What follows belongs to an exercise in optimizing a design on an open flow for small area, a short achievable clock period and few clock cycles; a production flow would make more cautious choices.
RTL that was checked went through simulation tests only; none was proved equivalent to the original.
Not every run is shown, and edits may drop behaviour that the tests do not exercise.
Only the layout flow was run in runs 1, 2, 5 and 7; the RTL was not checked for function there.
Power is estimated from default activity; no workload was simulated.

run_1/met2.png
Scale: 1.5 px per um.
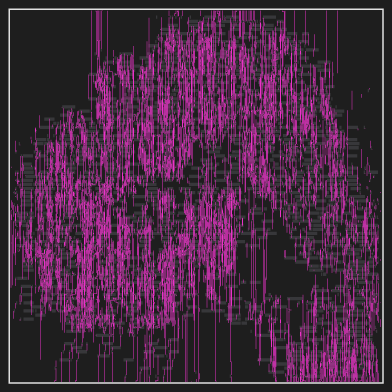
run_1/pdn.png
Scale: 2 px per um. Pins as bars on the die edge. Tap cells in grey.
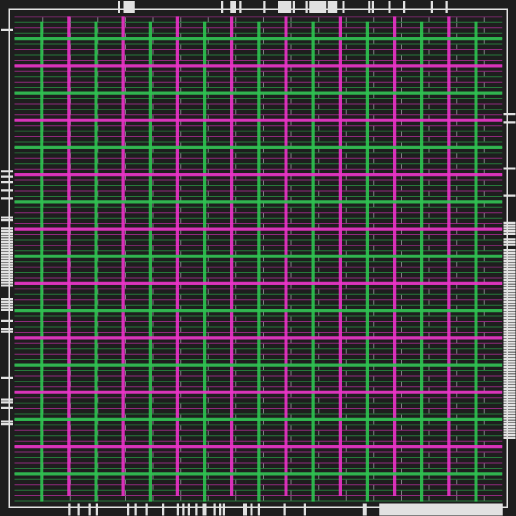
run_1/cts_layout.png
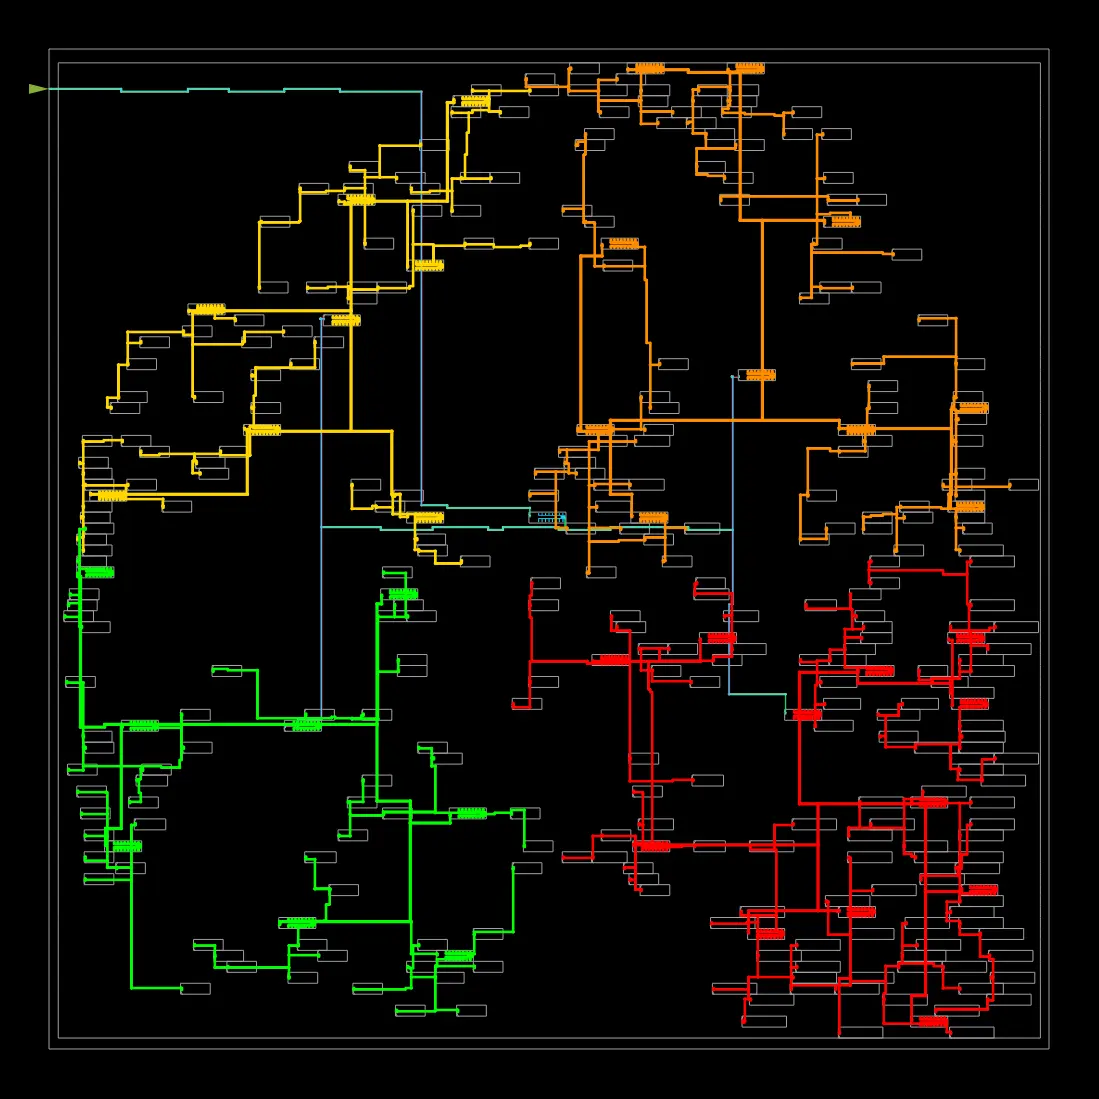
--- flow/design.v: outline only ---
// module booth_mul64: 1090 lines
module booth_mul64(clk, reset_n, multiplier, multiplicand, op_start, op_clear, op_done, result);
  // ...
==> flow/flow/run.sh <==
#!/bin/bash
# Layout flow: the standard flow, with the port buffers made of the
# smallest plain buffer instead of the default delay buffer, and no dummy
# loads in the clock tree.
set -o pipefail
export BUFFER_PORTS_ARGS="-buffer_cell sky130_fd_sc_hd__buf_1"
export CTS_ARGS="-sink_clustering_enable -repair_clock_nets -dont_use_dummy_load"
bash standard.sh > standard.log 2>&1
==> flow/standard.sh <==
#!/bin/bash
# synth_recipe.tcl (not shown) runs the flow's synth.tcl, then flattens the netlist and writes it again
# the make line also repeats each setting of config.mk as NAME=value (left out here)
make -C /OpenROAD-flow-scripts/flow DESIGN_CONFIG=/design/flow/config.mk WORK_HOME=/design/flow/orfs CLKGATE_MAP_FILE= SYNTH_SCRIPT=/design/flow/synth_recipe.tcl "${@:-finish}"
==> flow/config.mk <==
export PLATFORM = sky130hd
export DESIGN_NAME = booth_mul64
export DESIGN_NICKNAME = booth_mul64
export VERILOG_FILES = /design/flow/design.v
export SDC_FILE = /design/flow/constraint.sdc
export NUM_CORES = 4
export LEC_CHECK = 0
export CAP_MARGIN = 20
export CORE_MARGIN = 2
export CORE_UTILIZATION = 40
export SETUP_SLACK_MARGIN = 4.0
export SLEW_MARGIN = 20
==> flow/constraint.sdc <==
create_clock -name core_clock -period 7.0 [get_ports {clk}]
set_input_delay 1.4000 -clock core_clock [delete_from_list [all_inputs] [get_ports {clk}]]
set_output_delay 1.4000 -clock core_clock [all_outputs]
set_load 0.01 [all_outputs]
==> impl_metrics.env, run 1 <==
export IMPL_synth_simple_gate_area_frac=0.0777
export IMPL_worstSetupPathType="reg -> reg"
export IMPL_grt_start_max_net_pins=87
export IMPL_hold_viol_final=0
export IMPL_critPathMaxFanout=8
export IMPL_detail_route_wirelength_um=70800
export IMPL_yosysUniqueCellTypes=74
export IMPL_total_power_per_unit_cell_area_nw_per_um2=437
export IMPL_synth_cell_area_um2=23900
export IMPL_fraction_of_final_layout_cells_with_drive_strength_greater_than_1=0.191
export IMPL_first_global_vias=18800
export IMPL_layout_area_overhead_vs_synth_pct=18.0
export IMPL_detailroute_via_count=17900
export IMPL_result_of_the_run="no timing/DRC/antenna violations"
export IMPL_cp_data_required_time_ps=7430
export IMPL_num_io_pins=261
export IMPL_leading_post_synthesis_cells_by_cell_area="fa_1, dfxtp_1, xnor2_1"
export IMPL_synth_adder_area_share=0.293
export IMPL_core_region_um2=59000
export IMPL_skew_ps=57.5
export IMPL_drc_violation_count_after_routing=0
export IMPL_yosys_warnings=1
export IMPL_detail_route_wl_per_cell_um=21.4
export IMPL_grt_most_used_layer="met2"
export IMPL_overflow=0
export IMPL_timing_final_ws_setup_ps=3880
export IMPL_global_route_wire_length_before_repair_um=108000
export IMPL_timing_critical_path_slowest_cell_delay_ps=570
export IMPL_yosys_top_cells_count="inv_1, fa_1, dfxtp_1, xnor2_1, ha_1"
export IMPL_max_freq_ghz=0.321
export IMPL_rsz_0062_raised_after_global_routing="yes"
export IMPL_post_cts_hold_buffer_count=0
export IMPL_number_of_diodes_added_for_antenna_fixing=0
export IMPL_timing_critical_path_slowest_stage_cell="fa_2"
export IMPL_fin_setup_tns_ps=0
export IMPL_synth_mux_area_fraction=0.0298
export IMPL_crit_family="adder cells"
export IMPL_synthDominantCellAreaShare=0.217
export IMPL_nets=3072
export IMPL_setup_violations=0
export IMPL_first_iter_violations=1134
export IMPL_synth_compound_area_share=0.133
export IMPL_slack_of_the_worst_reg_to_reg_path_ps=3880
export IMPL_max_cap_violations=0
export IMPL_cp_depth=11
export IMPL_die_height_um=248
export IMPL_post_synth_top_area_cell="fa_1"
export IMPL_number_of_input_and_output_port_buffers_inserted=260
export IMPL_timing_final_max_slew_violations=0
export IMPL_die_w_um=248
export IMPL_cts_buffers=39
export IMPL_worstHoldPathCells=1
export IMPL_groute_layer_met3_usage=0.0517
export IMPL_clk_pin_slew_worst_paths_ps=50
export IMPL_critPathBufInv=5
export IMPL_floorplan_die_area_um2=61600
export IMPL_post_synth_top_count_cell="inv_1"
export IMPL_synth_seq_cells=303
export IMPL_synth_enable_flop_cells=64
export IMPL_worst_reg_to_reg_cells=11
export IMPL_cts_tree="yes"
export IMPL_place_detailed_hpwl_um=50200
export IMPL_asyncSetResetFlopFracSynth=0.0264
export IMPL_yosys_most_used_dff="dfxtp_1"
export IMPL_synth_top_family_by_area="adder cells"
export IMPL_setup_worst_path_start_class="flop"
export IMPL_globalRouteMet1Util=0.287
export IMPL_power_ir_vdd_worst_mv=0.245
export IMPL_endpoint_kind="flop"
export IMPL_synth_net_count=2879
export IMPL_met2_usage=0.381
export IMPL_synthesis_area_per_instance_um2=10.2
export IMPL_arrival_time_at_the_worst_endpoint_ps=3550
export IMPL_grt_total_usage=0.227
export IMPL_timing_final_crit_share=0.445
export IMPL_worst_slew_pin_slew_ps=912
export IMPL_placement_setup_worst_slack_ps=3420
export IMPL_filler_free_cell_count_of_the_finished_design=3307
export IMPL_yosys_area_share_xor_xnor=0.109
export IMPL_worst_path_cell_chain="buf_12 > buf_12 > buf_16 > nor2b_2 > ha_1 > inv_2 > fa_1 > inv_2 > fa_2 > fa_2 > and2_1"
export IMPL_detailedRoute_firstPassIterationCount=7
export IMPL_placement_rows=89
export IMPL_route_detailed_vias_per_inst=5.41
export IMPL_antenna_violating_nets_post_route=0
export IMPL_post_synthesis_sequential_area_ratio=0.283
export IMPL_maxSlewHeadroom=0.392
export IMPL_worstSkewPairLatency_ps=580
export IMPL_place_inst=3242
export IMPL_fin_crit_ps=3120
export IMPL_hp_class="reg -> reg"
export IMPL_antenna_found_initial=0
export IMPL_total_leakage_power_nw=11.2
export IMPL_clock_tree_buffer_depth=3
export IMPL_floorplan_initialDensity=0.404
export IMPL_gp_congestion=0.910
export IMPL_synthCells=2343
Notes on met2.png above:
longest straight run: 94.2 um
share of all routed wire: 48%
nets with wire on the layer: 2667
wire length on this layer: 34.2 mm
main direction: vertical

Notes on pdn.png above:
legend:
  magenta:
    net: VDD
  green:
    net: VSS
tap cells: 773
met4 straps: 17
signal pins: 261
rows: 89

Notes on cts_layout.png above:
number of sequential storage elements: 303
Root Buffer: clkbuf_16
count of H-tree levels built during CTS: 2
clk sinks: 303

[run 1: timing repair]
| item | in CTS | in global routing |
|---|---|---|
| pin swaps | 139 | 86 |
| setup endpoints to repair | 127 | 123 |
| setup buffers | 12 | 7 |
| gates cloned | 6 | 1 |
| gates resized for setup | 143 | 256 |
[run 1: logic make-up (layout without fill, tap and decap cells)]
group / Yosys count / count (layout)
compound gates: 460 / 460
xor+xnor: 297 / 297
fa+ha+maj: 404 / 404
buf+inv: 466 / 657
flops: 303 / 303
mux: 64 / 64
simple gates: 349 / 349
[run 1: cell type report]
type	count	area, um^2
Timing Repair Buffer	307	1610
Tap cell	773	967
Multi-Input combinational cell	1574	16600
Inverter	311	1170
Fill cell	5444	30900
Sequential cell	303	6800
Clock buffer	39	976
[run 1: metal layers]
metal / vias to the layer above / share of wire
met2: 687 / 0.48
met5: - / 0
met3: 134 / 0.079
met1: 8934 / 0.40
met4: 0 / 0.035
li1: 8142 / -
[run 1: per-stage QoR]
step	util	hold slack, ps	power [mW]	cell area (um^2)
2_1_floorplan	-	388	7.48	23900
3_3_place_gp	0.430	414	9.69	25400
5_1_grt	0.477	451	13.4	28100
4_1_cts	0.459	436	11.8	27100
3_5_place_dp	0.430	428	9.77	25400
6_report	0.477	437	12.3	28100
[run 1: worst reg2reg max path, delay by kind of cell (launching register included)]
family                     cells  cell delay [ps]
DFF                            1              400
and+or+nand+nor                2              230
adders and majority gates      4             1810
buffers and inverters          5              530
[run 1: placed cells by master, fill, tap and decap left out, types with 11 or more instances in the layout]
| master | synthesis | layout |
|---|---|---|
| ha_1 | 145 | 97 |
| xnor2_1 | 221 | 221 |
| a22oi_1 | 131 | 129 |
| dfxtp_2 | 0 | 11 |
| clkbuf_16 | 0 | 40 |
| nor3_1 | 18 | 15 |
| nor2_1 | 32 | 28 |
| fa_1 | 259 | 191 |
| xor2_1 | 76 | 76 |
| fa_2 | 0 | 68 |
| inv_1 | 310 | 236 |
| ha_4 | 0 | 43 |
| nand2_2 | 0 | 11 |
| buf_4 | 0 | 23 |
| nand2_1 | 100 | 89 |
| and2_1 | 80 | 67 |
| mux2_2 | 56 | 55 |
| buf_1 | 30 | 260 |
| dfxtp_1 | 231 | 210 |
| inv_2 | 0 | 74 |
| o21ai_0 | 57 | 40 |
| nor2b_1 | 65 | 21 |
| nor2b_4 | 0 | 38 |
| edfxtp_1 | 64 | 64 |
| a21oi_1 | 47 | 41 |
| o21a_1 | 16 | 16 |
| o21ai_1 | 8 | 16 |
| o22ai_1 | 124 | 124 |
| and2_4 | 0 | 13 |
[run 1: where the power goes]
group | internal (mW) | switching (mW) | leakage, nW
Clock | 0.972 | 0.730 | 0.481
Sequential | 2.26 | 0.548 | 2.69
Combinational | 3.66 | 4.14 | 8.02
--- run 2 (diff from run 1) ---
--- a/flow/design.v
+++ b/flow/design.v
@@ -7,5 +7,4 @@
   reg st_idle, st_busy, st_cpa, st_done;
   reg [2:0] cnt;
-  reg [63:0] M;           
   reg [63:0] PL;          
   reg [64:0] S, C;        
@@ -15,4 +14,5 @@
   assign op_done = st_done;
   assign result = {S[63:0], PL};
+  wire [63:0] M = multiplicand;
   wire [64:0] xe  = {M[63], M};
   wire [64:0] x2e = {M, 1'b0};
@@ -1075,5 +1075,4 @@
     end
   always @(posedge clk) begin
-    M <= multiplicand;
     bone0 <= n_one; btwo0 <= n_two; bneg0 <= n_neg;
     bone1 <= ~n_one; btwo1 <= ~n_two; bneg1 <= ~n_neg;
==> run 2 against run 1 <==
Setup slack worse by 290 ps. Utilization rose by 3.4 points. Largest power group unchanged. Synthesized cell count shrank 3.0%. Still clean on timing, DRC and antenna. Fmax is 8.5% lower.
==> impl_metrics.env, run 2 <==
export IMPL_result_of_the_run="no timing/DRC/antenna violations"
export IMPL_crit_family="adder cells"
export IMPL_cts_tree="yes"
export IMPL_post_synth_top_area_cell="fa_1"
export IMPL_arrival_time_at_the_worst_endpoint_ps=3860
export IMPL_cts_sinks=239
export IMPL_seq_power_share=0.202
export IMPL_worst_path_cell_chain="buf_6 > clkinvlp_4 > buf_6 > buf_6 > o22ai_2 > xor2_2 > fa_1 > inv_1 > fa_2 > fa_2 > and2_1"
export IMPL_die_height_um=242
export IMPL_timing_critical_path_slowest_cell_delay_ps=520
export IMPL_critPathMaxFanout=3
export IMPL_timing_final_max_slew_violations=0
export IMPL_layout_area_overhead_vs_synth_pct=26.6
export IMPL_worstSetupPathType="in -> reg"
export IMPL_power_ir_vdd_worst_mv=0.289
export IMPL_cp_depth=11
export IMPL_grt_start_max_net_pins=87
export IMPL_leading_post_synthesis_cells_by_cell_area="fa_1, dfxtp_1, edfxtp_1"
export IMPL_place_detailed_hpwl_um=48800
export IMPL_hold_viol_final=0
export IMPL_setup_violations=0
export IMPL_yosys_top_cells_count="inv_1, fa_1, xnor2_1, dfxtp_1, ha_1"
export IMPL_timing_final_crit_share=0.487
export IMPL_post_synth_top_count_cell="inv_1"
export IMPL_drc_violation_count_after_routing=0
export IMPL_placement_rows=87
export IMPL_cts_buffers=29
export IMPL_endpoint_kind="flop"
export IMPL_max_cap_violations=0
export IMPL_layout_cells_most_common_list="inv_1, buf_1, xnor2_1, fa_2, dfxtp_1"
export IMPL_place_inst=3158
export IMPL_finalCoreUtilization=0.511
export IMPL_cp_data_required_time_ps=7450
export IMPL_slack_of_the_worst_reg_to_reg_path_ps=3650
export IMPL_global_route_wire_length_before_repair_um=106000
export IMPL_first_iter_violations=1257
export IMPL_internal_power_mw=6.31
export IMPL_filler_free_cell_count_of_the_finished_design=3292
export IMPL_floorplan_initialDensity=0.404
export IMPL_total_power_per_unit_cell_area_nw_per_um2=401
export IMPL_fin_crit_ps=3410
export IMPL_clock_tree_root_cell="clkbuf_16"
export IMPL_synth_seq_cells=239
export IMPL_nets=3073
export IMPL_worst_slew_pin_slew_ps=1220
export IMPL_seq_area_um2=5510
export IMPL_detailroute_via_count=17600
export IMPL_fin_setup_tns_ps=0
export IMPL_post_cts_hold_buffer_count=0
export IMPL_overflow=0
export IMPL_core_region_um2=56200
export IMPL_critPathBufInv=5
export IMPL_worstHoldPathCells=1
export IMPL_skew_ps=26.7
export IMPL_timing_critical_path_slowest_stage_cell="fa_1"
export IMPL_rsz_0062_raised_after_global_routing="yes"
export IMPL_synthDominantCellAreaShare=0.229
export IMPL_yosysUniqueCellTypes=80
export IMPL_power_switching_mw=5.21
export IMPL_synthesis_area_per_instance_um2=9.97
export IMPL_comb_power_share=0.686
export IMPL_share_of_total_power_in_the_clock_network=0.112
export IMPL_gp_congestion=0.906
export IMPL_multi_input_area_um2=17600
export IMPL_die_w_um=242
export IMPL_filler_cell_count=5049
export IMPL_yosys_warnings=1
export IMPL_worst_reg_to_reg_cells=6
export IMPL_synth_net_count=2809
export IMPL_asyncSetResetFlopFracSynth=0.0335
export IMPL_post_synthesis_sequential_area_ratio=0.241
export IMPL_first_global_vias=18700
export IMPL_clock_tree_buffer_depth=3
export IMPL_total_leakage_power_nw=11.4
export IMPL_grt_total_usage=0.228
export IMPL_antenna_violating_nets_post_route=0
export IMPL_switching_share=0.452
export IMPL_synth_enable_flop_cells=64
## run 2: stage by stage
stage	area, um^2	setup WS [ps]
finish	28700	3590
global route	28700	3570
CTS	27400	3670
detailed placement	24900	2830
global placement	24900	2870
floorplan	23900	3290
## run 2: what timing repair did
item | CTS | global route
gates resized for setup | 318 | 240
setup buffers | 71 | 30
pin swaps | 110 | 105
cloned | 0 | 3
endpoints found under the setup margin | 127 | 123
## run 2: cell families after synthesis
family / Yosys count / share of synthesized area
AO/OA/AOI/OAI: 449 / 0.141
XOR/XNOR: 304 / 0.117
flip-flops: 239 / 0.241
adder cells (fa/ha/maj): 404 / 0.309
AND/OR/NAND/NOR: 351 / 0.0826
buffers and inverters: 463 / 0.0782
multiplexers: 63 / 0.0309
## run 2: power by group through the flow
stage                     logic (mW)  registers (mW)  clock network (mW)
after global placement          7.14            2.30                   0
after detailed placement        7.29            2.30                   0
after CTS                       7.63            2.29                1.33
after global routing            8.89            2.38                1.38
after floorplan                 5.15            2.21                   0
final                           7.91            2.32                1.29
## run 2: cell type report
class / count / share of cell area
Multi-Input combinational cell: 1571 / 0.613
Sequential cell: 239 / 0.192
Timing Repair Buffer: 387 / 0.0923
Inverter: 309 / 0.0443
Tap cell: 756 / 0.0329
Clock buffer: 29 / 0.0253
Antenna cell: 1 / 0.0000872
## run 2: worst reg2reg max path, cell delays in order (launching register included)
cell     delay [ps]
dfxtp_2        1140
xnor2_1         310
fa_2            480
fa_1            470
fa_2            340
a22o_1          200
or3_1           300
## run 2: per-layer routing
metal  up-vias  track usage  routed length [um]
li1       8031            -                   -
met1      8874        0.290               28100
met2       575        0.391               34700
met3       138       0.0453                4040
met4        10       0.0668                2170
met5         -            0                  63
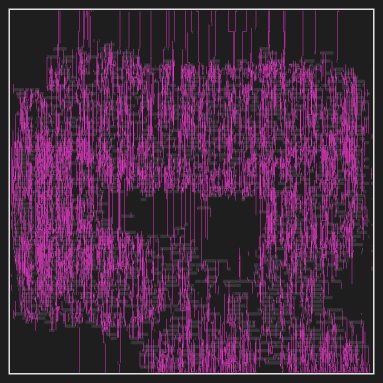
run_2/met2.png
Scale: 1.5 px per um.
wire length on this layer: 34.7 mm
main direction: vertical
nets with wire on the layer: 2751

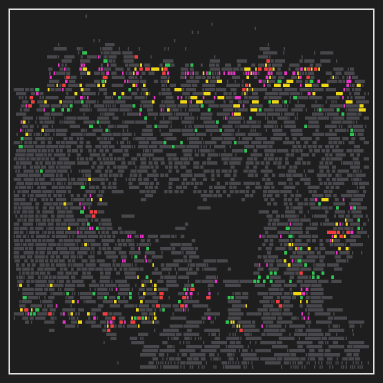
run_2/gate_families.png
Scale: 1.5 px per um.
legend:
  green:
    family: AND and OR gates
    cells: 99
  yellow:
    family: NOR gates
    cells: 125
    where: all over the die
  magenta:
    family: NAND gates
    cells: 127
    where: all over the die
  red:
    family: AND-OR and OR-AND gates
    cells: 47
    where: all over the die

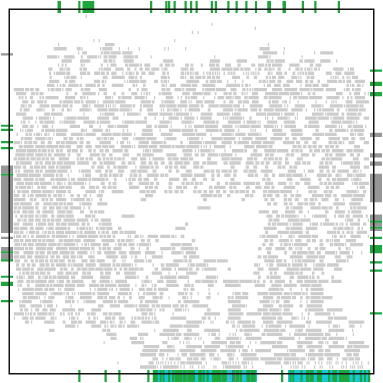
run_2/pins.png
Scale: 1.5 px per um. Pins as bars across the die edge, other pins in grey.
legend:
  cyan:
    port: `multiplier`
    pins: 64
    direction: input
    edge: bottom
  blue:
    port: `op_start`
    pins: 1
    direction: input
    edge: bottom
  green:
    port: `result`
    pins: 128
    direction: output
    edge: 71 bottom, 31 top, 15 right, 11 left
all pins by edge: 139 bottom, 50 left, 41 right, 31 top

==> run 3: a larger rewrite; changed files in full <==
removed: flow/flow/run.sh
removed: flow/standard.sh
==> flow/design.v <==
module booth_mul64(clk, reset_n, multiplier, multiplicand, op_start, op_clear, op_done, result);
  input clk, reset_n;
  input op_start, op_clear;
  input [63:0] multiplier, multiplicand;
  output op_done;
  output [127:0] result;
  reg st_idle, st_busy, st_cpa, st_done;
  reg [2:0] cnt;
  reg [63:0] M;         
  reg [63:0] PL;        
  reg [64:0] S, C;      
  reg [7:0] SL, CL;     
  reg cin;
  reg [3:0] bone, btwo, bneg;   
  assign op_done = st_done;
  assign result = {S[63:0], PL};
  wire [65:0] xe  = {M[63], M[63], M};
  wire [65:0] x2e = {M[63], M, 1'b0};
  wire [64:0] sel0 = ({65{bone[0]}} & xe[64:0]) | ({65{btwo[0]}} & x2e[64:0]);
  wire [65:0] pp0;
  assign pp0[64:0] = sel0 ^ {65{bneg[0]}};
  assign pp0[65] = ~pp0[64];
  wire [64:0] sel1 = ({65{bone[1]}} & xe[64:0]) | ({65{btwo[1]}} & x2e[64:0]);
  wire [65:0] pp1;
  assign pp1[64:0] = sel1 ^ {65{bneg[1]}};
  assign pp1[65] = ~pp1[64];
  wire [64:0] sel2 = ({65{bone[2]}} & xe[64:0]) | ({65{btwo[2]}} & x2e[64:0]);
  wire [65:0] pp2;
  assign pp2[64:0] = sel2 ^ {65{bneg[2]}};
  assign pp2[65] = ~pp2[64];
  wire [64:0] sel3 = ({65{bone[3]}} & xe[64:0]) | ({65{btwo[3]}} & x2e[64:0]);
  wire [65:0] pp3;
  assign pp3[64:0] = sel3 ^ {65{bneg[3]}};
  assign pp3[65] = ~pp3[64];
  wire fs0, fc0, fs1, fc1, fs2, fc2, fs3, fc3, fs4, fc4, fs5, fc5, fs6, fc6, fs7, fc7, fs8, fc8, fs9, fc9, fs10, fc10, fs11, fc11, fs12, fc12, fs13, fc13, fs14, fc14, fs15, fc15, fs16, fc16, fs17, fc17, fs18, fc18, fs19, fc19, fs20, fc20, fs21, fc21, fs22, fc22, fs23, fc23, fs24, fc24, fs25, fc25, fs26, fc26, fs27, fc27, fs28, fc28, fs29, fc29, fs30, fc30, fs31, fc31, fs32, fc32, fs33, fc33, fs34, fc34, fs35, fc35, fs36, fc36, fs37, fc37, fs38, fc38, fs39, fc39, fs40, fc40, fs41, fc41, fs42, fc42, fs43, fc43, fs44, fc44, fs45, fc45, fs46, fc46, fs47, fc47, fs48, fc48, fs49, fc49, fs50, fc50, fs51, fc51, fs52, fc52, fs53, fc53, fs54, fc54, fs55, fc55, fs56, fc56, fs57, fc57, fs58, fc58, fs59, fc59, fs60, fc60, fs61, fc61, fs62, fc62, fs63, fc63, fs64, fc64, fs65, fc65, fs66, fc66, fs67, fc67, fs68, fc68, fs69, fc69, fs70, fc70, fs71, fc71, fs72, fc72, fs73, fc73, fs74, fc74, fs75, fc75, fs76, fc76, fs77, fc77, fs78, fc78, fs79, fc79, fs80, fc80, fs81, fc81, fs82, fc82, fs83, fc83, fs84, fc84, fs85, fc85, fs86, fc86, fs87, fc87, fs88, fc88, fs89, fc89, fs90, fc90, fs91, fc91, fs92, fc92, fs93, fc93, fs94, fc94, fs95, fc95, fs96, fc96, fs97, fc97, fs98, fc98, fs99, fc99, fs100, fc100, fs101, fc101, fs102, fc102, fs103, fc103, fs104, fc104, fs105, fc105, fs106, fc106, fs107, fc107, fs108, fc108, fs109, fc109, fs110, fc110, fs111, fc111, fs112, fc112, fs113, fc113, fs114, fc114, fs115, fc115, fs116, fc116, fs117, fc117, fs118, fc118, fs119, fc119, fs120, fc120, fs121, fc121, fs122, fc122, fs123, fc123, fs124, fc124, fs125, fc125, fs126, fc126, fs127, fc127, fs128, fc128, fs129, fc129, fs130, fc130, fs131, fc131, fs132, fc132, fs133, fc133, fs134, fc134, fs135, fc135, fs136, fc136, fs137, fc137, fs138, fc138, fs139, fc139, fs140, fc140, fs141, fc141, fs142, fc142, fs143, fc143, fs144, fc144, fs145, fc145, fs146, fc146, fs147, fc147, fs148, fc148, fs149, fc149, fs150, fc150, fs151, fc151, fs152, fc152, fs153, fc153, fs154, fc154, fs155, fc155, fs156, fc156, fs157, fc157, fs158, fc158, fs159, fc159, fs160, fc160, fs161, fc161, fs162, fc162, fs163, fc163, fs164, fc164, fs165, fc165, fs166, fc166, fs167, fc167, fs168, fc168, fs169, fc169, fs170, fc170, fs171, fc171, fs172, fc172, fs173, fc173, fs174, fc174, fs175, fc175, fs176, fc176, fs177, fc177, fs178, fc178, fs179, fc179, fs180, fc180, fs181, fc181, fs182, fc182, fs183, fc183, fs184, fc184, fs185, fc185, fs186, fc186, fs187, fc187, fs188, fc188, fs189, fc189, fs190, fc190, fs191, fc191, fs192, fc192, fs193, fc193, fs194, fc194, fs195, fc195, fs196, fc196, fs197, fc197, fs198, fc198, fs199, fc199, fs200, fc200, fs201, fc201, fs202, fc202, fs203, fc203, fs204, fc204, fs205, fc205, fs206, fc206, fs207, fc207, fs208, fc208, fs209, fc209, fs210, fc210, fs211, fc211, fs212, fc212, fs213, fc213, fs214, fc214, fs215, fc215, fs216, fc216, fs217, fc217, fs218, fc218, fs219, fc219, fs220, fc220, fs221, fc221, fs222, fc222, fs223, fc223, fs224, fc224, fs225, fc225, fs226, fc226, fs227, fc227, fs228, fc228, fs229, fc229, fs230, fc230, fs231, fc231, fs232, fc232, fs233, fc233, fs234, fc234, fs235, fc235, fs236, fc236, fs237, fc237, fs238, fc238, fs239, fc239, fs240, fc240, fs241, fc241, fs242, fc242, fs243, fc243, fs244, fc244, fs245, fc245, fs246, fc246, fs247, fc247, fs248, fc248, fs249, fc249, fs250, fc250, fs251, fc251, fs252, fc252, fs253, fc253, fs254, fc254, fs255, fc255, fs256, fc256;
  assign fs0 = S[0] ^ C[0] ^ bneg[0];
  assign fc0 = (S[0] & C[0]) | (S[0] & bneg[0]) | (C[0] & bneg[0]);
  assign fs1 = S[1] ^ C[1] ^ pp0[1];
  assign fc1 = (S[1] & C[1]) | (S[1] & pp0[1]) | (C[1] & pp0[1]);
  assign fs2 = S[2] ^ C[2] ^ bneg[1];
  assign fc2 = (S[2] & C[2]) | (S[2] & bneg[1]) | (C[2] & bneg[1]);
  assign fs3 = pp0[2] ^ pp1[0] ^ fs2;
  assign fc3 = (pp0[2] & pp1[0]) | (pp0[2] & fs2) | (pp1[0] & fs2);
  assign fs4 = S[3] ^ C[3] ^ pp0[3];
  assign fc4 = (S[3] & C[3]) | (S[3] & pp0[3]) | (C[3] & pp0[3]);
  assign fs5 = pp1[1] ^ fc2 ^ fs4;
  assign fc5 = (pp1[1] & fc2) | (pp1[1] & fs4) | (fc2 & fs4);
  assign fs6 = S[4] ^ C[4] ^ bneg[2];
  assign fc6 = (S[4] & C[4]) | (S[4] & bneg[2]) | (C[4] & bneg[2]);
  assign fs7 = pp0[4] ^ pp1[2] ^ pp2[0];
  assign fc7 = (pp0[4] & pp1[2]) | (pp0[4] & pp2[0]) | (pp1[2] & pp2[0]);
  assign fs8 = fs6 ^ fc4 ^ fs7;
  assign fc8 = (fs6 & fc4) | (fs6 & fs7) | (fc4 & fs7);
  assign fs9 = S[5] ^ C[5] ^ pp0[5];
  assign fc9 = (S[5] & C[5]) | (S[5] & pp0[5]) | (C[5] & pp0[5]);
  assign fs10 = pp1[3] ^ pp2[1] ^ fc6;
  assign fc10 = (pp1[3] & pp2[1]) | (pp1[3] & fc6) | (pp2[1] & fc6);
  assign fs11 = fc7 ^ fs9 ^ fs10;
  assign fc11 = (fc7 & fs9) | (fc7 & fs10) | (fs9 & fs10);
  assign fs12 = S[6] ^ C[6] ^ bneg[3];
  assign fc12 = (S[6] & C[6]) | (S[6] & bneg[3]) | (C[6] & bneg[3]);
  assign fs13 = pp0[6] ^ pp1[4] ^ pp2[2];
  assign fc13 = (pp0[6] & pp1[4]) | (pp0[6] & pp2[2]) | (pp1[4] & pp2[2]);
  assign fs14 = pp3[0] ^ fs12 ^ fc9;
  assign fc14 = (pp3[0] & fs12) | (pp3[0] & fc9) | (fs12 & fc9);
  assign fs15 = fc10 ^ fs13 ^ fs14;
  assign fc15 = (fc10 & fs13) | (fc10 & fs14) | (fs13 & fs14);
  assign fs16 = S[7] ^ C[7] ^ pp0[7];
  assign fc16 = (S[7] & C[7]) | (S[7] & pp0[7]) | (C[7] & pp0[7]);
  assign fs17 = pp1[5] ^ pp2[3] ^ pp3[1];
  assign fc17 = (pp1[5] & pp2[3]) | (pp1[5] & pp3[1]) | (pp2[3] & pp3[1]);
  assign fs18 = fc12 ^ fc13 ^ fs16;
  assign fc18 = (fc12 & fc13) | (fc12 & fs16) | (fc13 & fs16);
  assign fs19 = fs17 ^ fc14 ^ fs18;
  assign fc19 = (fs17 & fc14) | (fs17 & fs18) | (fc14 & fs18);
  assign fs20 = S[8] ^ C[8] ^ pp0[8];
  assign fc20 = (S[8] & C[8]) | (S[8] & pp0[8]) | (C[8] & pp0[8]);
  assign fs21 = pp1[6] ^ pp2[4] ^ pp3[2];
  assign fc21 = (pp1[6] & pp2[4]) | (pp1[6] & pp3[2]) | (pp2[4] & pp3[2]);
  assign fs22 = fc16 ^ fc17 ^ fs20;
  assign fc22 = (fc16 & fc17) | (fc16 & fs20) | (fc17 & fs20);
  assign fs23 = fs21 ^ fc18 ^ fs22;
  assign fc23 = (fs21 & fc18) | (fs21 & fs22) | (fc18 & fs22);
  assign fs24 = S[9] ^ C[9] ^ pp0[9];
  assign fc24 = (S[9] & C[9]) | (S[9] & pp0[9]) | (C[9] & pp0[9]);
  assign fs25 = pp1[7] ^ pp2[5] ^ pp3[3];
  assign fc25 = (pp1[7] & pp2[5]) | (pp1[7] & pp3[3]) | (pp2[5] & pp3[3]);
  assign fs26 = fc20 ^ fc21 ^ fs24;
  assign fc26 = (fc20 & fc21) | (fc20 & fs24) | (fc21 & fs24);
  assign fs27 = fs25 ^ fc22 ^ fs26;
  assign fc27 = (fs25 & fc22) | (fs25 & fs26) | (fc22 & fs26);
  assign fs28 = S[10] ^ C[10] ^ pp0[10];
  assign fc28 = (S[10] & C[10]) | (S[10] & pp0[10]) | (C[10] & pp0[10]);
  assign fs29 = pp1[8] ^ pp2[6] ^ pp3[4];
  assign fc29 = (pp1[8] & pp2[6]) | (pp1[8] & pp3[4]) | (pp2[6] & pp3[4]);
  assign fs30 = fc24 ^ fc25 ^ fs28;
  assign fc30 = (fc24 & fc25) | (fc24 & fs28) | (fc25 & fs28);
  assign fs31 = fs29 ^ fc26 ^ fs30;
  assign fc31 = (fs29 & fc26) | (fs29 & fs30) | (fc26 & fs30);
  assign fs32 = S[11] ^ C[11] ^ pp0[11];
  assign fc32 = (S[11] & C[11]) | (S[11] & pp0[11]) | (C[11] & pp0[11]);
  assign fs33 = pp1[9] ^ pp2[7] ^ pp3[5];
  assign fc33 = (pp1[9] & pp2[7]) | (pp1[9] & pp3[5]) | (pp2[7] & pp3[5]);
  assign fs34 = fc28 ^ fc29 ^ fs32;
  assign fc34 = (fc28 & fc29) | (fc28 & fs32) | (fc29 & fs32);
  assign fs35 = fs33 ^ fc30 ^ fs34;
  assign fc35 = (fs33 & fc30) | (fs33 & fs34) | (fc30 & fs34);
  assign fs36 = S[12] ^ C[12] ^ pp0[12];
  assign fc36 = (S[12] & C[12]) | (S[12] & pp0[12]) | (C[12] & pp0[12]);
  assign fs37 = pp1[10] ^ pp2[8] ^ pp3[6];
  assign fc37 = (pp1[10] & pp2[8]) | (pp1[10] & pp3[6]) | (pp2[8] & pp3[6]);
  assign fs38 = fc32 ^ fc33 ^ fs36;
  assign fc38 = (fc32 & fc33) | (fc32 & fs36) | (fc33 & fs36);
  assign fs39 = fs37 ^ fc34 ^ fs38;
  assign fc39 = (fs37 & fc34) | (fs37 & fs38) | (fc34 & fs38);
  assign fs40 = S[13] ^ C[13] ^ pp0[13];
  assign fc40 = (S[13] & C[13]) | (S[13] & pp0[13]) | (C[13] & pp0[13]);
  assign fs41 = pp1[11] ^ pp2[9] ^ pp3[7];
  assign fc41 = (pp1[11] & pp2[9]) | (pp1[11] & pp3[7]) | (pp2[9] & pp3[7]);
  assign fs42 = fc36 ^ fc37 ^ fs40;
  assign fc42 = (fc36 & fc37) | (fc36 & fs40) | (fc37 & fs40);
  assign fs43 = fs41 ^ fc38 ^ fs42;
  assign fc43 = (fs41 & fc38) | (fs41 & fs42) | (fc38 & fs42);
  assign fs44 = S[14] ^ C[14] ^ pp0[14];
  assign fc44 = (S[14] & C[14]) | (S[14] & pp0[14]) | (C[14] & pp0[14]);
  assign fs45 = pp1[12] ^ pp2[10] ^ pp3[8];
  assign fc45 = (pp1[12] & pp2[10]) | (pp1[12] & pp3[8]) | (pp2[10] & pp3[8]);
  assign fs46 = fc40 ^ fc41 ^ fs44;
  assign fc46 = (fc40 & fc41) | (fc40 & fs44) | (fc41 & fs44);
  assign fs47 = fs45 ^ fc42 ^ fs46;
  assign fc47 = (fs45 & fc42) | (fs45 & fs46) | (fc42 & fs46);
  assign fs48 = S[15] ^ C[15] ^ pp0[15];
  assign fc48 = (S[15] & C[15]) | (S[15] & pp0[15]) | (C[15] & pp0[15]);
  assign fs49 = pp1[13] ^ pp2[11] ^ pp3[9];
  assign fc49 = (pp1[13] & pp2[11]) | (pp1[13] & pp3[9]) | (pp2[11] & pp3[9]);
  assign fs50 = fc44 ^ fc45 ^ fs48;
  assign fc50 = (fc44 & fc45) | (fc44 & fs48) | (fc45 & fs48);
  assign fs51 = fs49 ^ fc46 ^ fs50;
  assign fc51 = (fs49 & fc46) | (fs49 & fs50) | (fc46 & fs50);
  assign fs52 = S[16] ^ C[16] ^ pp0[16];
  assign fc52 = (S[16] & C[16]) | (S[16] & pp0[16]) | (C[16] & pp0[16]);
  assign fs53 = pp1[14] ^ pp2[12] ^ pp3[10];
  assign fc53 = (pp1[14] & pp2[12]) | (pp1[14] & pp3[10]) | (pp2[12] & pp3[10]);
  assign fs54 = fc48 ^ fc49 ^ fs52;
  assign fc54 = (fc48 & fc49) | (fc48 & fs52) | (fc49 & fs52);
  assign fs55 = fs53 ^ fc50 ^ fs54;
  assign fc55 = (fs53 & fc50) | (fs53 & fs54) | (fc50 & fs54);
  assign fs56 = S[17] ^ C[17] ^ pp0[17];
  assign fc56 = (S[17] & C[17]) | (S[17] & pp0[17]) | (C[17] & pp0[17]);
  assign fs57 = pp1[15] ^ pp2[13] ^ pp3[11];
  assign fc57 = (pp1[15] & pp2[13]) | (pp1[15] & pp3[11]) | (pp2[13] & pp3[11]);
  assign fs58 = fc52 ^ fc53 ^ fs56;
  assign fc58 = (fc52 & fc53) | (fc52 & fs56) | (fc53 & fs56);
  assign fs59 = fs57 ^ fc54 ^ fs58;
  assign fc59 = (fs57 & fc54) | (fs57 & fs58) | (fc54 & fs58);
  assign fs60 = S[18] ^ C[18] ^ pp0[18];
  assign fc60 = (S[18] & C[18]) | (S[18] & pp0[18]) | (C[18] & pp0[18]);
  assign fs61 = pp1[16] ^ pp2[14] ^ pp3[12];
  assign fc61 = (pp1[16] & pp2[14]) | (pp1[16] & pp3[12]) | (pp2[14] & pp3[12]);
  assign fs62 = fc56 ^ fc57 ^ fs60;
  assign fc62 = (fc56 & fc57) | (fc56 & fs60) | (fc57 & fs60);
  assign fs63 = fs61 ^ fc58 ^ fs62;
  assign fc63 = (fs61 & fc58) | (fs61 & fs62) | (fc58 & fs62);
  assign fs64 = S[19] ^ C[19] ^ pp0[19];
  assign fc64 = (S[19] & C[19]) | (S[19] & pp0[19]) | (C[19] & pp0[19]);
  assign fs65 = pp1[17] ^ pp2[15] ^ pp3[13];
  assign fc65 = (pp1[17] & pp2[15]) | (pp1[17] & pp3[13]) | (pp2[15] & pp3[13]);
  assign fs66 = fc60 ^ fc61 ^ fs64;
  assign fc66 = (fc60 & fc61) | (fc60 & fs64) | (fc61 & fs64);
  assign fs67 = fs65 ^ fc62 ^ fs66;
  assign fc67 = (fs65 & fc62) | (fs65 & fs66) | (fc62 & fs66);
  assign fs68 = S[20] ^ C[20] ^ pp0[20];
  assign fc68 = (S[20] & C[20]) | (S[20] & pp0[20]) | (C[20] & pp0[20]);
  assign fs69 = pp1[18] ^ pp2[16] ^ pp3[14];
  assign fc69 = (pp1[18] & pp2[16]) | (pp1[18] & pp3[14]) | (pp2[16] & pp3[14]);
  assign fs70 = fc64 ^ fc65 ^ fs68;
  assign fc70 = (fc64 & fc65) | (fc64 & fs68) | (fc65 & fs68);
  assign fs71 = fs69 ^ fc66 ^ fs70;
  assign fc71 = (fs69 & fc66) | (fs69 & fs70) | (fc66 & fs70);
  assign fs72 = S[21] ^ C[21] ^ pp0[21];
  assign fc72 = (S[21] & C[21]) | (S[21] & pp0[21]) | (C[21] & pp0[21]);
  assign fs73 = pp1[19] ^ pp2[17] ^ pp3[15];
  assign fc73 = (pp1[19] & pp2[17]) | (pp1[19] & pp3[15]) | (pp2[17] & pp3[15]);
  assign fs74 = fc68 ^ fc69 ^ fs72;
  assign fc74 = (fc68 & fc69) | (fc68 & fs72) | (fc69 & fs72);
  assign fs75 = fs73 ^ fc70 ^ fs74;
  assign fc75 = (fs73 & fc70) | (fs73 & fs74) | (fc70 & fs74);
  assign fs76 = S[22] ^ C[22] ^ pp0[22];
  assign fc76 = (S[22] & C[22]) | (S[22] & pp0[22]) | (C[22] & pp0[22]);
  assign fs77 = pp1[20] ^ pp2[18] ^ pp3[16];
  assign fc77 = (pp1[20] & pp2[18]) | (pp1[20] & pp3[16]) | (pp2[18] & pp3[16]);
  assign fs78 = fc72 ^ fc73 ^ fs76;
  assign fc78 = (fc72 & fc73) | (fc72 & fs76) | (fc73 & fs76);
  assign fs79 = fs77 ^ fc74 ^ fs78;
  assign fc79 = (fs77 & fc74) | (fs77 & fs78) | (fc74 & fs78);
  assign fs80 = S[23] ^ C[23] ^ pp0[23];
  assign fc80 = (S[23] & C[23]) | (S[23] & pp0[23]) | (C[23] & pp0[23]);
  assign fs81 = pp1[21] ^ pp2[19] ^ pp3[17];
  assign fc81 = (pp1[21] & pp2[19]) | (pp1[21] & pp3[17]) | (pp2[19] & pp3[17]);
  assign fs82 = fc76 ^ fc77 ^ fs80;
  assign fc82 = (fc76 & fc77) | (fc76 & fs80) | (fc77 & fs80);
  assign fs83 = fs81 ^ fc78 ^ fs82;
  assign fc83 = (fs81 & fc78) | (fs81 & fs82) | (fc78 & fs82);
  assign fs84 = S[24] ^ C[24] ^ pp0[24];
  assign fc84 = (S[24] & C[24]) | (S[24] & pp0[24]) | (C[24] & pp0[24]);
  assign fs85 = pp1[22] ^ pp2[20] ^ pp3[18];
  assign fc85 = (pp1[22] & pp2[20]) | (pp1[22] & pp3[18]) | (pp2[20] & pp3[18]);
  assign fs86 = fc80 ^ fc81 ^ fs84;
  assign fc86 = (fc80 & fc81) | (fc80 & fs84) | (fc81 & fs84);
  assign fs87 = fs85 ^ fc82 ^ fs86;
  assign fc87 = (fs85 & fc82) | (fs85 & fs86) | (fc82 & fs86);
  assign fs88 = S[25] ^ C[25] ^ pp0[25];
  assign fc88 = (S[25] & C[25]) | (S[25] & pp0[25]) | (C[25] & pp0[25]);
  assign fs89 = pp1[23] ^ pp2[21] ^ pp3[19];
  assign fc89 = (pp1[23] & pp2[21]) | (pp1[23] & pp3[19]) | (pp2[21] & pp3[19]);
  assign fs90 = fc84 ^ fc85 ^ fs88;
  assign fc90 = (fc84 & fc85) | (fc84 & fs88) | (fc85 & fs88);
  assign fs91 = fs89 ^ fc86 ^ fs90;
  assign fc91 = (fs89 & fc86) | (fs89 & fs90) | (fc86 & fs90);
  assign fs92 = S[26] ^ C[26] ^ pp0[26];
  assign fc92 = (S[26] & C[26]) | (S[26] & pp0[26]) | (C[26] & pp0[26]);
  assign fs93 = pp1[24] ^ pp2[22] ^ pp3[20];
  assign fc93 = (pp1[24] & pp2[22]) | (pp1[24] & pp3[20]) | (pp2[22] & pp3[20]);
  assign fs94 = fc88 ^ fc89 ^ fs92;
  assign fc94 = (fc88 & fc89) | (fc88 & fs92) | (fc89 & fs92);
  assign fs95 = fs93 ^ fc90 ^ fs94;
  assign fc95 = (fs93 & fc90) | (fs93 & fs94) | (fc90 & fs94);
  assign fs96 = S[27] ^ C[27] ^ pp0[27];
  assign fc96 = (S[27] & C[27]) | (S[27] & pp0[27]) | (C[27] & pp0[27]);
  assign fs97 = pp1[25] ^ pp2[23] ^ pp3[21];
  assign fc97 = (pp1[25] & pp2[23]) | (pp1[25] & pp3[21]) | (pp2[23] & pp3[21]);
  assign fs98 = fc92 ^ fc93 ^ fs96;
  assign fc98 = (fc92 & fc93) | (fc92 & fs96) | (fc93 & fs96);
  assign fs99 = fs97 ^ fc94 ^ fs98;
  assign fc99 = (fs97 & fc94) | (fs97 & fs98) | (fc94 & fs98);
  assign fs100 = S[28] ^ C[28] ^ pp0[28];
  assign fc100 = (S[28] & C[28]) | (S[28] & pp0[28]) | (C[28] & pp0[28]);
  assign fs101 = pp1[26] ^ pp2[24] ^ pp3[22];
  assign fc101 = (pp1[26] & pp2[24]) | (pp1[26] & pp3[22]) | (pp2[24] & pp3[22]);
  assign fs102 = fc96 ^ fc97 ^ fs100;
  assign fc102 = (fc96 & fc97) | (fc96 & fs100) | (fc97 & fs100);
  assign fs103 = fs101 ^ fc98 ^ fs102;
  assign fc103 = (fs101 & fc98) | (fs101 & fs102) | (fc98 & fs102);
  assign fs104 = S[29] ^ C[29] ^ pp0[29];
  assign fc104 = (S[29] & C[29]) | (S[29] & pp0[29]) | (C[29] & pp0[29]);
  assign fs105 = pp1[27] ^ pp2[25] ^ pp3[23];
  assign fc105 = (pp1[27] & pp2[25]) | (pp1[27] & pp3[23]) | (pp2[25] & pp3[23]);
  assign fs106 = fc100 ^ fc101 ^ fs104;
  assign fc106 = (fc100 & fc101) | (fc100 & fs104) | (fc101 & fs104);
  assign fs107 = fs105 ^ fc102 ^ fs106;
  assign fc107 = (fs105 & fc102) | (fs105 & fs106) | (fc102 & fs106);
  assign fs108 = S[30] ^ C[30] ^ pp0[30];
  assign fc108 = (S[30] & C[30]) | (S[30] & pp0[30]) | (C[30] & pp0[30]);
  assign fs109 = pp1[28] ^ pp2[26] ^ pp3[24];
  assign fc109 = (pp1[28] & pp2[26]) | (pp1[28] & pp3[24]) | (pp2[26] & pp3[24]);
  assign fs110 = fc104 ^ fc105 ^ fs108;
  assign fc110 = (fc104 & fc105) | (fc104 & fs108) | (fc105 & fs108);
  assign fs111 = fs109 ^ fc106 ^ fs110;
  assign fc111 = (fs109 & fc106) | (fs109 & fs110) | (fc106 & fs110);
  assign fs112 = S[31] ^ C[31] ^ pp0[31];
  assign fc112 = (S[31] & C[31]) | (S[31] & pp0[31]) | (C[31] & pp0[31]);
  assign fs113 = pp1[29] ^ pp2[27] ^ pp3[25];
  assign fc113 = (pp1[29] & pp2[27]) | (pp1[29] & pp3[25]) | (pp2[27] & pp3[25]);
  assign fs114 = fc108 ^ fc109 ^ fs112;
  assign fc114 = (fc108 & fc109) | (fc108 & fs112) | (fc109 & fs112);
  assign fs115 = fs113 ^ fc110 ^ fs114;
  assign fc115 = (fs113 & fc110) | (fs113 & fs114) | (fc110 & fs114);
  assign fs116 = S[32] ^ C[32] ^ pp0[32];
  assign fc116 = (S[32] & C[32]) | (S[32] & pp0[32]) | (C[32] & pp0[32]);
  assign fs117 = pp1[30] ^ pp2[28] ^ pp3[26];
  assign fc117 = (pp1[30] & pp2[28]) | (pp1[30] & pp3[26]) | (pp2[28] & pp3[26]);
  assign fs118 = fc112 ^ fc113 ^ fs116;
  assign fc118 = (fc112 & fc113) | (fc112 & fs116) | (fc113 & fs116);
  assign fs119 = fs117 ^ fc114 ^ fs118;
  assign fc119 = (fs117 & fc114) | (fs117 & fs118) | (fc114 & fs118);
  assign fs120 = S[33] ^ C[33] ^ pp0[33];
  assign fc120 = (S[33] & C[33]) | (S[33] & pp0[33]) | (C[33] & pp0[33]);
  assign fs121 = pp1[31] ^ pp2[29] ^ pp3[27];
  assign fc121 = (pp1[31] & pp2[29]) | (pp1[31] & pp3[27]) | (pp2[29] & pp3[27]);
  assign fs122 = fc116 ^ fc117 ^ fs120;
  assign fc122 = (fc116 & fc117) | (fc116 & fs120) | (fc117 & fs120);
  assign fs123 = fs121 ^ fc118 ^ fs122;
  assign fc123 = (fs121 & fc118) | (fs121 & fs122) | (fc118 & fs122);
  assign fs124 = S[34] ^ C[34] ^ pp0[34];
  assign fc124 = (S[34] & C[34]) | (S[34] & pp0[34]) | (C[34] & pp0[34]);
  assign fs125 = pp1[32] ^ pp2[30] ^ pp3[28];
  assign fc125 = (pp1[32] & pp2[30]) | (pp1[32] & pp3[28]) | (pp2[30] & pp3[28]);
  assign fs126 = fc120 ^ fc121 ^ fs124;
  assign fc126 = (fc120 & fc121) | (fc120 & fs124) | (fc121 & fs124);
  assign fs127 = fs125 ^ fc122 ^ fs126;
  assign fc127 = (fs125 & fc122) | (fs125 & fs126) | (fc122 & fs126);
  assign fs128 = S[35] ^ C[35] ^ pp0[35];
  assign fc128 = (S[35] & C[35]) | (S[35] & pp0[35]) | (C[35] & pp0[35]);
  assign fs129 = pp1[33] ^ pp2[31] ^ pp3[29];
  assign fc129 = (pp1[33] & pp2[31]) | (pp1[33] & pp3[29]) | (pp2[31] & pp3[29]);
  assign fs130 = fc124 ^ fc125 ^ fs128;
  assign fc130 = (fc124 & fc125) | (fc124 & fs128) | (fc125 & fs128);
  assign fs131 = fs129 ^ fc126 ^ fs130;
  assign fc131 = (fs129 & fc126) | (fs129 & fs130) | (fc126 & fs130);
  assign fs132 = S[36] ^ C[36] ^ pp0[36];
  assign fc132 = (S[36] & C[36]) | (S[36] & pp0[36]) | (C[36] & pp0[36]);
  assign fs133 = pp1[34] ^ pp2[32] ^ pp3[30];
  assign fc133 = (pp1[34] & pp2[32]) | (pp1[34] & pp3[30]) | (pp2[32] & pp3[30]);
  assign fs134 = fc128 ^ fc129 ^ fs132;
  assign fc134 = (fc128 & fc129) | (fc128 & fs132) | (fc129 & fs132);
  assign fs135 = fs133 ^ fc130 ^ fs134;
  assign fc135 = (fs133 & fc130) | (fs133 & fs134) | (fc130 & fs134);
  assign fs136 = S[37] ^ C[37] ^ pp0[37];
  assign fc136 = (S[37] & C[37]) | (S[37] & pp0[37]) | (C[37] & pp0[37]);
  assign fs137 = pp1[35] ^ pp2[33] ^ pp3[31];
  assign fc137 = (pp1[35] & pp2[33]) | (pp1[35] & pp3[31]) | (pp2[33] & pp3[31]);
  assign fs138 = fc132 ^ fc133 ^ fs136;
  assign fc138 = (fc132 & fc133) | (fc132 & fs136) | (fc133 & fs136);
  assign fs139 = fs137 ^ fc134 ^ fs138;
  assign fc139 = (fs137 & fc134) | (fs137 & fs138) | (fc134 & fs138);
  assign fs140 = S[38] ^ C[38] ^ pp0[38];
  assign fc140 = (S[38] & C[38]) | (S[38] & pp0[38]) | (C[38] & pp0[38]);
  assign fs141 = pp1[36] ^ pp2[34] ^ pp3[32];
  assign fc141 = (pp1[36] & pp2[34]) | (pp1[36] & pp3[32]) | (pp2[34] & pp3[32]);
  assign fs142 = fc136 ^ fc137 ^ fs140;
  assign fc142 = (fc136 & fc137) | (fc136 & fs140) | (fc137 & fs140);
  assign fs143 = fs141 ^ fc138 ^ fs142;
  assign fc143 = (fs141 & fc138) | (fs141 & fs142) | (fc138 & fs142);
  assign fs144 = S[39] ^ C[39] ^ pp0[39];
  assign fc144 = (S[39] & C[39]) | (S[39] & pp0[39]) | (C[39] & pp0[39]);
  assign fs145 = pp1[37] ^ pp2[35] ^ pp3[33];
  assign fc145 = (pp1[37] & pp2[35]) | (pp1[37] & pp3[33]) | (pp2[35] & pp3[33]);
  assign fs146 = fc140 ^ fc141 ^ fs144;
  assign fc146 = (fc140 & fc141) | (fc140 & fs144) | (fc141 & fs144);
  assign fs147 = fs145 ^ fc142 ^ fs146;
  assign fc147 = (fs145 & fc142) | (fs145 & fs146) | (fc142 & fs146);
  assign fs148 = S[40] ^ C[40] ^ pp0[40];
  assign fc148 = (S[40] & C[40]) | (S[40] & pp0[40]) | (C[40] & pp0[40]);
  assign fs149 = pp1[38] ^ pp2[36] ^ pp3[34];
  assign fc149 = (pp1[38] & pp2[36]) | (pp1[38] & pp3[34]) | (pp2[36] & pp3[34]);
  assign fs150 = fc144 ^ fc145 ^ fs148;
  assign fc150 = (fc144 & fc145) | (fc144 & fs148) | (fc145 & fs148);
  assign fs151 = fs149 ^ fc146 ^ fs150;
  assign fc151 = (fs149 & fc146) | (fs149 & fs150) | (fc146 & fs150);
  assign fs152 = S[41] ^ C[41] ^ pp0[41];
  assign fc152 = (S[41] & C[41]) | (S[41] & pp0[41]) | (C[41] & pp0[41]);
  assign fs153 = pp1[39] ^ pp2[37] ^ pp3[35];
  assign fc153 = (pp1[39] & pp2[37]) | (pp1[39] & pp3[35]) | (pp2[37] & pp3[35]);
  assign fs154 = fc148 ^ fc149 ^ fs152;
  assign fc154 = (fc148 & fc149) | (fc148 & fs152) | (fc149 & fs152);
  assign fs155 = fs153 ^ fc150 ^ fs154;
  assign fc155 = (fs153 & fc150) | (fs153 & fs154) | (fc150 & fs154);
  assign fs156 = S[42] ^ C[42] ^ pp0[42];
  assign fc156 = (S[42] & C[42]) | (S[42] & pp0[42]) | (C[42] & pp0[42]);
  assign fs157 = pp1[40] ^ pp2[38] ^ pp3[36];
  assign fc157 = (pp1[40] & pp2[38]) | (pp1[40] & pp3[36]) | (pp2[38] & pp3[36]);
  assign fs158 = fc152 ^ fc153 ^ fs156;
  assign fc158 = (fc152 & fc153) | (fc152 & fs156) | (fc153 & fs156);
  assign fs159 = fs157 ^ fc154 ^ fs158;
  assign fc159 = (fs157 & fc154) | (fs157 & fs158) | (fc154 & fs158);
  assign fs160 = S[43] ^ C[43] ^ pp0[43];
  assign fc160 = (S[43] & C[43]) | (S[43] & pp0[43]) | (C[43] & pp0[43]);
  assign fs161 = pp1[41] ^ pp2[39] ^ pp3[37];
  assign fc161 = (pp1[41] & pp2[39]) | (pp1[41] & pp3[37]) | (pp2[39] & pp3[37]);
  assign fs162 = fc156 ^ fc157 ^ fs160;
  assign fc162 = (fc156 & fc157) | (fc156 & fs160) | (fc157 & fs160);
  assign fs163 = fs161 ^ fc158 ^ fs162;
  assign fc163 = (fs161 & fc158) | (fs161 & fs162) | (fc158 & fs162);
  assign fs164 = S[44] ^ C[44] ^ pp0[44];
  assign fc164 = (S[44] & C[44]) | (S[44] & pp0[44]) | (C[44] & pp0[44]);
  assign fs165 = pp1[42] ^ pp2[40] ^ pp3[38];
  assign fc165 = (pp1[42] & pp2[40]) | (pp1[42] & pp3[38]) | (pp2[40] & pp3[38]);
  assign fs166 = fc160 ^ fc161 ^ fs164;
  assign fc166 = (fc160 & fc161) | (fc160 & fs164) | (fc161 & fs164);
  assign fs167 = fs165 ^ fc162 ^ fs166;
  assign fc167 = (fs165 & fc162) | (fs165 & fs166) | (fc162 & fs166);
  assign fs168 = S[45] ^ C[45] ^ pp0[45];
  assign fc168 = (S[45] & C[45]) | (S[45] & pp0[45]) | (C[45] & pp0[45]);
  assign fs169 = pp1[43] ^ pp2[41] ^ pp3[39];
  assign fc169 = (pp1[43] & pp2[41]) | (pp1[43] & pp3[39]) | (pp2[41] & pp3[39]);
  assign fs170 = fc164 ^ fc165 ^ fs168;
  assign fc170 = (fc164 & fc165) | (fc164 & fs168) | (fc165 & fs168);
  assign fs171 = fs169 ^ fc166 ^ fs170;
  assign fc171 = (fs169 & fc166) | (fs169 & fs170) | (fc166 & fs170);
  assign fs172 = S[46] ^ C[46] ^ pp0[46];
  assign fc172 = (S[46] & C[46]) | (S[46] & pp0[46]) | (C[46] & pp0[46]);
  assign fs173 = pp1[44] ^ pp2[42] ^ pp3[40];
  assign fc173 = (pp1[44] & pp2[42]) | (pp1[44] & pp3[40]) | (pp2[42] & pp3[40]);
  assign fs174 = fc168 ^ fc169 ^ fs172;
  assign fc174 = (fc168 & fc169) | (fc168 & fs172) | (fc169 & fs172);
  assign fs175 = fs173 ^ fc170 ^ fs174;
  assign fc175 = (fs173 & fc170) | (fs173 & fs174) | (fc170 & fs174);
  assign fs176 = S[47] ^ C[47] ^ pp0[47];
  assign fc176 = (S[47] & C[47]) | (S[47] & pp0[47]) | (C[47] & pp0[47]);
  assign fs177 = pp1[45] ^ pp2[43] ^ pp3[41];
  assign fc177 = (pp1[45] & pp2[43]) | (pp1[45] & pp3[41]) | (pp2[43] & pp3[41]);
  assign fs178 = fc172 ^ fc173 ^ fs176;
  assign fc178 = (fc172 & fc173) | (fc172 & fs176) | (fc173 & fs176);
  assign fs179 = fs177 ^ fc174 ^ fs178;
  assign fc179 = (fs177 & fc174) | (fs177 & fs178) | (fc174 & fs178);
  assign fs180 = S[48] ^ C[48] ^ pp0[48];
  assign fc180 = (S[48] & C[48]) | (S[48] & pp0[48]) | (C[48] & pp0[48]);
  assign fs181 = pp1[46] ^ pp2[44] ^ pp3[42];
  assign fc181 = (pp1[46] & pp2[44]) | (pp1[46] & pp3[42]) | (pp2[44] & pp3[42]);
  assign fs182 = fc176 ^ fc177 ^ fs180;
  assign fc182 = (fc176 & fc177) | (fc176 & fs180) | (fc177 & fs180);
  assign fs183 = fs181 ^ fc178 ^ fs182;
  assign fc183 = (fs181 & fc178) | (fs181 & fs182) | (fc178 & fs182);
  assign fs184 = S[49] ^ C[49] ^ pp0[49];
  assign fc184 = (S[49] & C[49]) | (S[49] & pp0[49]) | (C[49] & pp0[49]);
  assign fs185 = pp1[47] ^ pp2[45] ^ pp3[43];
  assign fc185 = (pp1[47] & pp2[45]) | (pp1[47] & pp3[43]) | (pp2[45] & pp3[43]);
  assign fs186 = fc180 ^ fc181 ^ fs184;
  assign fc186 = (fc180 & fc181) | (fc180 & fs184) | (fc181 & fs184);
  assign fs187 = fs185 ^ fc182 ^ fs186;
  assign fc187 = (fs185 & fc182) | (fs185 & fs186) | (fc182 & fs186);
  assign fs188 = S[50] ^ C[50] ^ pp0[50];
  assign fc188 = (S[50] & C[50]) | (S[50] & pp0[50]) | (C[50] & pp0[50]);
  assign fs189 = pp1[48] ^ pp2[46] ^ pp3[44];
  assign fc189 = (pp1[48] & pp2[46]) | (pp1[48] & pp3[44]) | (pp2[46] & pp3[44]);
  assign fs190 = fc184 ^ fc185 ^ fs188;
  assign fc190 = (fc184 & fc185) | (fc184 & fs188) | (fc185 & fs188);
  assign fs191 = fs189 ^ fc186 ^ fs190;
  assign fc191 = (fs189 & fc186) | (fs189 & fs190) | (fc186 & fs190);
  assign fs192 = S[51] ^ C[51] ^ pp0[51];
  assign fc192 = (S[51] & C[51]) | (S[51] & pp0[51]) | (C[51] & pp0[51]);
  assign fs193 = pp1[49] ^ pp2[47] ^ pp3[45];
  assign fc193 = (pp1[49] & pp2[47]) | (pp1[49] & pp3[45]) | (pp2[47] & pp3[45]);
  assign fs194 = fc188 ^ fc189 ^ fs192;
  assign fc194 = (fc188 & fc189) | (fc188 & fs192) | (fc189 & fs192);
  assign fs195 = fs193 ^ fc190 ^ fs194;
  assign fc195 = (fs193 & fc190) | (fs193 & fs194) | (fc190 & fs194);
  assign fs196 = S[52] ^ C[52] ^ pp0[52];
  assign fc196 = (S[52] & C[52]) | (S[52] & pp0[52]) | (C[52] & pp0[52]);
  assign fs197 = pp1[50] ^ pp2[48] ^ pp3[46];
  assign fc197 = (pp1[50] & pp2[48]) | (pp1[50] & pp3[46]) | (pp2[48] & pp3[46]);
  assign fs198 = fc192 ^ fc193 ^ fs196;
  assign fc198 = (fc192 & fc193) | (fc192 & fs196) | (fc193 & fs196);
  assign fs199 = fs197 ^ fc194 ^ fs198;
  assign fc199 = (fs197 & fc194) | (fs197 & fs198) | (fc194 & fs198);
  assign fs200 = S[53] ^ C[53] ^ pp0[53];
  assign fc200 = (S[53] & C[53]) | (S[53] & pp0[53]) | (C[53] & pp0[53]);
  assign fs201 = pp1[51] ^ pp2[49] ^ pp3[47];
  assign fc201 = (pp1[51] & pp2[49]) | (pp1[51] & pp3[47]) | (pp2[49] & pp3[47]);
  assign fs202 = fc196 ^ fc197 ^ fs200;
  assign fc202 = (fc196 & fc197) | (fc196 & fs200) | (fc197 & fs200);
  assign fs203 = fs201 ^ fc198 ^ fs202;
  assign fc203 = (fs201 & fc198) | (fs201 & fs202) | (fc198 & fs202);
  assign fs204 = S[54] ^ C[54] ^ pp0[54];
  assign fc204 = (S[54] & C[54]) | (S[54] & pp0[54]) | (C[54] & pp0[54]);
  assign fs205 = pp1[52] ^ pp2[50] ^ pp3[48];
  assign fc205 = (pp1[52] & pp2[50]) | (pp1[52] & pp3[48]) | (pp2[50] & pp3[48]);
  assign fs206 = fc200 ^ fc201 ^ fs204;
  assign fc206 = (fc200 & fc201) | (fc200 & fs204) | (fc201 & fs204);
  assign fs207 = fs205 ^ fc202 ^ fs206;
  assign fc207 = (fs205 & fc202) | (fs205 & fs206) | (fc202 & fs206);
  assign fs208 = S[55] ^ C[55] ^ pp0[55];
  assign fc208 = (S[55] & C[55]) | (S[55] & pp0[55]) | (C[55] & pp0[55]);
  assign fs209 = pp1[53] ^ pp2[51] ^ pp3[49];
  assign fc209 = (pp1[53] & pp2[51]) | (pp1[53] & pp3[49]) | (pp2[51] & pp3[49]);
  assign fs210 = fc204 ^ fc205 ^ fs208;
  assign fc210 = (fc204 & fc205) | (fc204 & fs208) | (fc205 & fs208);
  assign fs211 = fs209 ^ fc206 ^ fs210;
  assign fc211 = (fs209 & fc206) | (fs209 & fs210) | (fc206 & fs210);
  assign fs212 = S[56] ^ C[56] ^ pp0[56];
  assign fc212 = (S[56] & C[56]) | (S[56] & pp0[56]) | (C[56] & pp0[56]);
  assign fs213 = pp1[54] ^ pp2[52] ^ pp3[50];
  assign fc213 = (pp1[54] & pp2[52]) | (pp1[54] & pp3[50]) | (pp2[52] & pp3[50]);
  assign fs214 = fc208 ^ fc209 ^ fs212;
  assign fc214 = (fc208 & fc209) | (fc208 & fs212) | (fc209 & fs212);
  assign fs215 = fs213 ^ fc210 ^ fs214;
  assign fc215 = (fs213 & fc210) | (fs213 & fs214) | (fc210 & fs214);
  assign fs216 = S[57] ^ C[57] ^ pp0[57];
  assign fc216 = (S[57] & C[57]) | (S[57] & pp0[57]) | (C[57] & pp0[57]);
  assign fs217 = pp1[55] ^ pp2[53] ^ pp3[51];
  assign fc217 = (pp1[55] & pp2[53]) | (pp1[55] & pp3[51]) | (pp2[53] & pp3[51]);
  assign fs218 = fc212 ^ fc213 ^ fs216;
  assign fc218 = (fc212 & fc213) | (fc212 & fs216) | (fc213 & fs216);
  assign fs219 = fs217 ^ fc214 ^ fs218;
  assign fc219 = (fs217 & fc214) | (fs217 & fs218) | (fc214 & fs218);
  assign fs220 = S[58] ^ C[58] ^ pp0[58];
  assign fc220 = (S[58] & C[58]) | (S[58] & pp0[58]) | (C[58] & pp0[58]);
  assign fs221 = pp1[56] ^ pp2[54] ^ pp3[52];
  assign fc221 = (pp1[56] & pp2[54]) | (pp1[56] & pp3[52]) | (pp2[54] & pp3[52]);
  assign fs222 = fc216 ^ fc217 ^ fs220;
  assign fc222 = (fc216 & fc217) | (fc216 & fs220) | (fc217 & fs220);
  assign fs223 = fs221 ^ fc218 ^ fs222;
  assign fc223 = (fs221 & fc218) | (fs221 & fs222) | (fc218 & fs222);
  assign fs224 = S[59] ^ C[59] ^ pp0[59];
  assign fc224 = (S[59] & C[59]) | (S[59] & pp0[59]) | (C[59] & pp0[59]);
  assign fs225 = pp1[57] ^ pp2[55] ^ pp3[53];
  assign fc225 = (pp1[57] & pp2[55]) | (pp1[57] & pp3[53]) | (pp2[55] & pp3[53]);
  assign fs226 = fc220 ^ fc221 ^ fs224;
  assign fc226 = (fc220 & fc221) | (fc220 & fs224) | (fc221 & fs224);
  assign fs227 = fs225 ^ fc222 ^ fs226;
  assign fc227 = (fs225 & fc222) | (fs225 & fs226) | (fc222 & fs226);
  assign fs228 = S[60] ^ C[60] ^ pp0[60];
  assign fc228 = (S[60] & C[60]) | (S[60] & pp0[60]) | (C[60] & pp0[60]);
  assign fs229 = pp1[58] ^ pp2[56] ^ pp3[54];
  assign fc229 = (pp1[58] & pp2[56]) | (pp1[58] & pp3[54]) | (pp2[56] & pp3[54]);
  assign fs230 = fc224 ^ fc225 ^ fs228;
  assign fc230 = (fc224 & fc225) | (fc224 & fs228) | (fc225 & fs228);
  assign fs231 = fs229 ^ fc226 ^ fs230;
  assign fc231 = (fs229 & fc226) | (fs229 & fs230) | (fc226 & fs230);
  assign fs232 = S[61] ^ C[61] ^ pp0[61];
  assign fc232 = (S[61] & C[61]) | (S[61] & pp0[61]) | (C[61] & pp0[61]);
  assign fs233 = pp1[59] ^ pp2[57] ^ pp3[55];
  assign fc233 = (pp1[59] & pp2[57]) | (pp1[59] & pp3[55]) | (pp2[57] & pp3[55]);
  assign fs234 = fc228 ^ fc229 ^ fs232;
  assign fc234 = (fc228 & fc229) | (fc228 & fs232) | (fc229 & fs232);
  assign fs235 = fs233 ^ fc230 ^ fs234;
  assign fc235 = (fs233 & fc230) | (fs233 & fs234) | (fc230 & fs234);
  assign fs236 = S[62] ^ C[62] ^ pp0[62];
  assign fc236 = (S[62] & C[62]) | (S[62] & pp0[62]) | (C[62] & pp0[62]);
  assign fs237 = pp1[60] ^ pp2[58] ^ pp3[56];
  assign fc237 = (pp1[60] & pp2[58]) | (pp1[60] & pp3[56]) | (pp2[58] & pp3[56]);
  assign fs238 = fc232 ^ fc233 ^ fs236;
  assign fc238 = (fc232 & fc233) | (fc232 & fs236) | (fc233 & fs236);
  assign fs239 = fs237 ^ fc234 ^ fs238;
  assign fc239 = (fs237 & fc234) | (fs237 & fs238) | (fc234 & fs238);
  assign fs240 = S[63] ^ C[63] ^ pp0[63];
  assign fc240 = (S[63] & C[63]) | (S[63] & pp0[63]) | (C[63] & pp0[63]);
  assign fs241 = pp1[61] ^ pp2[59] ^ pp3[57];
  assign fc241 = (pp1[61] & pp2[59]) | (pp1[61] & pp3[57]) | (pp2[59] & pp3[57]);
  assign fs242 = fc236 ^ fc237 ^ fs240;
  assign fc242 = (fc236 & fc237) | (fc236 & fs240) | (fc237 & fs240);
  assign fs243 = fs241 ^ fc238 ^ fs242;
  assign fc243 = (fs241 & fc238) | (fs241 & fs242) | (fc238 & fs242);
  assign fs244 = S[64] ^ C[64] ^ pp0[64];
  assign fc244 = (S[64] & C[64]) | (S[64] & pp0[64]) | (C[64] & pp0[64]);
  assign fs245 = pp1[62] ^ pp2[60] ^ pp3[58];
  assign fc245 = (pp1[62] & pp2[60]) | (pp1[62] & pp3[58]) | (pp2[60] & pp3[58]);
  assign fs246 = fc240 ^ fc241 ^ fs244;
  assign fc246 = (fc240 & fc241) | (fc240 & fs244) | (fc241 & fs244);
  assign fs247 = fs245 ^ fc242 ^ fs246;
  assign fc247 = (fs245 & fc242) | (fs245 & fs246) | (fc242 & fs246);
  assign fs248 = pp0[65] ^ pp1[63] ^ pp2[61];
  assign fc248 = (pp0[65] & pp1[63]) | (pp0[65] & pp2[61]) | (pp1[63] & pp2[61]);
  assign fs249 = pp3[59] ^ fc244 ^ fc245;
  assign fc249 = (pp3[59] & fc244) | (pp3[59] & fc245) | (fc244 & fc245);
  assign fs250 = fs248 ^ fc246 ^ fs249;
  assign fc250 = (fs248 & fc246) | (fs248 & fs249) | (fc246 & fs249);
  assign fs251 = pp1[64] ^ pp2[62] ^ pp3[60];
  assign fc251 = (pp1[64] & pp2[62]) | (pp1[64] & pp3[60]) | (pp2[62] & pp3[60]);
  assign fs252 = fc248 ^ fs251 ^ fc249;
  assign fc252 = (fc248 & fs251) | (fc248 & fc249) | (fs251 & fc249);
  assign fs253 = pp1[65] ^ pp2[63] ^ pp3[61];
  assign fc253 = (pp1[65] & pp2[63]) | (pp1[65] & pp3[61]) | (pp2[63] & pp3[61]);
  assign fs254 = fc251 ^ fs253 ^ fc252;
  assign fc254 = (fc251 & fs253) | (fc251 & fc252) | (fs253 & fc252);
  assign fs255 = pp2[64] ^ pp3[62] ^ fc253;
  assign fc255 = (pp2[64] & pp3[62]) | (pp2[64] & fc253) | (pp3[62] & fc253);
  assign fs256 = pp2[65] ^ pp3[63] ^ fc255;
  assign fc256 = (pp2[65] & pp3[63]) | (pp2[65] & fc255) | (pp3[63] & fc255);
  wire [72:0] TS = {1'b0, pp3[65], pp3[64], fs256, fc254, fs254, fc250, fc247, fc243, fc239, fc235, fc231, fc227, fc223, fc219, fc215, fc211, fc207, fc203, fc199, fc195, fc191, fc187, fc183, fc179, fc175, fc171, fc167, fc163, fc159, fc155, fc151, fc147, fc143, fc139, fc135, fc131, fc127, fc123, fc119, fc115, fc111, fc107, fc103, fc99, fc95, fc91, fc87, fc83, fc79, fc75, fc71, fc67, fc63, fc59, fc55, fc51, fc47, fc43, fc39, fc35, fc31, fc27, fc23, fc19, fc15, fc11, fc8, fc5, fc3, fc1, fc0, pp0[0]};
  wire [72:0] TC = {1'b0, 1'b0, fc256, 1'b0, fs255, 1'b0, fs252, fs250, fs247, fs243, fs239, fs235, fs231, fs227, fs223, fs219, fs215, fs211, fs207, fs203, fs199, fs195, fs191, fs187, fs183, fs179, fs175, fs171, fs167, fs163, fs159, fs155, fs151, fs147, fs143, fs139, fs135, fs131, fs127, fs123, fs119, fs115, fs111, fs107, fs103, fs99, fs95, fs91, fs87, fs83, fs79, fs75, fs71, fs67, fs63, fs59, fs55, fs51, fs47, fs43, fs39, fs35, fs31, fs27, fs23, fs19, fs15, fs11, fs8, fs5, fs3, fs1, fs0};
  wire [8:0] lsum = {1'b0, SL} + {1'b0, CL} + {8'd0, cin};
  localparam [63:0] KHI = 64'h5555555555555556;
  wire [63:0] k_s = S[63:0] ^ C[63:0] ^ KHI;
  wire [63:0] k_c = (S[63:0] & C[63:0]) | (S[63:0] & KHI) | (C[63:0] & KHI);
  wire [63:0] hi = k_s + {k_c[62:0], lsum[8]};
  wire [8:0] win = st_idle ? {multiplier[7:0], 1'b0} : PL[15:7];
  wire [3:0] n_one, n_two, n_neg;
  genvar g;
  generate for (g = 0; g < 4; g = g + 1) begin : enc
    wire b0 = win[2*g], b1 = win[2*g+1], b2 = win[2*g+2];
    assign n_one[g] = b1 ^ b0;
    assign n_two[g] = (b2 & ~b1 & ~b0) | (~b2 & b1 & b0);
    assign n_neg[g] = b2 & ~(b1 & b0);
  end endgenerate
  always @(posedge clk or negedge reset_n)
    if (!reset_n) begin
      st_idle <= 1'b1; st_busy <= 1'b0; st_cpa <= 1'b0; st_done <= 1'b0;
      cnt <= 3'd0;
    end else begin
      st_idle <= op_clear | (st_idle & ~op_start);
      st_busy <= ~op_clear & ((st_idle & op_start) | (st_busy & (cnt != 3'd7)));
      st_cpa  <= ~op_clear & st_busy & (cnt == 3'd7);
      st_done <= ~op_clear & (st_cpa | st_done);
      cnt <= st_busy ? cnt + 3'd1 : 3'd0;
    end
  always @(posedge clk) begin
    M <= multiplicand;
    bone <= n_one; btwo <= n_two; bneg <= n_neg;
    if (st_idle) PL <= multiplier;
    else if (st_busy | st_cpa) PL <= {lsum[7:0], PL[63:8]};
    if (st_idle) begin
      S <= 65'd0; C <= 65'd0; SL <= 8'd0; CL <= 8'd0; cin <= 1'b0;
    end else if (st_busy) begin
      S <= TS[72:8]; C <= TC[72:8];
      SL <= TS[7:0]; CL <= TC[7:0]; cin <= lsum[8];
    end else if (st_cpa) begin
      S[63:0] <= hi;
    end
  end
endmodule
==> flow/run.sh <==
#!/bin/bash
# synth_recipe.tcl (not shown) runs the flow's synth.tcl, then flattens the netlist and writes it again
# the make line also repeats each setting of config.mk as NAME=value (left out here)
make -C /OpenROAD-flow-scripts/flow DESIGN_CONFIG=/design/flow/config.mk WORK_HOME=/design/flow/orfs CLKGATE_MAP_FILE= SYNTH_SCRIPT=/design/flow/synth_recipe.tcl finish
==> flow/config.mk <==
export PLATFORM = sky130hd
export DESIGN_NAME = booth_mul64
export DESIGN_NICKNAME = booth_mul64
export VERILOG_FILES = /design/flow/design.v
export SDC_FILE = /design/flow/constraint.sdc
export NUM_CORES = 4
export LEC_CHECK = 0
export CAP_MARGIN = 20
export CORE_MARGIN = 2
export CORE_UTILIZATION = 40
export SLEW_MARGIN = 20
==> run 3 against run 2 <==
Still clean. Synthesized cell count rose by 15%. First-iteration DRC count increased by 61%. Area after synthesis is 13% higher. Setup slack got worse by 1700 ps. Global-route usage grew 0.85 points. Non-clock buffer count fell by 109. Die area increased by 13%. Critical path depth rose by 13. Clock power grew 63%. Fmax shrank 33%. Design area rose by 3.8%. Critical endpoint is now S[38]$_SDFFE_PP0P_. Highest routed layer is now met4.
==> impl_metrics.env, run 3 <==
export IMPL_power_ir_vdd_worst_mv=0.174
export IMPL_floorplan_initialDensity=0.405
export IMPL_first_global_vias=20600
export IMPL_rsz_0062_raised_after_global_routing="no"
export IMPL_synth_cell_area_um2=25600
export IMPL_result_of_the_run="no timing/DRC/antenna violations"
export IMPL_max_freq_ghz=0.196
export IMPL_cts_sinks=289
export IMPL_layout_area_overhead_vs_synth_pct=16.6
export IMPL_synth_net_count=3147
export IMPL_number_of_input_and_output_port_buffers_inserted=260
export IMPL_yosys_warnings=1
export IMPL_total_power_per_unit_cell_area_nw_per_um2=409
export IMPL_gp_congestion=0.901
export IMPL_global_route_wire_length_before_repair_um=123000
export IMPL_comb_power_share=0.614
export IMPL_setup_worst_path_start_class="flop"
export IMPL_asyncSetResetFlopFracSynth=0.0242
export IMPL_timing_final_crit_share=0.729
export IMPL_synthesis_area_per_instance_um2=9.75
export IMPL_crit_family="compound AO/OA/AOI/OAI gates"
export IMPL_post_synthesis_sequential_area_ratio=0.253
export IMPL_fin_setup_tns_ps=0
export IMPL_yosys_top_cells_count="xnor2_1, fa_1, a22oi_1, dfxtp_1, inv_1"
export IMPL_setup_violations=0
export IMPL_grt_start_max_net_pins=81
export IMPL_clock_tree_htree_level_count=2
export IMPL_cts_setup_buffers=0
export IMPL_share_of_total_power_in_the_clock_network=0.173
export IMPL_internal_power_mw=6.65
export IMPL_switching_share=0.454
export IMPL_p_total_mw=12.2
export IMPL_yosys_most_used_dff="dfxtp_1"
export IMPL_yosysUniqueCellTypes=82
export IMPL_fin_crit_ps=5110
export IMPL_cts_buffers=39
export IMPL_groute_layer_met3_usage=0.0323
export IMPL_critPathMaxFanout=4
export IMPL_maxSlewHeadroom=0.313
export IMPL_clock_tree_root_cell="clkbuf_16"
export IMPL_antenna_found_initial=1
export IMPL_timing_final_max_slew_violations=0
export IMPL_cts_tree="yes"
export IMPL_num_io_pins=261
export IMPL_post_cts_resized=0
export IMPL_skew_ps=42.7
export IMPL_post_synth_top_area_cell="fa_1"
export IMPL_power_switching_mw=5.54
export IMPL_detail_route_wirelength_um=78600
export IMPL_hp_class="reg -> reg"
export IMPL_globalRouteMet1Util=0.333
export IMPL_grt_total_usage=0.236
export IMPL_arrival_time_at_the_worst_endpoint_ps=5590
export IMPL_synthDominantCellAreaShare=0.200
export IMPL_detailedRoute_firstPassIterationCount=6
export IMPL_worstSkewPairLatency_ps=600
export IMPL_final_common_cell="xnor2_1"
export IMPL_synth_seq_cells=289
export IMPL_worst_path_cell_chain="inv_1 > fa_1 > inv_1 > fa_1 > nand2_1 > nand2_1 > a21oi_1 > o21bai_1 > a21oi_1 > o21bai_1 > a21o_1 > ha_1 > inv_1 > fa_1 > nand2b_1 > a21oi_1 > o211ai_2 > a211oi_2 > or3_1 > a21oi_2 > o21ba_2 > o31a_1 > xnor2_1 > a2111oi_2"
export IMPL_synth_enable_flop_cells=64
export IMPL_worstSetupPathType="reg -> reg"
export IMPL_first_iter_violations=2025
export IMPL_clk_pin_slew_worst_paths_ps=60
export IMPL_endpoint_kind="flop"
export IMPL_worst_reg_to_reg_cells=24
export IMPL_total_leakage_power_nw=11.7
export IMPL_number_of_diodes_added_for_antenna_fixing=0
export IMPL_max_cap_violations=0
export IMPL_synthCells=2621
export IMPL_die_height_um=257
export IMPL_overflow=0
export IMPL_met2_usage=0.383
export IMPL_cp_depth=24
export IMPL_timing_critical_path_slowest_stage_cell="fa_1"
export IMPL_slack_of_the_worst_reg_to_reg_path_ps=1890
export IMPL_layout_cells_most_common_list="xnor2_1, clkdlybuf4s50_1, fa_1, a22oi_1, dfxtp_1"
export IMPL_antenna_violating_nets_post_route=0
export IMPL_cp_data_required_time_ps=7480
export IMPL_leading_post_synthesis_cells_by_cell_area="fa_1, dfxtp_1, xnor2_1"
export IMPL_worst_slew_pin_slew_ps=1030
export IMPL_clock_tree_buffer_depth=3
export IMPL_hold_viol_final=0
export IMPL_worstHoldPathCells=1
export IMPL_drc_violation_count_after_routing=0
export IMPL_detail_route_wl_per_cell_um=21.9
export IMPL_grt_most_used_layer="met2"
export IMPL_nets=3234
export IMPL_post_synth_top_count_cell="xnor2_1"
export IMPL_place_detailed_hpwl_um=60000
export IMPL_floorplan_die_area_um2=65900
Testbench counts for the RTL of run 3, summed over its fixed seeds: cycles 6,144.
run 3: cell count changes after synthesis, moves of 91 or more:
cell,previous run,this run
nor2_1,41,183
a22oi_1,129,253
o22ai_1,125,4
a21oi_1,32,137
inv_1,308,203
mux2i_1,7,98
run 3: cell families (layout without fill, tap and decap cells):
| kind of cell | count (synthesis) | after routing | synth area share |
|---|---|---|---|
| compound gates | 625 | 625 | 0.170 |
| buf+inv | 436 | 552 | 0.0672 |
| simple gates | 407 | 407 | 0.0713 |
| fa+ha+maj | 394 | 394 | 0.268 |
| xor+xnor | 319 | 319 | 0.109 |
| flops | 289 | 289 | 0.253 |
| mux | 151 | 151 | 0.0617 |
run 3: area by class of cell:
cell class                 instances  area (um^2)
fill                            5947        33300
multi-input combinational       1896        17400
sequential                       289         6500
timing repair buffer             278         2740
clock buffer                      52         1110
tap                              846         1060
inverter                         204          766
clock inverter                    18          238
run 3: through the flow:
stage | std cells | util | area [um^2] | hold slack (ps) | worst slack, ps
4_1_cts | 3583 | 0.472 | 29800 | 453 | 1880
3_5_place_dp | 3513 | 0.451 | 28400 | 444 | 1940
5_1_grt | 3583 | 0.472 | 29800 | 466 | 1500
2_1_floorplan | 2621 | - | 25600 | 409 | 2530
3_3_place_gp | 3513 | 0.451 | 28400 | 421 | 1990
6_report | 3583 | 0.472 | 29800 | 449 | 1890
run 3: metal layers:
| layer | share of wire | wire length (um) |
|---|---|---|
| met3 | 0.062 | 4870 |
| met5 | 0 | 0 |
| met4 | 0.020 | 1550 |
| met1 | 0.45 | 35100 |
| met2 | 0.47 | 37100 |
run 3: power by group through the flow:
| stage | Clock (mW) | Combinational [mW] | Sequential, mW |
|---|---|---|---|
| finish | 2.10 | 7.48 | 2.60 |
| floorplan | 0 | 5.39 | 2.30 |
| detailed placement | 0 | 7.44 | 2.62 |
| CTS | 2.15 | 7.52 | 2.59 |
| global route | 2.20 | 8.38 | 2.64 |
| global placement | 0 | 7.34 | 2.62 |
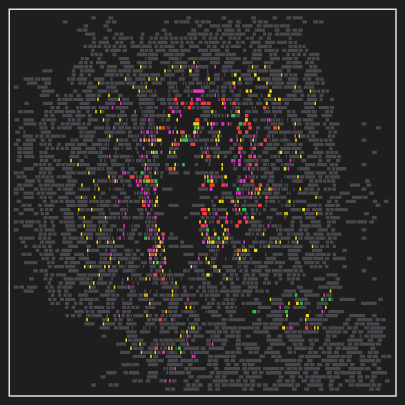
run_3/gate_families.png
Scale: 1.5 px per um.
legend:
  red:
    family: AND-OR and OR-AND gates
    cells: 60
  magenta:
    family: NAND gates
    cells: 146
  yellow:
    family: NOR gates
    cells: 238
  green:
    family: AND and OR gates
    cells: 23

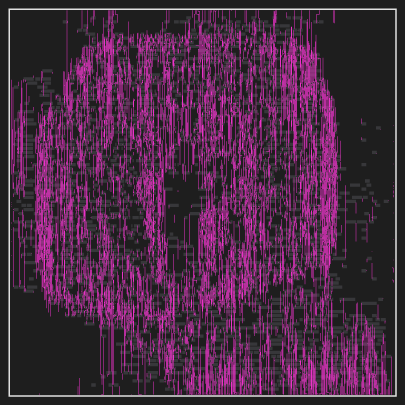
run_3/met2.png
Scale: 1.5 px per um.
longest straight run: 78.2 um
wire length on this layer: 37.1 mm

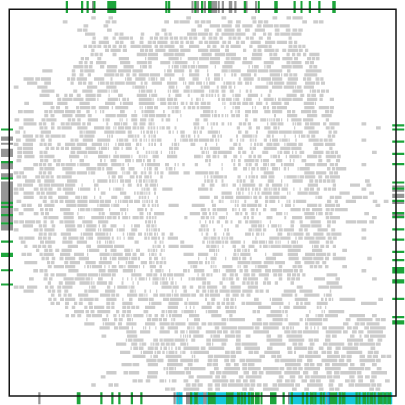
run_3/pins.png
Scale: 1.5 px per um. Pins as bars across the die edge, other pins in grey.
legend:
  cyan:
    port: `multiplier`
    pins: 64
    direction: input
    edge: bottom
  green:
    port: `result`
    pins: 128
    direction: output
    edge: 67 bottom, 26 top, 23 right, 12 left
  blue:
    port: `op_start`
    pins: 1
    direction: input
    edge: bottom

--- run 4 (diff from run 3) ---
--- a/flow/config.mk
+++ b/flow/config.mk
@@ -6,6 +6,8 @@
 export NUM_CORES = 4
 export LEC_CHECK = 0
+export ABC_CLOCK_PERIOD_IN_PS = 2200
 export CAP_MARGIN = 20
 export CORE_MARGIN = 2
 export CORE_UTILIZATION = 40
+export SETUP_SLACK_MARGIN = 4.6
 export SLEW_MARGIN = 20
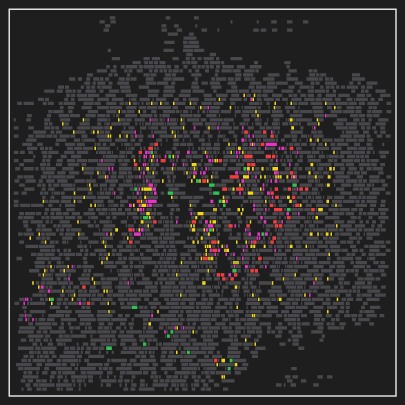
run_4/gate_families.png
Scale: 1.5 px per um.
legend:
  magenta:
    family: NAND gates
    cells: 146
  green:
    family: AND and OR gates
    cells: 25
  red:
    family: AND-OR and OR-AND gates
    cells: 60
  yellow:
    family: NOR gates
    cells: 238

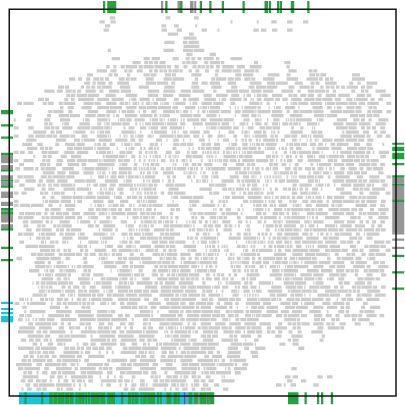
run_4/pins.png
Scale: 1.5 px per um. Pins as bars across the die edge, other pins in grey.
legend:
  green:
    port: `result`
    pins: 128
    direction: output
    edge: 81 bottom, 21 top, 13 right, 13 left
  cyan:
    port: `multiplier`
    pins: 64
    direction: input
    edge: 58 bottom, 6 left
  blue:
    port: `op_start`
    pins: 1
    direction: input
    edge: bottom

==> run 4 against run 3 <==
Still clean on timing, DRC and antenna. First-iteration DRC count is 3.8% lower. Register-to-register slack better by 620 ps. Clock-buffer cell count stayed put. Fmax is 14% higher. Synthesized cell count stayed put. Critical path depth is 1 higher. Clock skew is 15 ps lower. Utilization is 8.5 points higher. Combinational power is about 20% higher. Area after synthesis stayed put. Critical path type unchanged.
==> impl_metrics.env, run 4 <==
export IMPL_max_cap_violations=0
export IMPL_synth_cell_area_um2=25600
export IMPL_worst_slew_pin_slew_ps=1060
export IMPL_maxSlewHeadroom=0.291
export IMPL_floorplan_die_area_um2=65900
export IMPL_floorplan_initialDensity=0.405
export IMPL_post_synthesis_sequential_area_ratio=0.253
export IMPL_synth_net_count=3147
export IMPL_worstSkewPairLatency_ps=590
export IMPL_setup_worst_path_start_class="flop"
export IMPL_slack_of_the_worst_reg_to_reg_path_ps=2520
export IMPL_grt_start_max_net_pins=76
export IMPL_total_leakage_power_nw=14.1
export IMPL_result_of_the_run="no timing/DRC/antenna violations"
export IMPL_synth_seq_cells=289
export IMPL_number_of_input_and_output_port_buffers_inserted=260
export IMPL_clock_tree_buffer_depth=3
export IMPL_die_w_um=257
export IMPL_yosys_warnings=1
export IMPL_post_synth_top_count_cell="xnor2_1"
export IMPL_multi_input_area_um2=19600
export IMPL_globalRouteMet1Util=0.378
export IMPL_yosys_top_cells_count="xnor2_1, fa_1, a22oi_1, dfxtp_1, inv_1"
export IMPL_detailedRoute_firstPassIterationCount=6
export IMPL_overflow=0
export IMPL_setup_violations=0
export IMPL_post_synth_top_area_cell="fa_1"
export IMPL_clock_tree_root_cell="clkbuf_16"
export IMPL_detail_route_wl_per_cell_um=25.3
export IMPL_total_power_per_unit_cell_area_nw_per_um2=389
export IMPL_detailroute_via_count=22200
export IMPL_worstHoldPathCells=1
export IMPL_cp_data_required_time_ps=7470
export IMPL_skew_ps=27.8
export IMPL_detail_route_wirelength_um=97200
export IMPL_hold_viol_final=0
export IMPL_asyncSetResetFlopFracSynth=0.0242
export IMPL_timing_final_crit_share=0.640
export IMPL_arrival_time_at_the_worst_endpoint_ps=4950
export IMPL_num_io_pins=261
export IMPL_max_freq_ghz=0.223
export IMPL_fin_setup_tns_ps=0
export IMPL_groute_layer_met3_usage=0.0395
export IMPL_global_route_wire_length_before_repair_um=147000
export IMPL_leading_post_synthesis_cells_by_cell_area="fa_1, dfxtp_1, xnor2_1"
export IMPL_yosys_area_share_xor_xnor=0.109
export IMPL_synth_simple_gate_area_frac=0.0713
export IMPL_nets=3483
export IMPL_grt_most_used_layer="met2"
export IMPL_synth_mux_area_fraction=0.0617
export IMPL_fin_crit_ps=4480
export IMPL_yosys_most_used_dff="dfxtp_1"
export IMPL_gp_congestion=0.916
export IMPL_filler_cell_count=5450
export IMPL_synth_compound_area_share=0.170
export IMPL_rsz_0062_raised_after_global_routing="yes"
export IMPL_worst_reg_to_reg_cells=25
export IMPL_die_height_um=257
export IMPL_place_detailed_hpwl_um=61500
export IMPL_clock_tree_htree_level_count=2
export IMPL_clk_pin_slew_worst_paths_ps=60
export IMPL_first_global_vias=23200
export IMPL_synthesis_area_per_instance_um2=9.75
export IMPL_layout_area_overhead_vs_synth_pct=37.5
export IMPL_met2_usage=0.483
export IMPL_core_region_um2=63100
export IMPL_endpoint_kind="flop"
export IMPL_seq_area_um2=6770
export IMPL_finalHoldWorstSlack_ps=431
export IMPL_first_iter_violations=1948
export IMPL_synth_adder_area_share=0.268
export IMPL_cts_tree="yes"
export IMPL_synthCells=2621
export IMPL_antenna_found_initial=6
export IMPL_route_detailed_vias_per_inst=5.78
export IMPL_synth_top_family_by_area="adder cells"
export IMPL_synthDominantCellAreaShare=0.200
export IMPL_antenna_violating_nets_post_route=0
export IMPL_drc_violation_count_after_routing=0
export IMPL_hp_class="reg -> reg"
export IMPL_timing_final_max_slew_violations=0
export IMPL_critPathMaxFanout=3
export IMPL_yosysUniqueCellTypes=82
export IMPL_grt_total_usage=0.291
export IMPL_final_common_cell="xnor2_1"
export IMPL_placement_rows=92
export IMPL_worstSetupPathType="reg -> reg"
export IMPL_power_ir_vdd_worst_mv=0.198
export IMPL_fraction_of_final_layout_cells_with_drive_strength_greater_than_1=0.355
export IMPL_post_cts_hold_buffer_count=0
export IMPL_layout_cells_most_common_list="xnor2_1, inv_1, nor2_1, a22oi_2, ha_1"
export IMPL_synth_enable_flop_cells=64
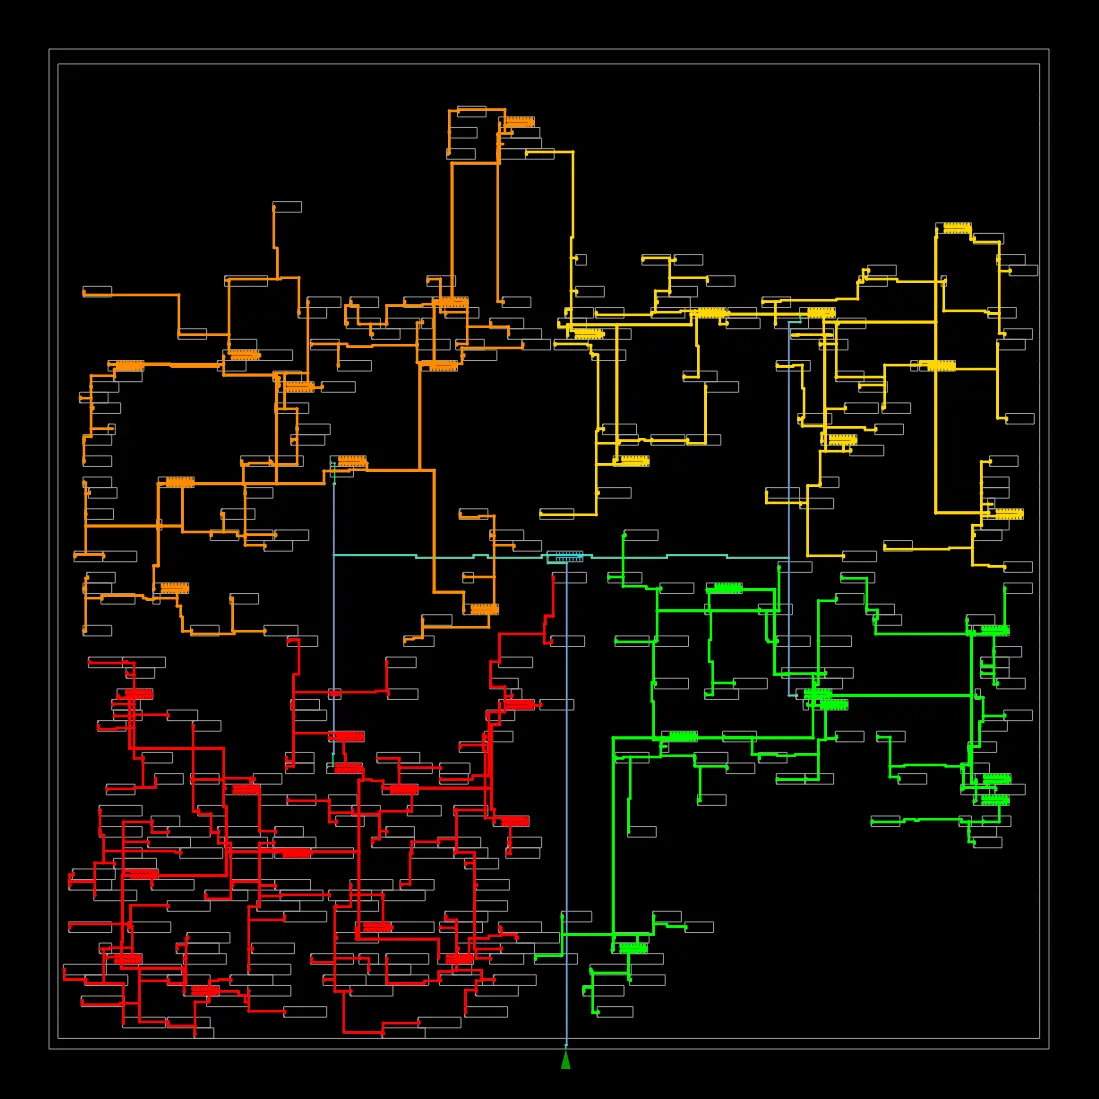
run_4/cts_layout.png
number of sequential storage elements: 289
clk sinks: 289
CTS Buf Count: 40

-- run 4: changes by cell type in the layout (fill, tap and decap cells not counted), moves of 68 or more --
cell / previous run / this run
dfxtp_1: 206 / 132
buf_4: 18 / 133
a22oi_2: 0 / 144
xnor2_2: 0 / 68
fa_1: 255 / 132
xnor2_1: 295 / 227
fa_2: 0 / 123
buf_6: 0 / 131
clkdlybuf4s50_1: 260 / 131
dfxtp_4: 4 / 75
a22oi_1: 253 / 109
-- run 4: what timing repair did --
item | in CTS | in global routing
pin swaps | 195 | 121
cloned | 16 | 1
setup buffers | 192 | 37
endpoints found under the setup margin | 335 | 265
gates resized for setup | 1002 | 144
-- run 4: metal layers --
| metal | part of all wire | vias to the layer above | wire length (um) |
|---|---|---|---|
| met5 | 0 | - | 0 |
| met2 | 0.48 | 1035 | 46600 |
| li1 | - | 9715 | - |
| met1 | 0.40 | 11200 | 39000 |
| met3 | 0.071 | 254 | 6920 |
| met4 | 0.048 | 0 | 4690 |
-- run 4: cells by family (layout without fill, tap and decap cells) --
| group | count (synthesis) | count (layout) |
|---|---|---|
| AOI/OAI and AO/OA | 625 | 625 |
| xor gates and xnor gates | 319 | 319 |
| adders and majority gates | 394 | 394 |
| buffers and inverters | 436 | 801 |
| DFF | 289 | 289 |
| muxes | 151 | 151 |
| other | 0 | 2 |
| and+or+nand+nor | 407 | 409 |
-- run 4: worst max-delay path, stage by stage (launching register included) --
cell       delay, ps
dfxtp_2          320
inv_2             60
fa_2             190
inv_2             40
fa_2             340
nand2_2           70
nand2_2           50
a21oi_2          160
o21bai_1         100
a21oi_2          160
o21bai_1          90
a21o_1           230
ha_4             190
buf_4            130
buf_6            110
a211oi_4         230
nor3_2            80
o2111ai_1        260
nand3_2          170
o22ai_4          280
buf_6            150
o21ba_4          170
o311ai_4         130
o31ai_2          290
nor4_2            80
a211o_1          260
-- run 4: cell type report --
type,instances,share of cell area
Inverter,204,0.0218
Multi-Input combinational cell,1898,0.556
Clock inverter,21,0.00886
Sequential cell,289,0.193
Timing Repair Buffer,524,0.158
Antenna cell,2,0.000142
Clock buffer,52,0.0321
Tap cell,846,0.0301
-- run 4: per-stage QoR --
stage | util | total power, mW | cells | setup WS [ps] | area, um^2
2_1_floorplan | - | 7.92 | 2621 | 2870 | 26800
3_3_place_gp | 0.463 | 10.0 | 3515 | 2400 | 29200
3_5_place_dp | 0.463 | 10.1 | 3515 | 2300 | 29200
4_1_cts | 0.544 | 13.4 | 3796 | 2550 | 34300
5_1_grt | 0.557 | 14.7 | 3836 | 2320 | 35200
6_report | 0.557 | 13.7 | 3836 | 2520 | 35200
-- run 4: power by group --
part / internal (mW) / leakage, nW / switching (mW)
Sequential: 2.03 / 2.59 / 0.436
Clock: 1.34 / 0.689 / 0.899
Combinational: 4.14 / 10.8 / 4.84
Total: 7.51 / 14.1 / 6.18
--- run 5: outline of the changes from run 4 ---
flow/design.v: 591 -> 588 lines; modules unchanged: 0
  booth_mul64: edited, 591 -> 588 lines
--- a/flow/config.mk
+++ b/flow/config.mk
@@ -6,8 +6,7 @@
 export NUM_CORES = 4
 export LEC_CHECK = 0
-export ABC_CLOCK_PERIOD_IN_PS = 2200
 export CAP_MARGIN = 20
 export CORE_MARGIN = 2
 export CORE_UTILIZATION = 40
-export SETUP_SLACK_MARGIN = 4.6
+export SETUP_SLACK_MARGIN = 4.3
 export SLEW_MARGIN = 20
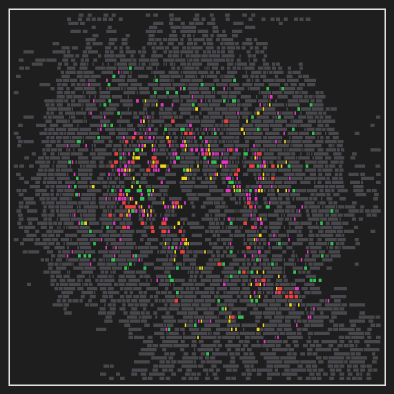
run_5/gate_families.png
Scale: 1.5 px per um.
legend:
  green:
    family: AND and OR gates
    cells: 104
  magenta:
    family: NAND gates
    cells: 186
  red:
    family: AND-OR and OR-AND gates
    cells: 56
  yellow:
    family: NOR gates
    cells: 102

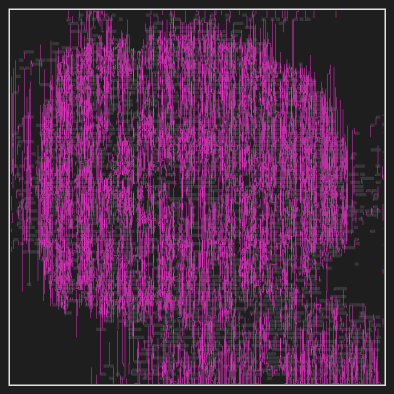
run_5/met2.png
Scale: 1.5 px per um.
longest straight run: 118 um
wire length on this layer: 46.2 mm
nets with wire on the layer: 2876

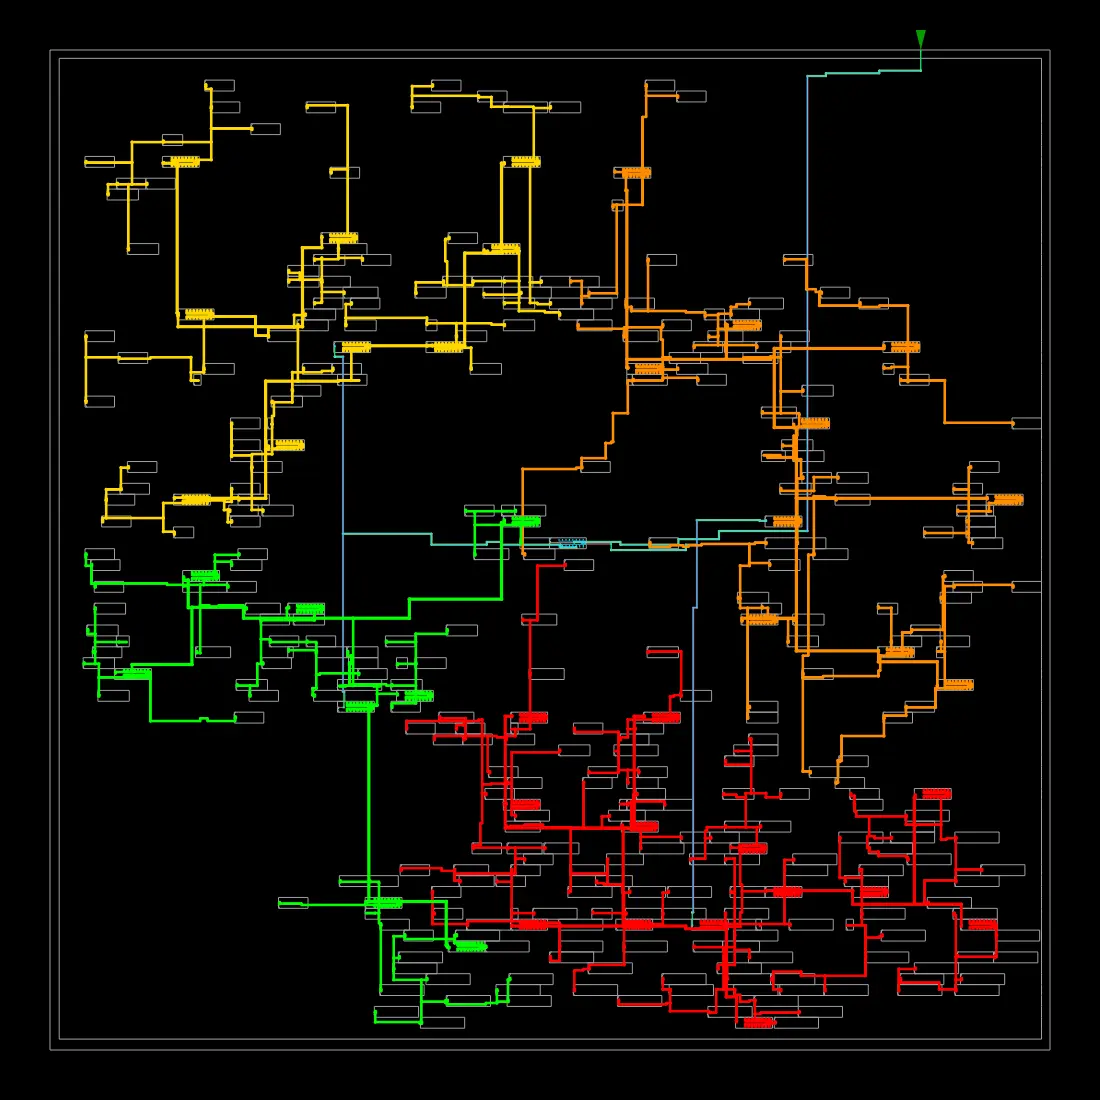
run_5/cts_layout.png
CTS Buf Count: 41
clk sinks: 291

==> run 5 against run 4 <==
First-iteration DRC count shrank 4.2%. Hold slack improved by 21 ps. Final cell count down 7.0%. Wire length grew 2.8%. Via count decreased by 5.3%. Die area is 5.5% lower. Setup slack gained 950 ps. Critical path type unchanged. Largest cell class unchanged.
==> impl_metrics.env, run 5 <==
export IMPL_layout_cells_most_common_list="inv_1, xnor2_1, a22oi_2, fa_1, clkdlybuf4s50_1"
export IMPL_detail_route_wirelength_um=100000
export IMPL_result_of_the_run="no timing/DRC/antenna violations"
export IMPL_setup_worst_path_start_class="flop"
export IMPL_place_detailed_hpwl_um=56900
export IMPL_layout_area_overhead_vs_synth_pct=40.7
export IMPL_route_detailed_vias_per_inst=5.88
export IMPL_grt_total_usage=0.311
export IMPL_yosys_most_used_dff="dfxtp_1"
export IMPL_num_io_pins=261
export IMPL_placement_rows=90
export IMPL_fraction_of_final_layout_cells_with_drive_strength_greater_than_1=0.342
export IMPL_yosys_top_cells_count="a22oi_1, fa_1, xnor2_1, dfxtp_1, inv_1"
export IMPL_antenna_violating_nets_post_route=0
export IMPL_timing_final_crit_share=0.505
export IMPL_global_route_wire_length_before_repair_um=144000
export IMPL_yosysUniqueCellTypes=68
export IMPL_detailroute_via_count=21000
export IMPL_final_common_cell="inv_1"
export IMPL_first_iter_violations=1867
export IMPL_total_leakage_power_nw=13.5
export IMPL_fin_setup_tns_ps=0
export IMPL_die_height_um=250
export IMPL_cts_tree="yes"
export IMPL_critPathBufInv=0
export IMPL_post_synthesis_sequential_area_ratio=0.269
export IMPL_synthesis_area_per_instance_um2=9.71
export IMPL_synth_enable_flop_cells=64
export IMPL_clock_tree_htree_level_count=2
export IMPL_crit_family="compound AO/OA/AOI/OAI gates"
export IMPL_worst_path_cell_chain="fa_2 > fa_2 > a211o_1 > a211o_1 > a211o_1 > a31oi_4 > or4_4 > a21oi_4 > a21oi_4 > o31a_1 > mux2i_1 > nand2_1"
export IMPL_worstHoldPathCells=1
export IMPL_gp_congestion=0.884
export IMPL_fin_crit_ps=3540
export IMPL_synth_net_count=2950
export IMPL_arrival_time_at_the_worst_endpoint_ps=4000
export IMPL_slack_of_the_worst_reg_to_reg_path_ps=3460
export IMPL_leading_post_synthesis_cells_by_cell_area="fa_1, dfxtp_1, xnor2_1"
export IMPL_timing_final_max_slew_violations=0
export IMPL_floorplan_initialDensity=0.402
export IMPL_overflow=0
export IMPL_floorplan_die_area_um2=62300
export IMPL_setup_violations=0
export IMPL_synthCells=2484
export IMPL_rsz_0062_raised_after_global_routing="yes"
export IMPL_die_w_um=250
export IMPL_core_region_um2=60000
export IMPL_worst_slew_pin_slew_ps=955
export IMPL_synth_seq_cells=291
export IMPL_worstSetupPathType="reg -> reg"
export IMPL_post_synth_top_count_cell="a22oi_1"
export IMPL_synthDominantCellAreaShare=0.209
export IMPL_nets=3216
export IMPL_maxSlewHeadroom=0.362
export IMPL_skew_ps=19.8
export IMPL_grt_start_max_net_pins=83
export IMPL_detail_route_wl_per_cell_um=28.0
export IMPL_max_freq_ghz=0.283
export IMPL_asyncSetResetFlopFracSynth=0.0241
export IMPL_worst_reg_to_reg_cells=12
export IMPL_post_synth_top_area_cell="fa_1"
export IMPL_power_ir_vdd_worst_mv=0.208
export IMPL_timing_critical_path_slowest_stage_cell="fa_2"
export IMPL_number_of_input_and_output_port_buffers_inserted=260
export IMPL_synth_cell_area_um2=24100
export IMPL_max_cap_violations=0
export IMPL_total_power_per_unit_cell_area_nw_per_um2=368
export IMPL_worstSkewPairLatency_ps=590
export IMPL_drc_violation_count_after_routing=0
export IMPL_hp_class="reg -> reg"
export IMPL_cp_data_required_time_ps=7470
export IMPL_timing_critical_path_slowest_cell_delay_ps=400
export IMPL_clock_tree_root_cell="clkbuf_16"
export IMPL_yosys_warnings=1
-- run 5: cell types whose count changed after synthesis, sizes merged, moves of 25 or more --
cell	delta
clkbuf	-25
o21ai	+39
ha	-57
xnor2	-58
buf	+67
and2	+77
xor2	+61
mux2i	-93
nor2	-106
-- run 5: area by class of cell --
class	instances	area, um^2
Antenna cell	2	5.00
Clock buffer	54	1200
Clock inverter	22	282
Fill cell	4886	26100
Inverter	215	836
Multi-Input combinational cell	1705	17900
Sequential cell	291	6700
Tap cell	782	978
Timing Repair Buffer	496	6050
-- run 5: what timing repair did --
item | CTS | global route
cloned | 35 | 3
gates resized for setup | 750 | 243
buffers inserted | 153 | 28
hold buffers | 0 | 0
hold endpoints to repair | 0 | 0
pin swaps | 270 | 213
endpoints found under the setup margin | 278 | 162
-- run 5: cell families after synthesis --
| group | after synthesis | synth area share |
|---|---|---|
| AO/OA/AOI/OAI | 597 | 0.166 |
| buffers and inverters | 489 | 0.0897 |
| AND/OR/NAND/NOR | 391 | 0.0787 |
| adder cells (fa/ha/maj) | 334 | 0.252 |
| XOR/XNOR | 322 | 0.117 |
| flip-flops | 291 | 0.269 |
| multiplexers | 60 | 0.0277 |
-- run 5: power breakdown --
part	internal, mW	switching, mW	leakage, nW
sequential	2.08	0.514	2.60
clock	1.37	0.904	0.718
combinational	3.59	4.03	10.1
-- run 5: per-layer routing --
metal  GRT usage  routed length, um
met1       0.386              37500
met2       0.498              46200
met3      0.0639               9250
met4       0.193               6940
met5           0                  0
-- run 5: through the flow --
step	instances	instance area (um^2)	total power, mW	utilization	hold slack, ps
4_1_cts	3534	32700	12.1	0.545	457
5_1_grt	3566	33900	13.4	0.566	487
3_3_place_gp	3270	26600	8.44	0.444	414
3_5_place_dp	3270	26600	8.58	0.444	428
6_report	3567	33900	12.5	0.566	452
2_1_floorplan	2484	24400	6.76	-	403
==> run 6: too many edits to list; what changed since run 5 <==
flow/design.v: 588 -> 1016 lines; modules unchanged: 0
  booth_mul64: edited, 588 -> 1016 lines
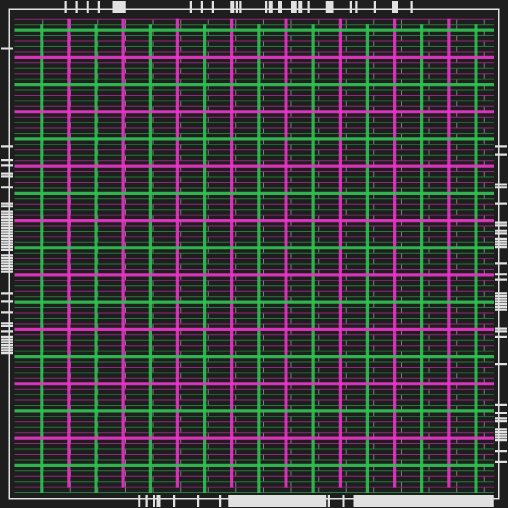
run_6/pdn.png
Scale: 2 px per um. Pins as bars on the die edge. Tap cells in grey.
legend:
  magenta:
    net: VDD
  green:
    net: VSS
signal pins: 261
met1 rails: 88

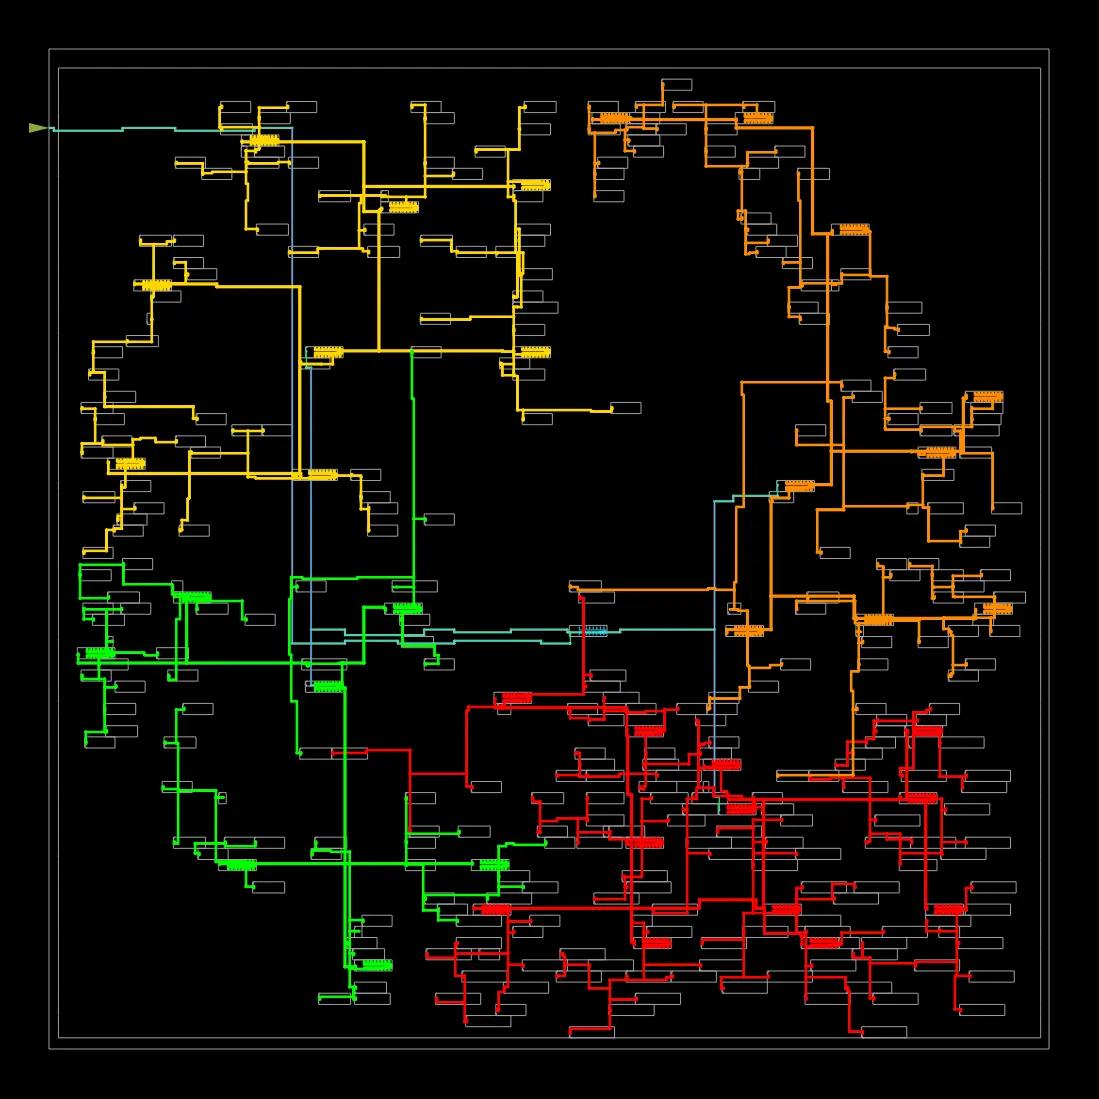
run_6/cts_layout.png
number of sequential storage elements: 291
CTS Buf Count: 37

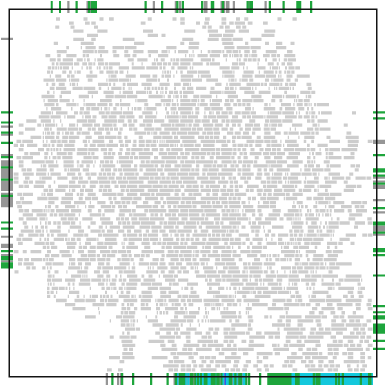
run_6/pins.png
Scale: 1.5 px per um. Pins as bars across the die edge, other pins in grey.
legend:
  green:
    port: `result`
    pins: 128
    direction: output
    edge: 61 bottom, 26 right, 25 top, 16 left
  blue:
    port: `op_start`
    pins: 1
    direction: input
    edge: bottom
  cyan:
    port: `multiplier`
    pins: 64
    direction: input
    edge: bottom
all pins by edge: 139 bottom, 44 left, 40 top, 38 right

==> run 6 against run 5 <==
Sequential cell count unchanged. First-iteration DRC count increased by 1.2%. Wire length decreased by 12%. Clock-buffer cell count decreased by 2. Final cell count decreased by 7.8%. Area after synthesis decreased by 4.5%. Utilization decreased by 0.25 points. Critical path depth increased by 4. Via count decreased by 9.3%. Design area decreased by 5.9%. Die area decreased by 4.4%. Critical path type unchanged. Critical endpoint unchanged. Largest power group unchanged.
==> impl_metrics.env, run 6 <==
export IMPL_result_of_the_run="no timing/DRC/antenna violations"
export IMPL_timing_final_crit_share=0.478
export IMPL_cts_tree="yes"
export IMPL_detail_route_wl_per_cell_um=26.8
export IMPL_timing_final_ws_setup_ps=3650
export IMPL_arrival_time_at_the_worst_endpoint_ps=3780
export IMPL_endpoint_kind="flop"
export IMPL_gp_congestion=0.948
export IMPL_worst_reg_to_reg_cells=16
export IMPL_clk_pin_slew_worst_paths_ps=60
export IMPL_hold_viol_final=0
export IMPL_detail_route_wirelength_um=88100
export IMPL_global_route_wire_length_before_repair_um=128000
export IMPL_placement_setup_worst_slack_ps=3350
export IMPL_drc_violation_count_after_routing=0
export IMPL_floorplan_die_area_um2=59500
export IMPL_yosys_warnings=1
export IMPL_max_freq_ghz=0.299
export IMPL_synthesis_area_per_instance_um2=10.4
export IMPL_post_synth_top_area_cell="fa_1"
export IMPL_asyncSetResetFlopFracSynth=0.0241
export IMPL_worstSetupPathType="reg -> reg"
export IMPL_grt_total_usage=0.287
export IMPL_worst_slew_pin_slew_ps=1110
export IMPL_nets=2971
export IMPL_slack_of_the_worst_reg_to_reg_path_ps=3650
export IMPL_total_leakage_power_nw=13.1
export IMPL_p_total_mw=12.0
export IMPL_yosys_most_used_dff="dfxtp_1"
export IMPL_clock_tree_buffer_depth=3
export IMPL_fin_crit_ps=3350
export IMPL_maxSlewHeadroom=0.258
export IMPL_detailroute_via_count=19000
export IMPL_power_ir_vdd_worst_mv=0.210
export IMPL_first_iter_violations=1890
export IMPL_die_w_um=244
export IMPL_rsz_0062_raised_after_global_routing="yes"
export IMPL_synth_net_count=2696
export IMPL_final_common_cell="inv_1"
export IMPL_leading_post_synthesis_cells_by_cell_area="fa_1, dfxtp_1, edfxtp_1"
export IMPL_place_detailed_hpwl_um=52200
export IMPL_setup_violations=0
Testbench counts for the RTL of run 6, summed over its fixed seeds: cycles 6,144.
==> run 6: changes by cell type after synthesis, moves of 15 or more <==
cell,delta
xnor2_1,-28
nand2_1,-54
nand4_1,-20
nor2_1,-27
a32o_1,+15
a21oi_1,-67
o21ai_0,-40
==> run 6: logic make-up (layout without fill, tap and decap cells) <==
logic type      Yosys count  after routing  synth area share
fa+ha+maj               339            339             0.268
buf+inv                 463            767            0.0889
flops                   291            291             0.282
other cells               0              2                 0
compound gates          479            479             0.154
mux                      64             64            0.0305
simple gates            303            303            0.0674
xor+xnor                286            286             0.109
==> run 6: metrics by stage <==
stage / hold WS, ps / std cells
floorplan: 403 / 2225
global placement: 415 / 3016
detailed placement: 422 / 3016
CTS: 431 / 3236
global route: 456 / 3287
finish: 436 / 3287
==> run 6: critical path, stage by stage (launching register included) <==
cell	delay, ps
dfxtp_2	320
inv_2	30
fa_2	370
inv_2	60
fa_2	230
nand2_4	60
a211oi_4	280
o21ai_2	120
a2111oi_4	310
buf_6	180
o2111ai_4	130
a21oi_2	260
nor2_2	70
fa_2	560
nor2_2	30
a21oi_1	120
nor2_1	50
==> run 6: power by group <==
part           leakage, nW  internal (mW)  switching, mW  total, mW
registers             2.58           2.06          0.417       2.48
logic                 9.91           3.59           3.88       7.46
clock network        0.641           1.22          0.852       2.07
==> run 6: routing by layer <==
| layer | share of wire | global-route usage | vias to the layer above |
|---|---|---|---|
| met5 | 0 | 0 | - |
| met4 | 0.061 | 0.148 | 0 |
| met3 | 0.094 | 0.0656 | 321 |
| met2 | 0.47 | 0.467 | 1094 |
| met1 | 0.38 | 0.357 | 9581 |
| li1 | - | - | 8037 |
==> run 6: what timing repair did <==
item                       CTS  global route
cloned                      44             3
resized for setup          580           244
setup endpoints to repair  269           165
buffers inserted           108            46
pin swaps                  269           191
==> run 6: layout make-up <==
type,instances,area [um^2],area share
Tap cell,756,946,0.0296
Sequential cell,291,6640,0.208
Multi-Input combinational cell,1471,16400,0.512
Timing Repair Buffer,481,5840,0.183
Antenna cell,2,5.00,0.000157
Clock inverter,16,219,0.00686
Inverter,218,836,0.0262
Clock buffer,52,1090,0.0343
run_6/met2.png
Scale: 1.5 px per um.
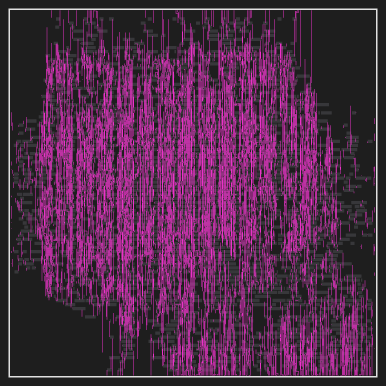

--- run 7: outline of the changes from run 6 ---
flow/design.v: 1016 -> 953 lines; modules unchanged: 0
  booth_mul64: edited, 1016 -> 953 lines
==> flow/flow/run.sh (new file) <==
#!/bin/bash
# Layout flow: the standard flow, with the port buffers made of the
# smallest plain buffer instead of the default delay buffer, and no dummy
# loads in the clock tree.
set -o pipefail
export BUFFER_PORTS_ARGS="-buffer_cell sky130_fd_sc_hd__buf_1"
export CTS_ARGS="-sink_clustering_enable -repair_clock_nets -dont_use_dummy_load"
bash standard.sh > standard.log 2>&1
==> flow/standard.sh (new file) <==
#!/bin/bash
# synth_recipe.tcl (not shown) runs the flow's synth.tcl, then flattens the netlist and writes it again
# the make line also repeats each setting of config.mk as NAME=value (left out here)
make -C /OpenROAD-flow-scripts/flow DESIGN_CONFIG=/design/flow/config.mk WORK_HOME=/design/flow/orfs CLKGATE_MAP_FILE= SYNTH_SCRIPT=/design/flow/synth_recipe.tcl "${@:-finish}"
--- a/flow/config.mk
+++ b/flow/config.mk
@@ -9,4 +9,4 @@
 export CORE_MARGIN = 2
 export CORE_UTILIZATION = 40
-export SETUP_SLACK_MARGIN = 4.3
+export SETUP_SLACK_MARGIN = 4.0
 export SLEW_MARGIN = 20
removed: flow/run.sh
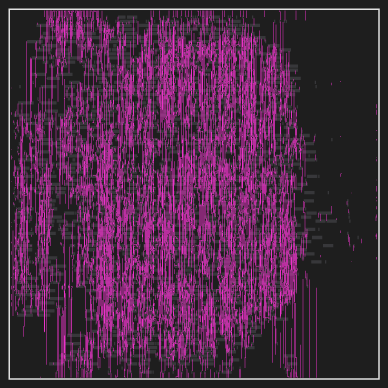
run_7/met2.png
Scale: 1.5 px per um.
wire length on this layer: 38.1 mm
main direction: vertical
longest straight run: 91.5 um
share of all routed wire: 44%
nets with wire on the layer: 2634

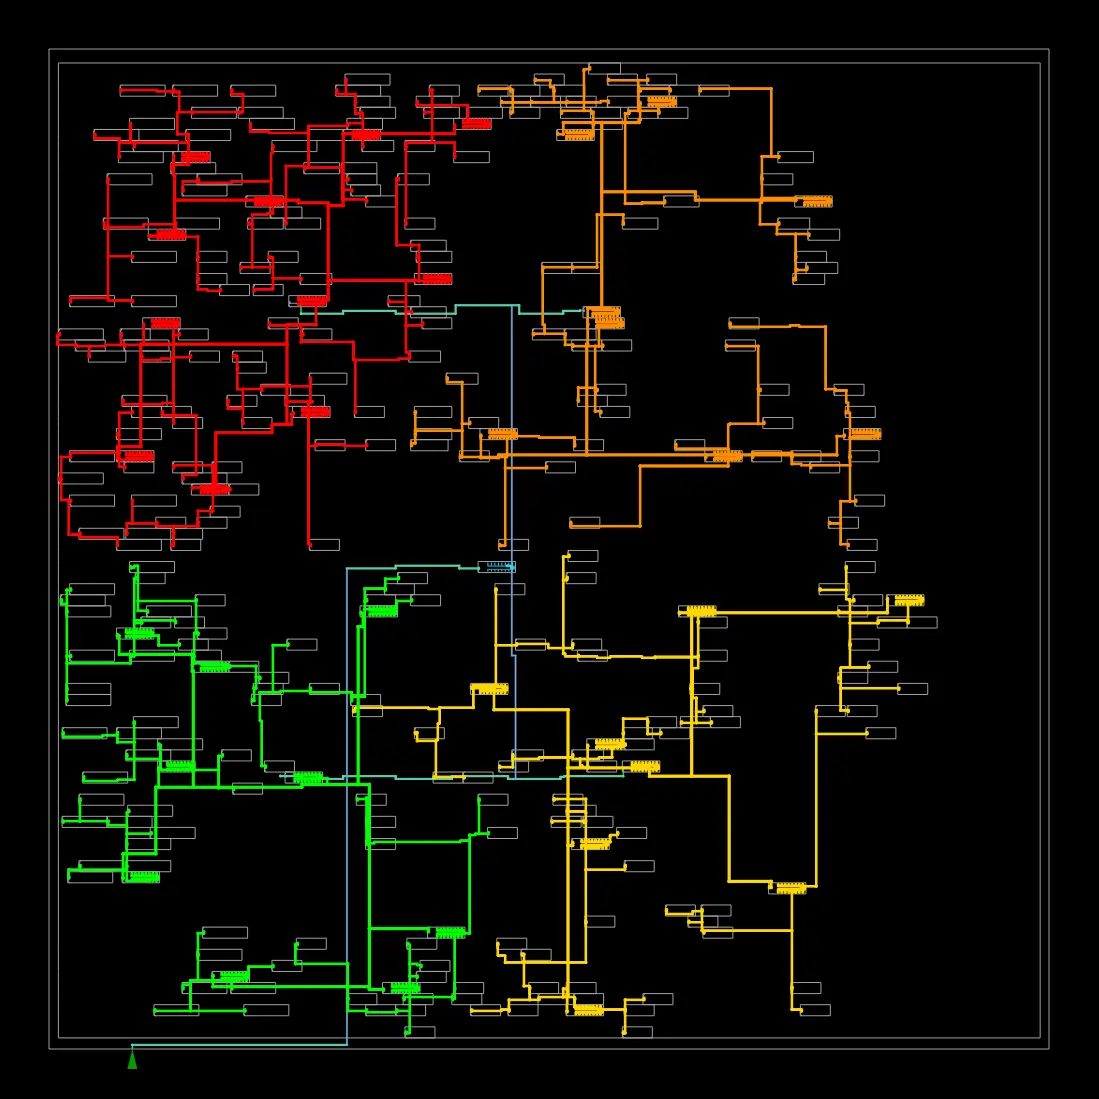
run_7/cts_layout.png

==> run 7 against run 6 <==
Synthesized cell count rose by 4.4%. Still clean on timing, DRC and antenna. Clock power shrank about 20%. Final cell count is 0.82% lower. Via count fell by 1.4%. Critical path depth down 2. Non-clock buffer count decreased by 100.
==> impl_metrics.env, run 7 <==
export IMPL_result_of_the_run="no timing/DRC/antenna violations"
export IMPL_detail_route_wirelength_um=87000
export IMPL_post_cts_hold_buffer_count=0
export IMPL_layout_cells_most_common_list="buf_1, inv_1, fa_1, a22oi_1, dfxtp_1"
export IMPL_cp_data_required_time_ps=7410
export IMPL_max_freq_ghz=0.322
export IMPL_gp_congestion=0.899
export IMPL_placement_setup_worst_slack_ps=3220
export IMPL_core_region_um2=57700
export IMPL_synth_seq_cells=291
export IMPL_number_of_input_and_output_port_buffers_inserted=260
export IMPL_final_common_cell="buf_1"
export IMPL_clock_tree_htree_level_count=2
export IMPL_hold_viol_final=0
export IMPL_detailedRoute_firstPassIterationCount=5
export IMPL_die_height_um=246
export IMPL_clock_tree_root_cell="clkbuf_16"
export IMPL_synth_cell_area_um2=23300
export IMPL_clock_network_power_consumption_mw=1.65
export IMPL_endpoint_kind="flop"
export IMPL_yosys_area_share_xor_xnor=0.117
export IMPL_leading_post_synthesis_cells_by_cell_area="fa_1, dfxtp_1, a22oi_1"
export IMPL_critPathMaxFanout=4
export IMPL_yosys_warnings=1
export IMPL_floorplan_initialDensity=0.404
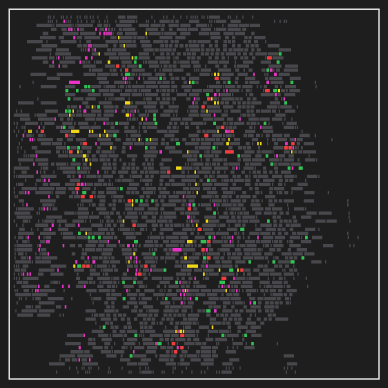
run_7/gate_families.png
Scale: 1.5 px per um.
legend:
  yellow:
    family: NOR gates
    cells: 67
  magenta:
    family: NAND gates
    cells: 153
  red:
    family: AND-OR and OR-AND gates
    cells: 40
  green:
    family: AND and OR gates
    cells: 88

## run 7: cell count changes after synthesis, moves of 7 or more
cell	change
o31ai_1	-8
o21ai_0	+15
buf_1	-9
inv_1	+54
xor2_1	+82
xnor2_1	-56
clkbuf_1	+14
a21o_1	+7
nand2_1	+41
a32o_1	-15
a21oi_1	+15
or3_1	-20
a32oi_1	+9
## run 7: logic make-up after synthesis
| kind of cell | Yosys count |
|---|---|
| flip-flops | 291 |
| adder cells (fa/ha/maj) | 337 |
| multiplexers | 65 |
| AO/OA/AOI/OAI | 493 |
| buffers and inverters | 519 |
| AND/OR/NAND/NOR | 307 |
| XOR/XNOR | 312 |
## run 7: cell type report
cell class	count	area, um^2	share of cell area
Inverter	271	1020	0.0366
Timing Repair Buffer	381	2690	0.0967
Tap cell	765	957	0.0345
Clock buffer	37	926	0.0333
Multi-Input combinational cell	1515	15600	0.561
Sequential cell	291	6600	0.238
## run 7: metrics by stage
stage,instance area [um^2],utilization,hold slack (ps)
2_1_floorplan,23400,-,403
3_3_place_gp,24200,0.420,415
3_5_place_dp,24200,0.420,434
4_1_cts,26600,0.462,442
5_1_grt,27800,0.481,471
6_report,27800,0.481,447
## run 7: per-layer routing
metal | track usage | vias up | wire [um]
li1 | - | 7982 | -
met1 | 0.371 | 9400 | 34700
met2 | 0.420 | 1105 | 38100
met3 | 0.0807 | 277 | 9550
met4 | 0.127 | 0 | 4690
met5 | 0 | - | 0
## run 7: worst max-delay path, delay by kind of cell (launching register included)
family / cells / cell delay [ps]
AOI/OAI and AO/OA: 9 / 1680
xor gates and xnor gates: 1 / 140
adders and majority gates: 2 / 600
DFF: 1 / 370
and+or+nand+nor: 2 / 180
## run 7: timing repair
| item | 4_1_cts | 5_1_grt |
|---|---|---|
| cloned | 11 | 9 |
| setup buffers | 57 | 23 |
| pin swaps | 26 | 132 |
| setup endpoints to repair | 127 | 162 |
| resized for setup | 133 | 197 |

==> notes/layouts.md <==
Pictures saved along the way, in no particular order.

Pin placement.
Scale: 1.5 px per um. Pins as bars across the die edge, other pins in grey.
image #1
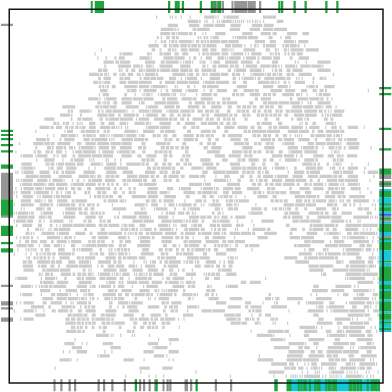
image #2
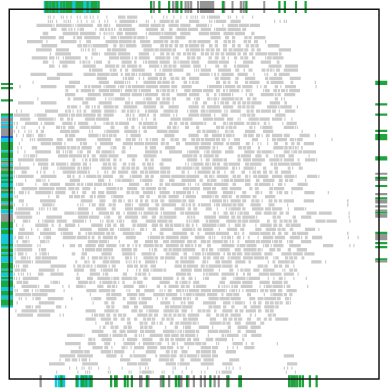
image #3
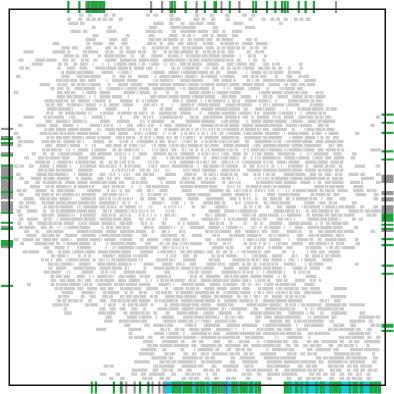
| picture | from |
|---|---|
| image #3 | run 5 |
| image #1 | run 1 |
| image #2 | run 7 |

Key to image #3:
legend:
  blue:
    port: `op_start`
    pins: 1
    direction: input
    edge: bottom
  green:
    port: `result`
    pins: 128
    direction: output
    edge: 68 bottom, 29 top, 18 right, 13 left
  cyan:
    port: `multiplier`
    pins: 64
    direction: input
    edge: bottom
all pins by edge: 152 bottom, 40 top, 38 left, 31 right


==> gallery <==
Power grid.
Scale: 2 px per um. Pins as bars on the die edge. Tap cells in grey.
Plate I
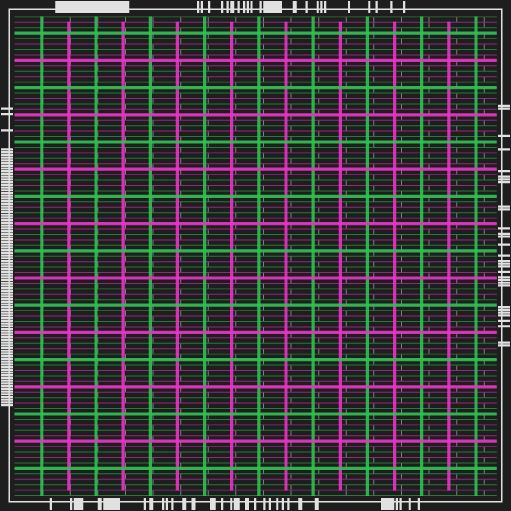
Plate II
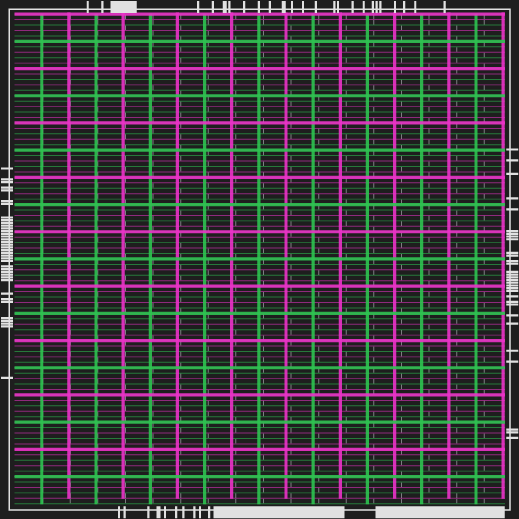
Plate III
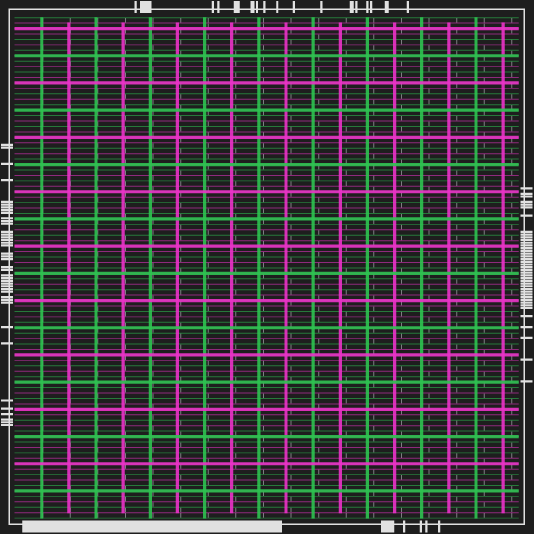
Plate I comes from run 7.
Plate III comes from run 4.
Plate II comes from run 5.

Key to Plate III:
legend:
  magenta:
    net: VDD
  green:
    net: VSS
tap cells: 846
rows: 92
met5 straps: 18
met4 straps: 18

==> separate check: timing with driven ports <==
How much do the figures lean on ideal ports? The routed layouts below were timed once more, with nothing changed but the port constraints.
Step 1 assumes that a clkbuf_16 drives the clock port and a buf_2 every other input.
Step 2 adds t to the input delays and takes it off the output delays; t is the mean of the earliest and latest rising clock arrival at the registers after step 1. Input paths then give back, and output paths get back, about the clock's delay inside the block.
Slacks: ideal ports / drivers / drivers and shift; pairs: ideal ports / drivers.
run | t (ns) | setup WS [ns] | worst hold slack (ns) | worst data-port slew with drivers (ns) | cell pins on the clock port's net
run 1 | 0.609 | 3.882 / 3.882 / 3.882 | 0.437 / 0.437 / 0.437 | 0.06 | 1
run 2 | 0.621 | 3.591 / 3.610 / 2.988 | 0.426 / 0.426 / 0.426 | 0.13 | 1
run 3 | 0.633 | 1.894 / 1.894 / 1.894 | 0.449 / 0.449 / 0.449 | 0.07 | 1
run 4 | 0.623 | 2.518 / 2.518 / 2.518 | 0.431 / 0.431 / 0.431 | 0.10 | 1
run 5 | 0.645 | 3.464 / 3.464 / 3.464 | 0.452 / 0.452 / 0.452 | 0.11 | 1
run 6 | 0.641 | 3.651 / 3.651 / 3.651 | 0.436 / 0.436 / 0.436 | 0.08 | 1
run 7 | 0.609 | 3.890 / 3.890 / 3.890 | 0.447 / 0.447 / 0.447 | 0.06 | 1
After both steps setup and hold are still met in every run listed. For run 2, which loses most, drivers alone change the setup slack by +0.019 ns; drivers and shift together by -0.603 ns.
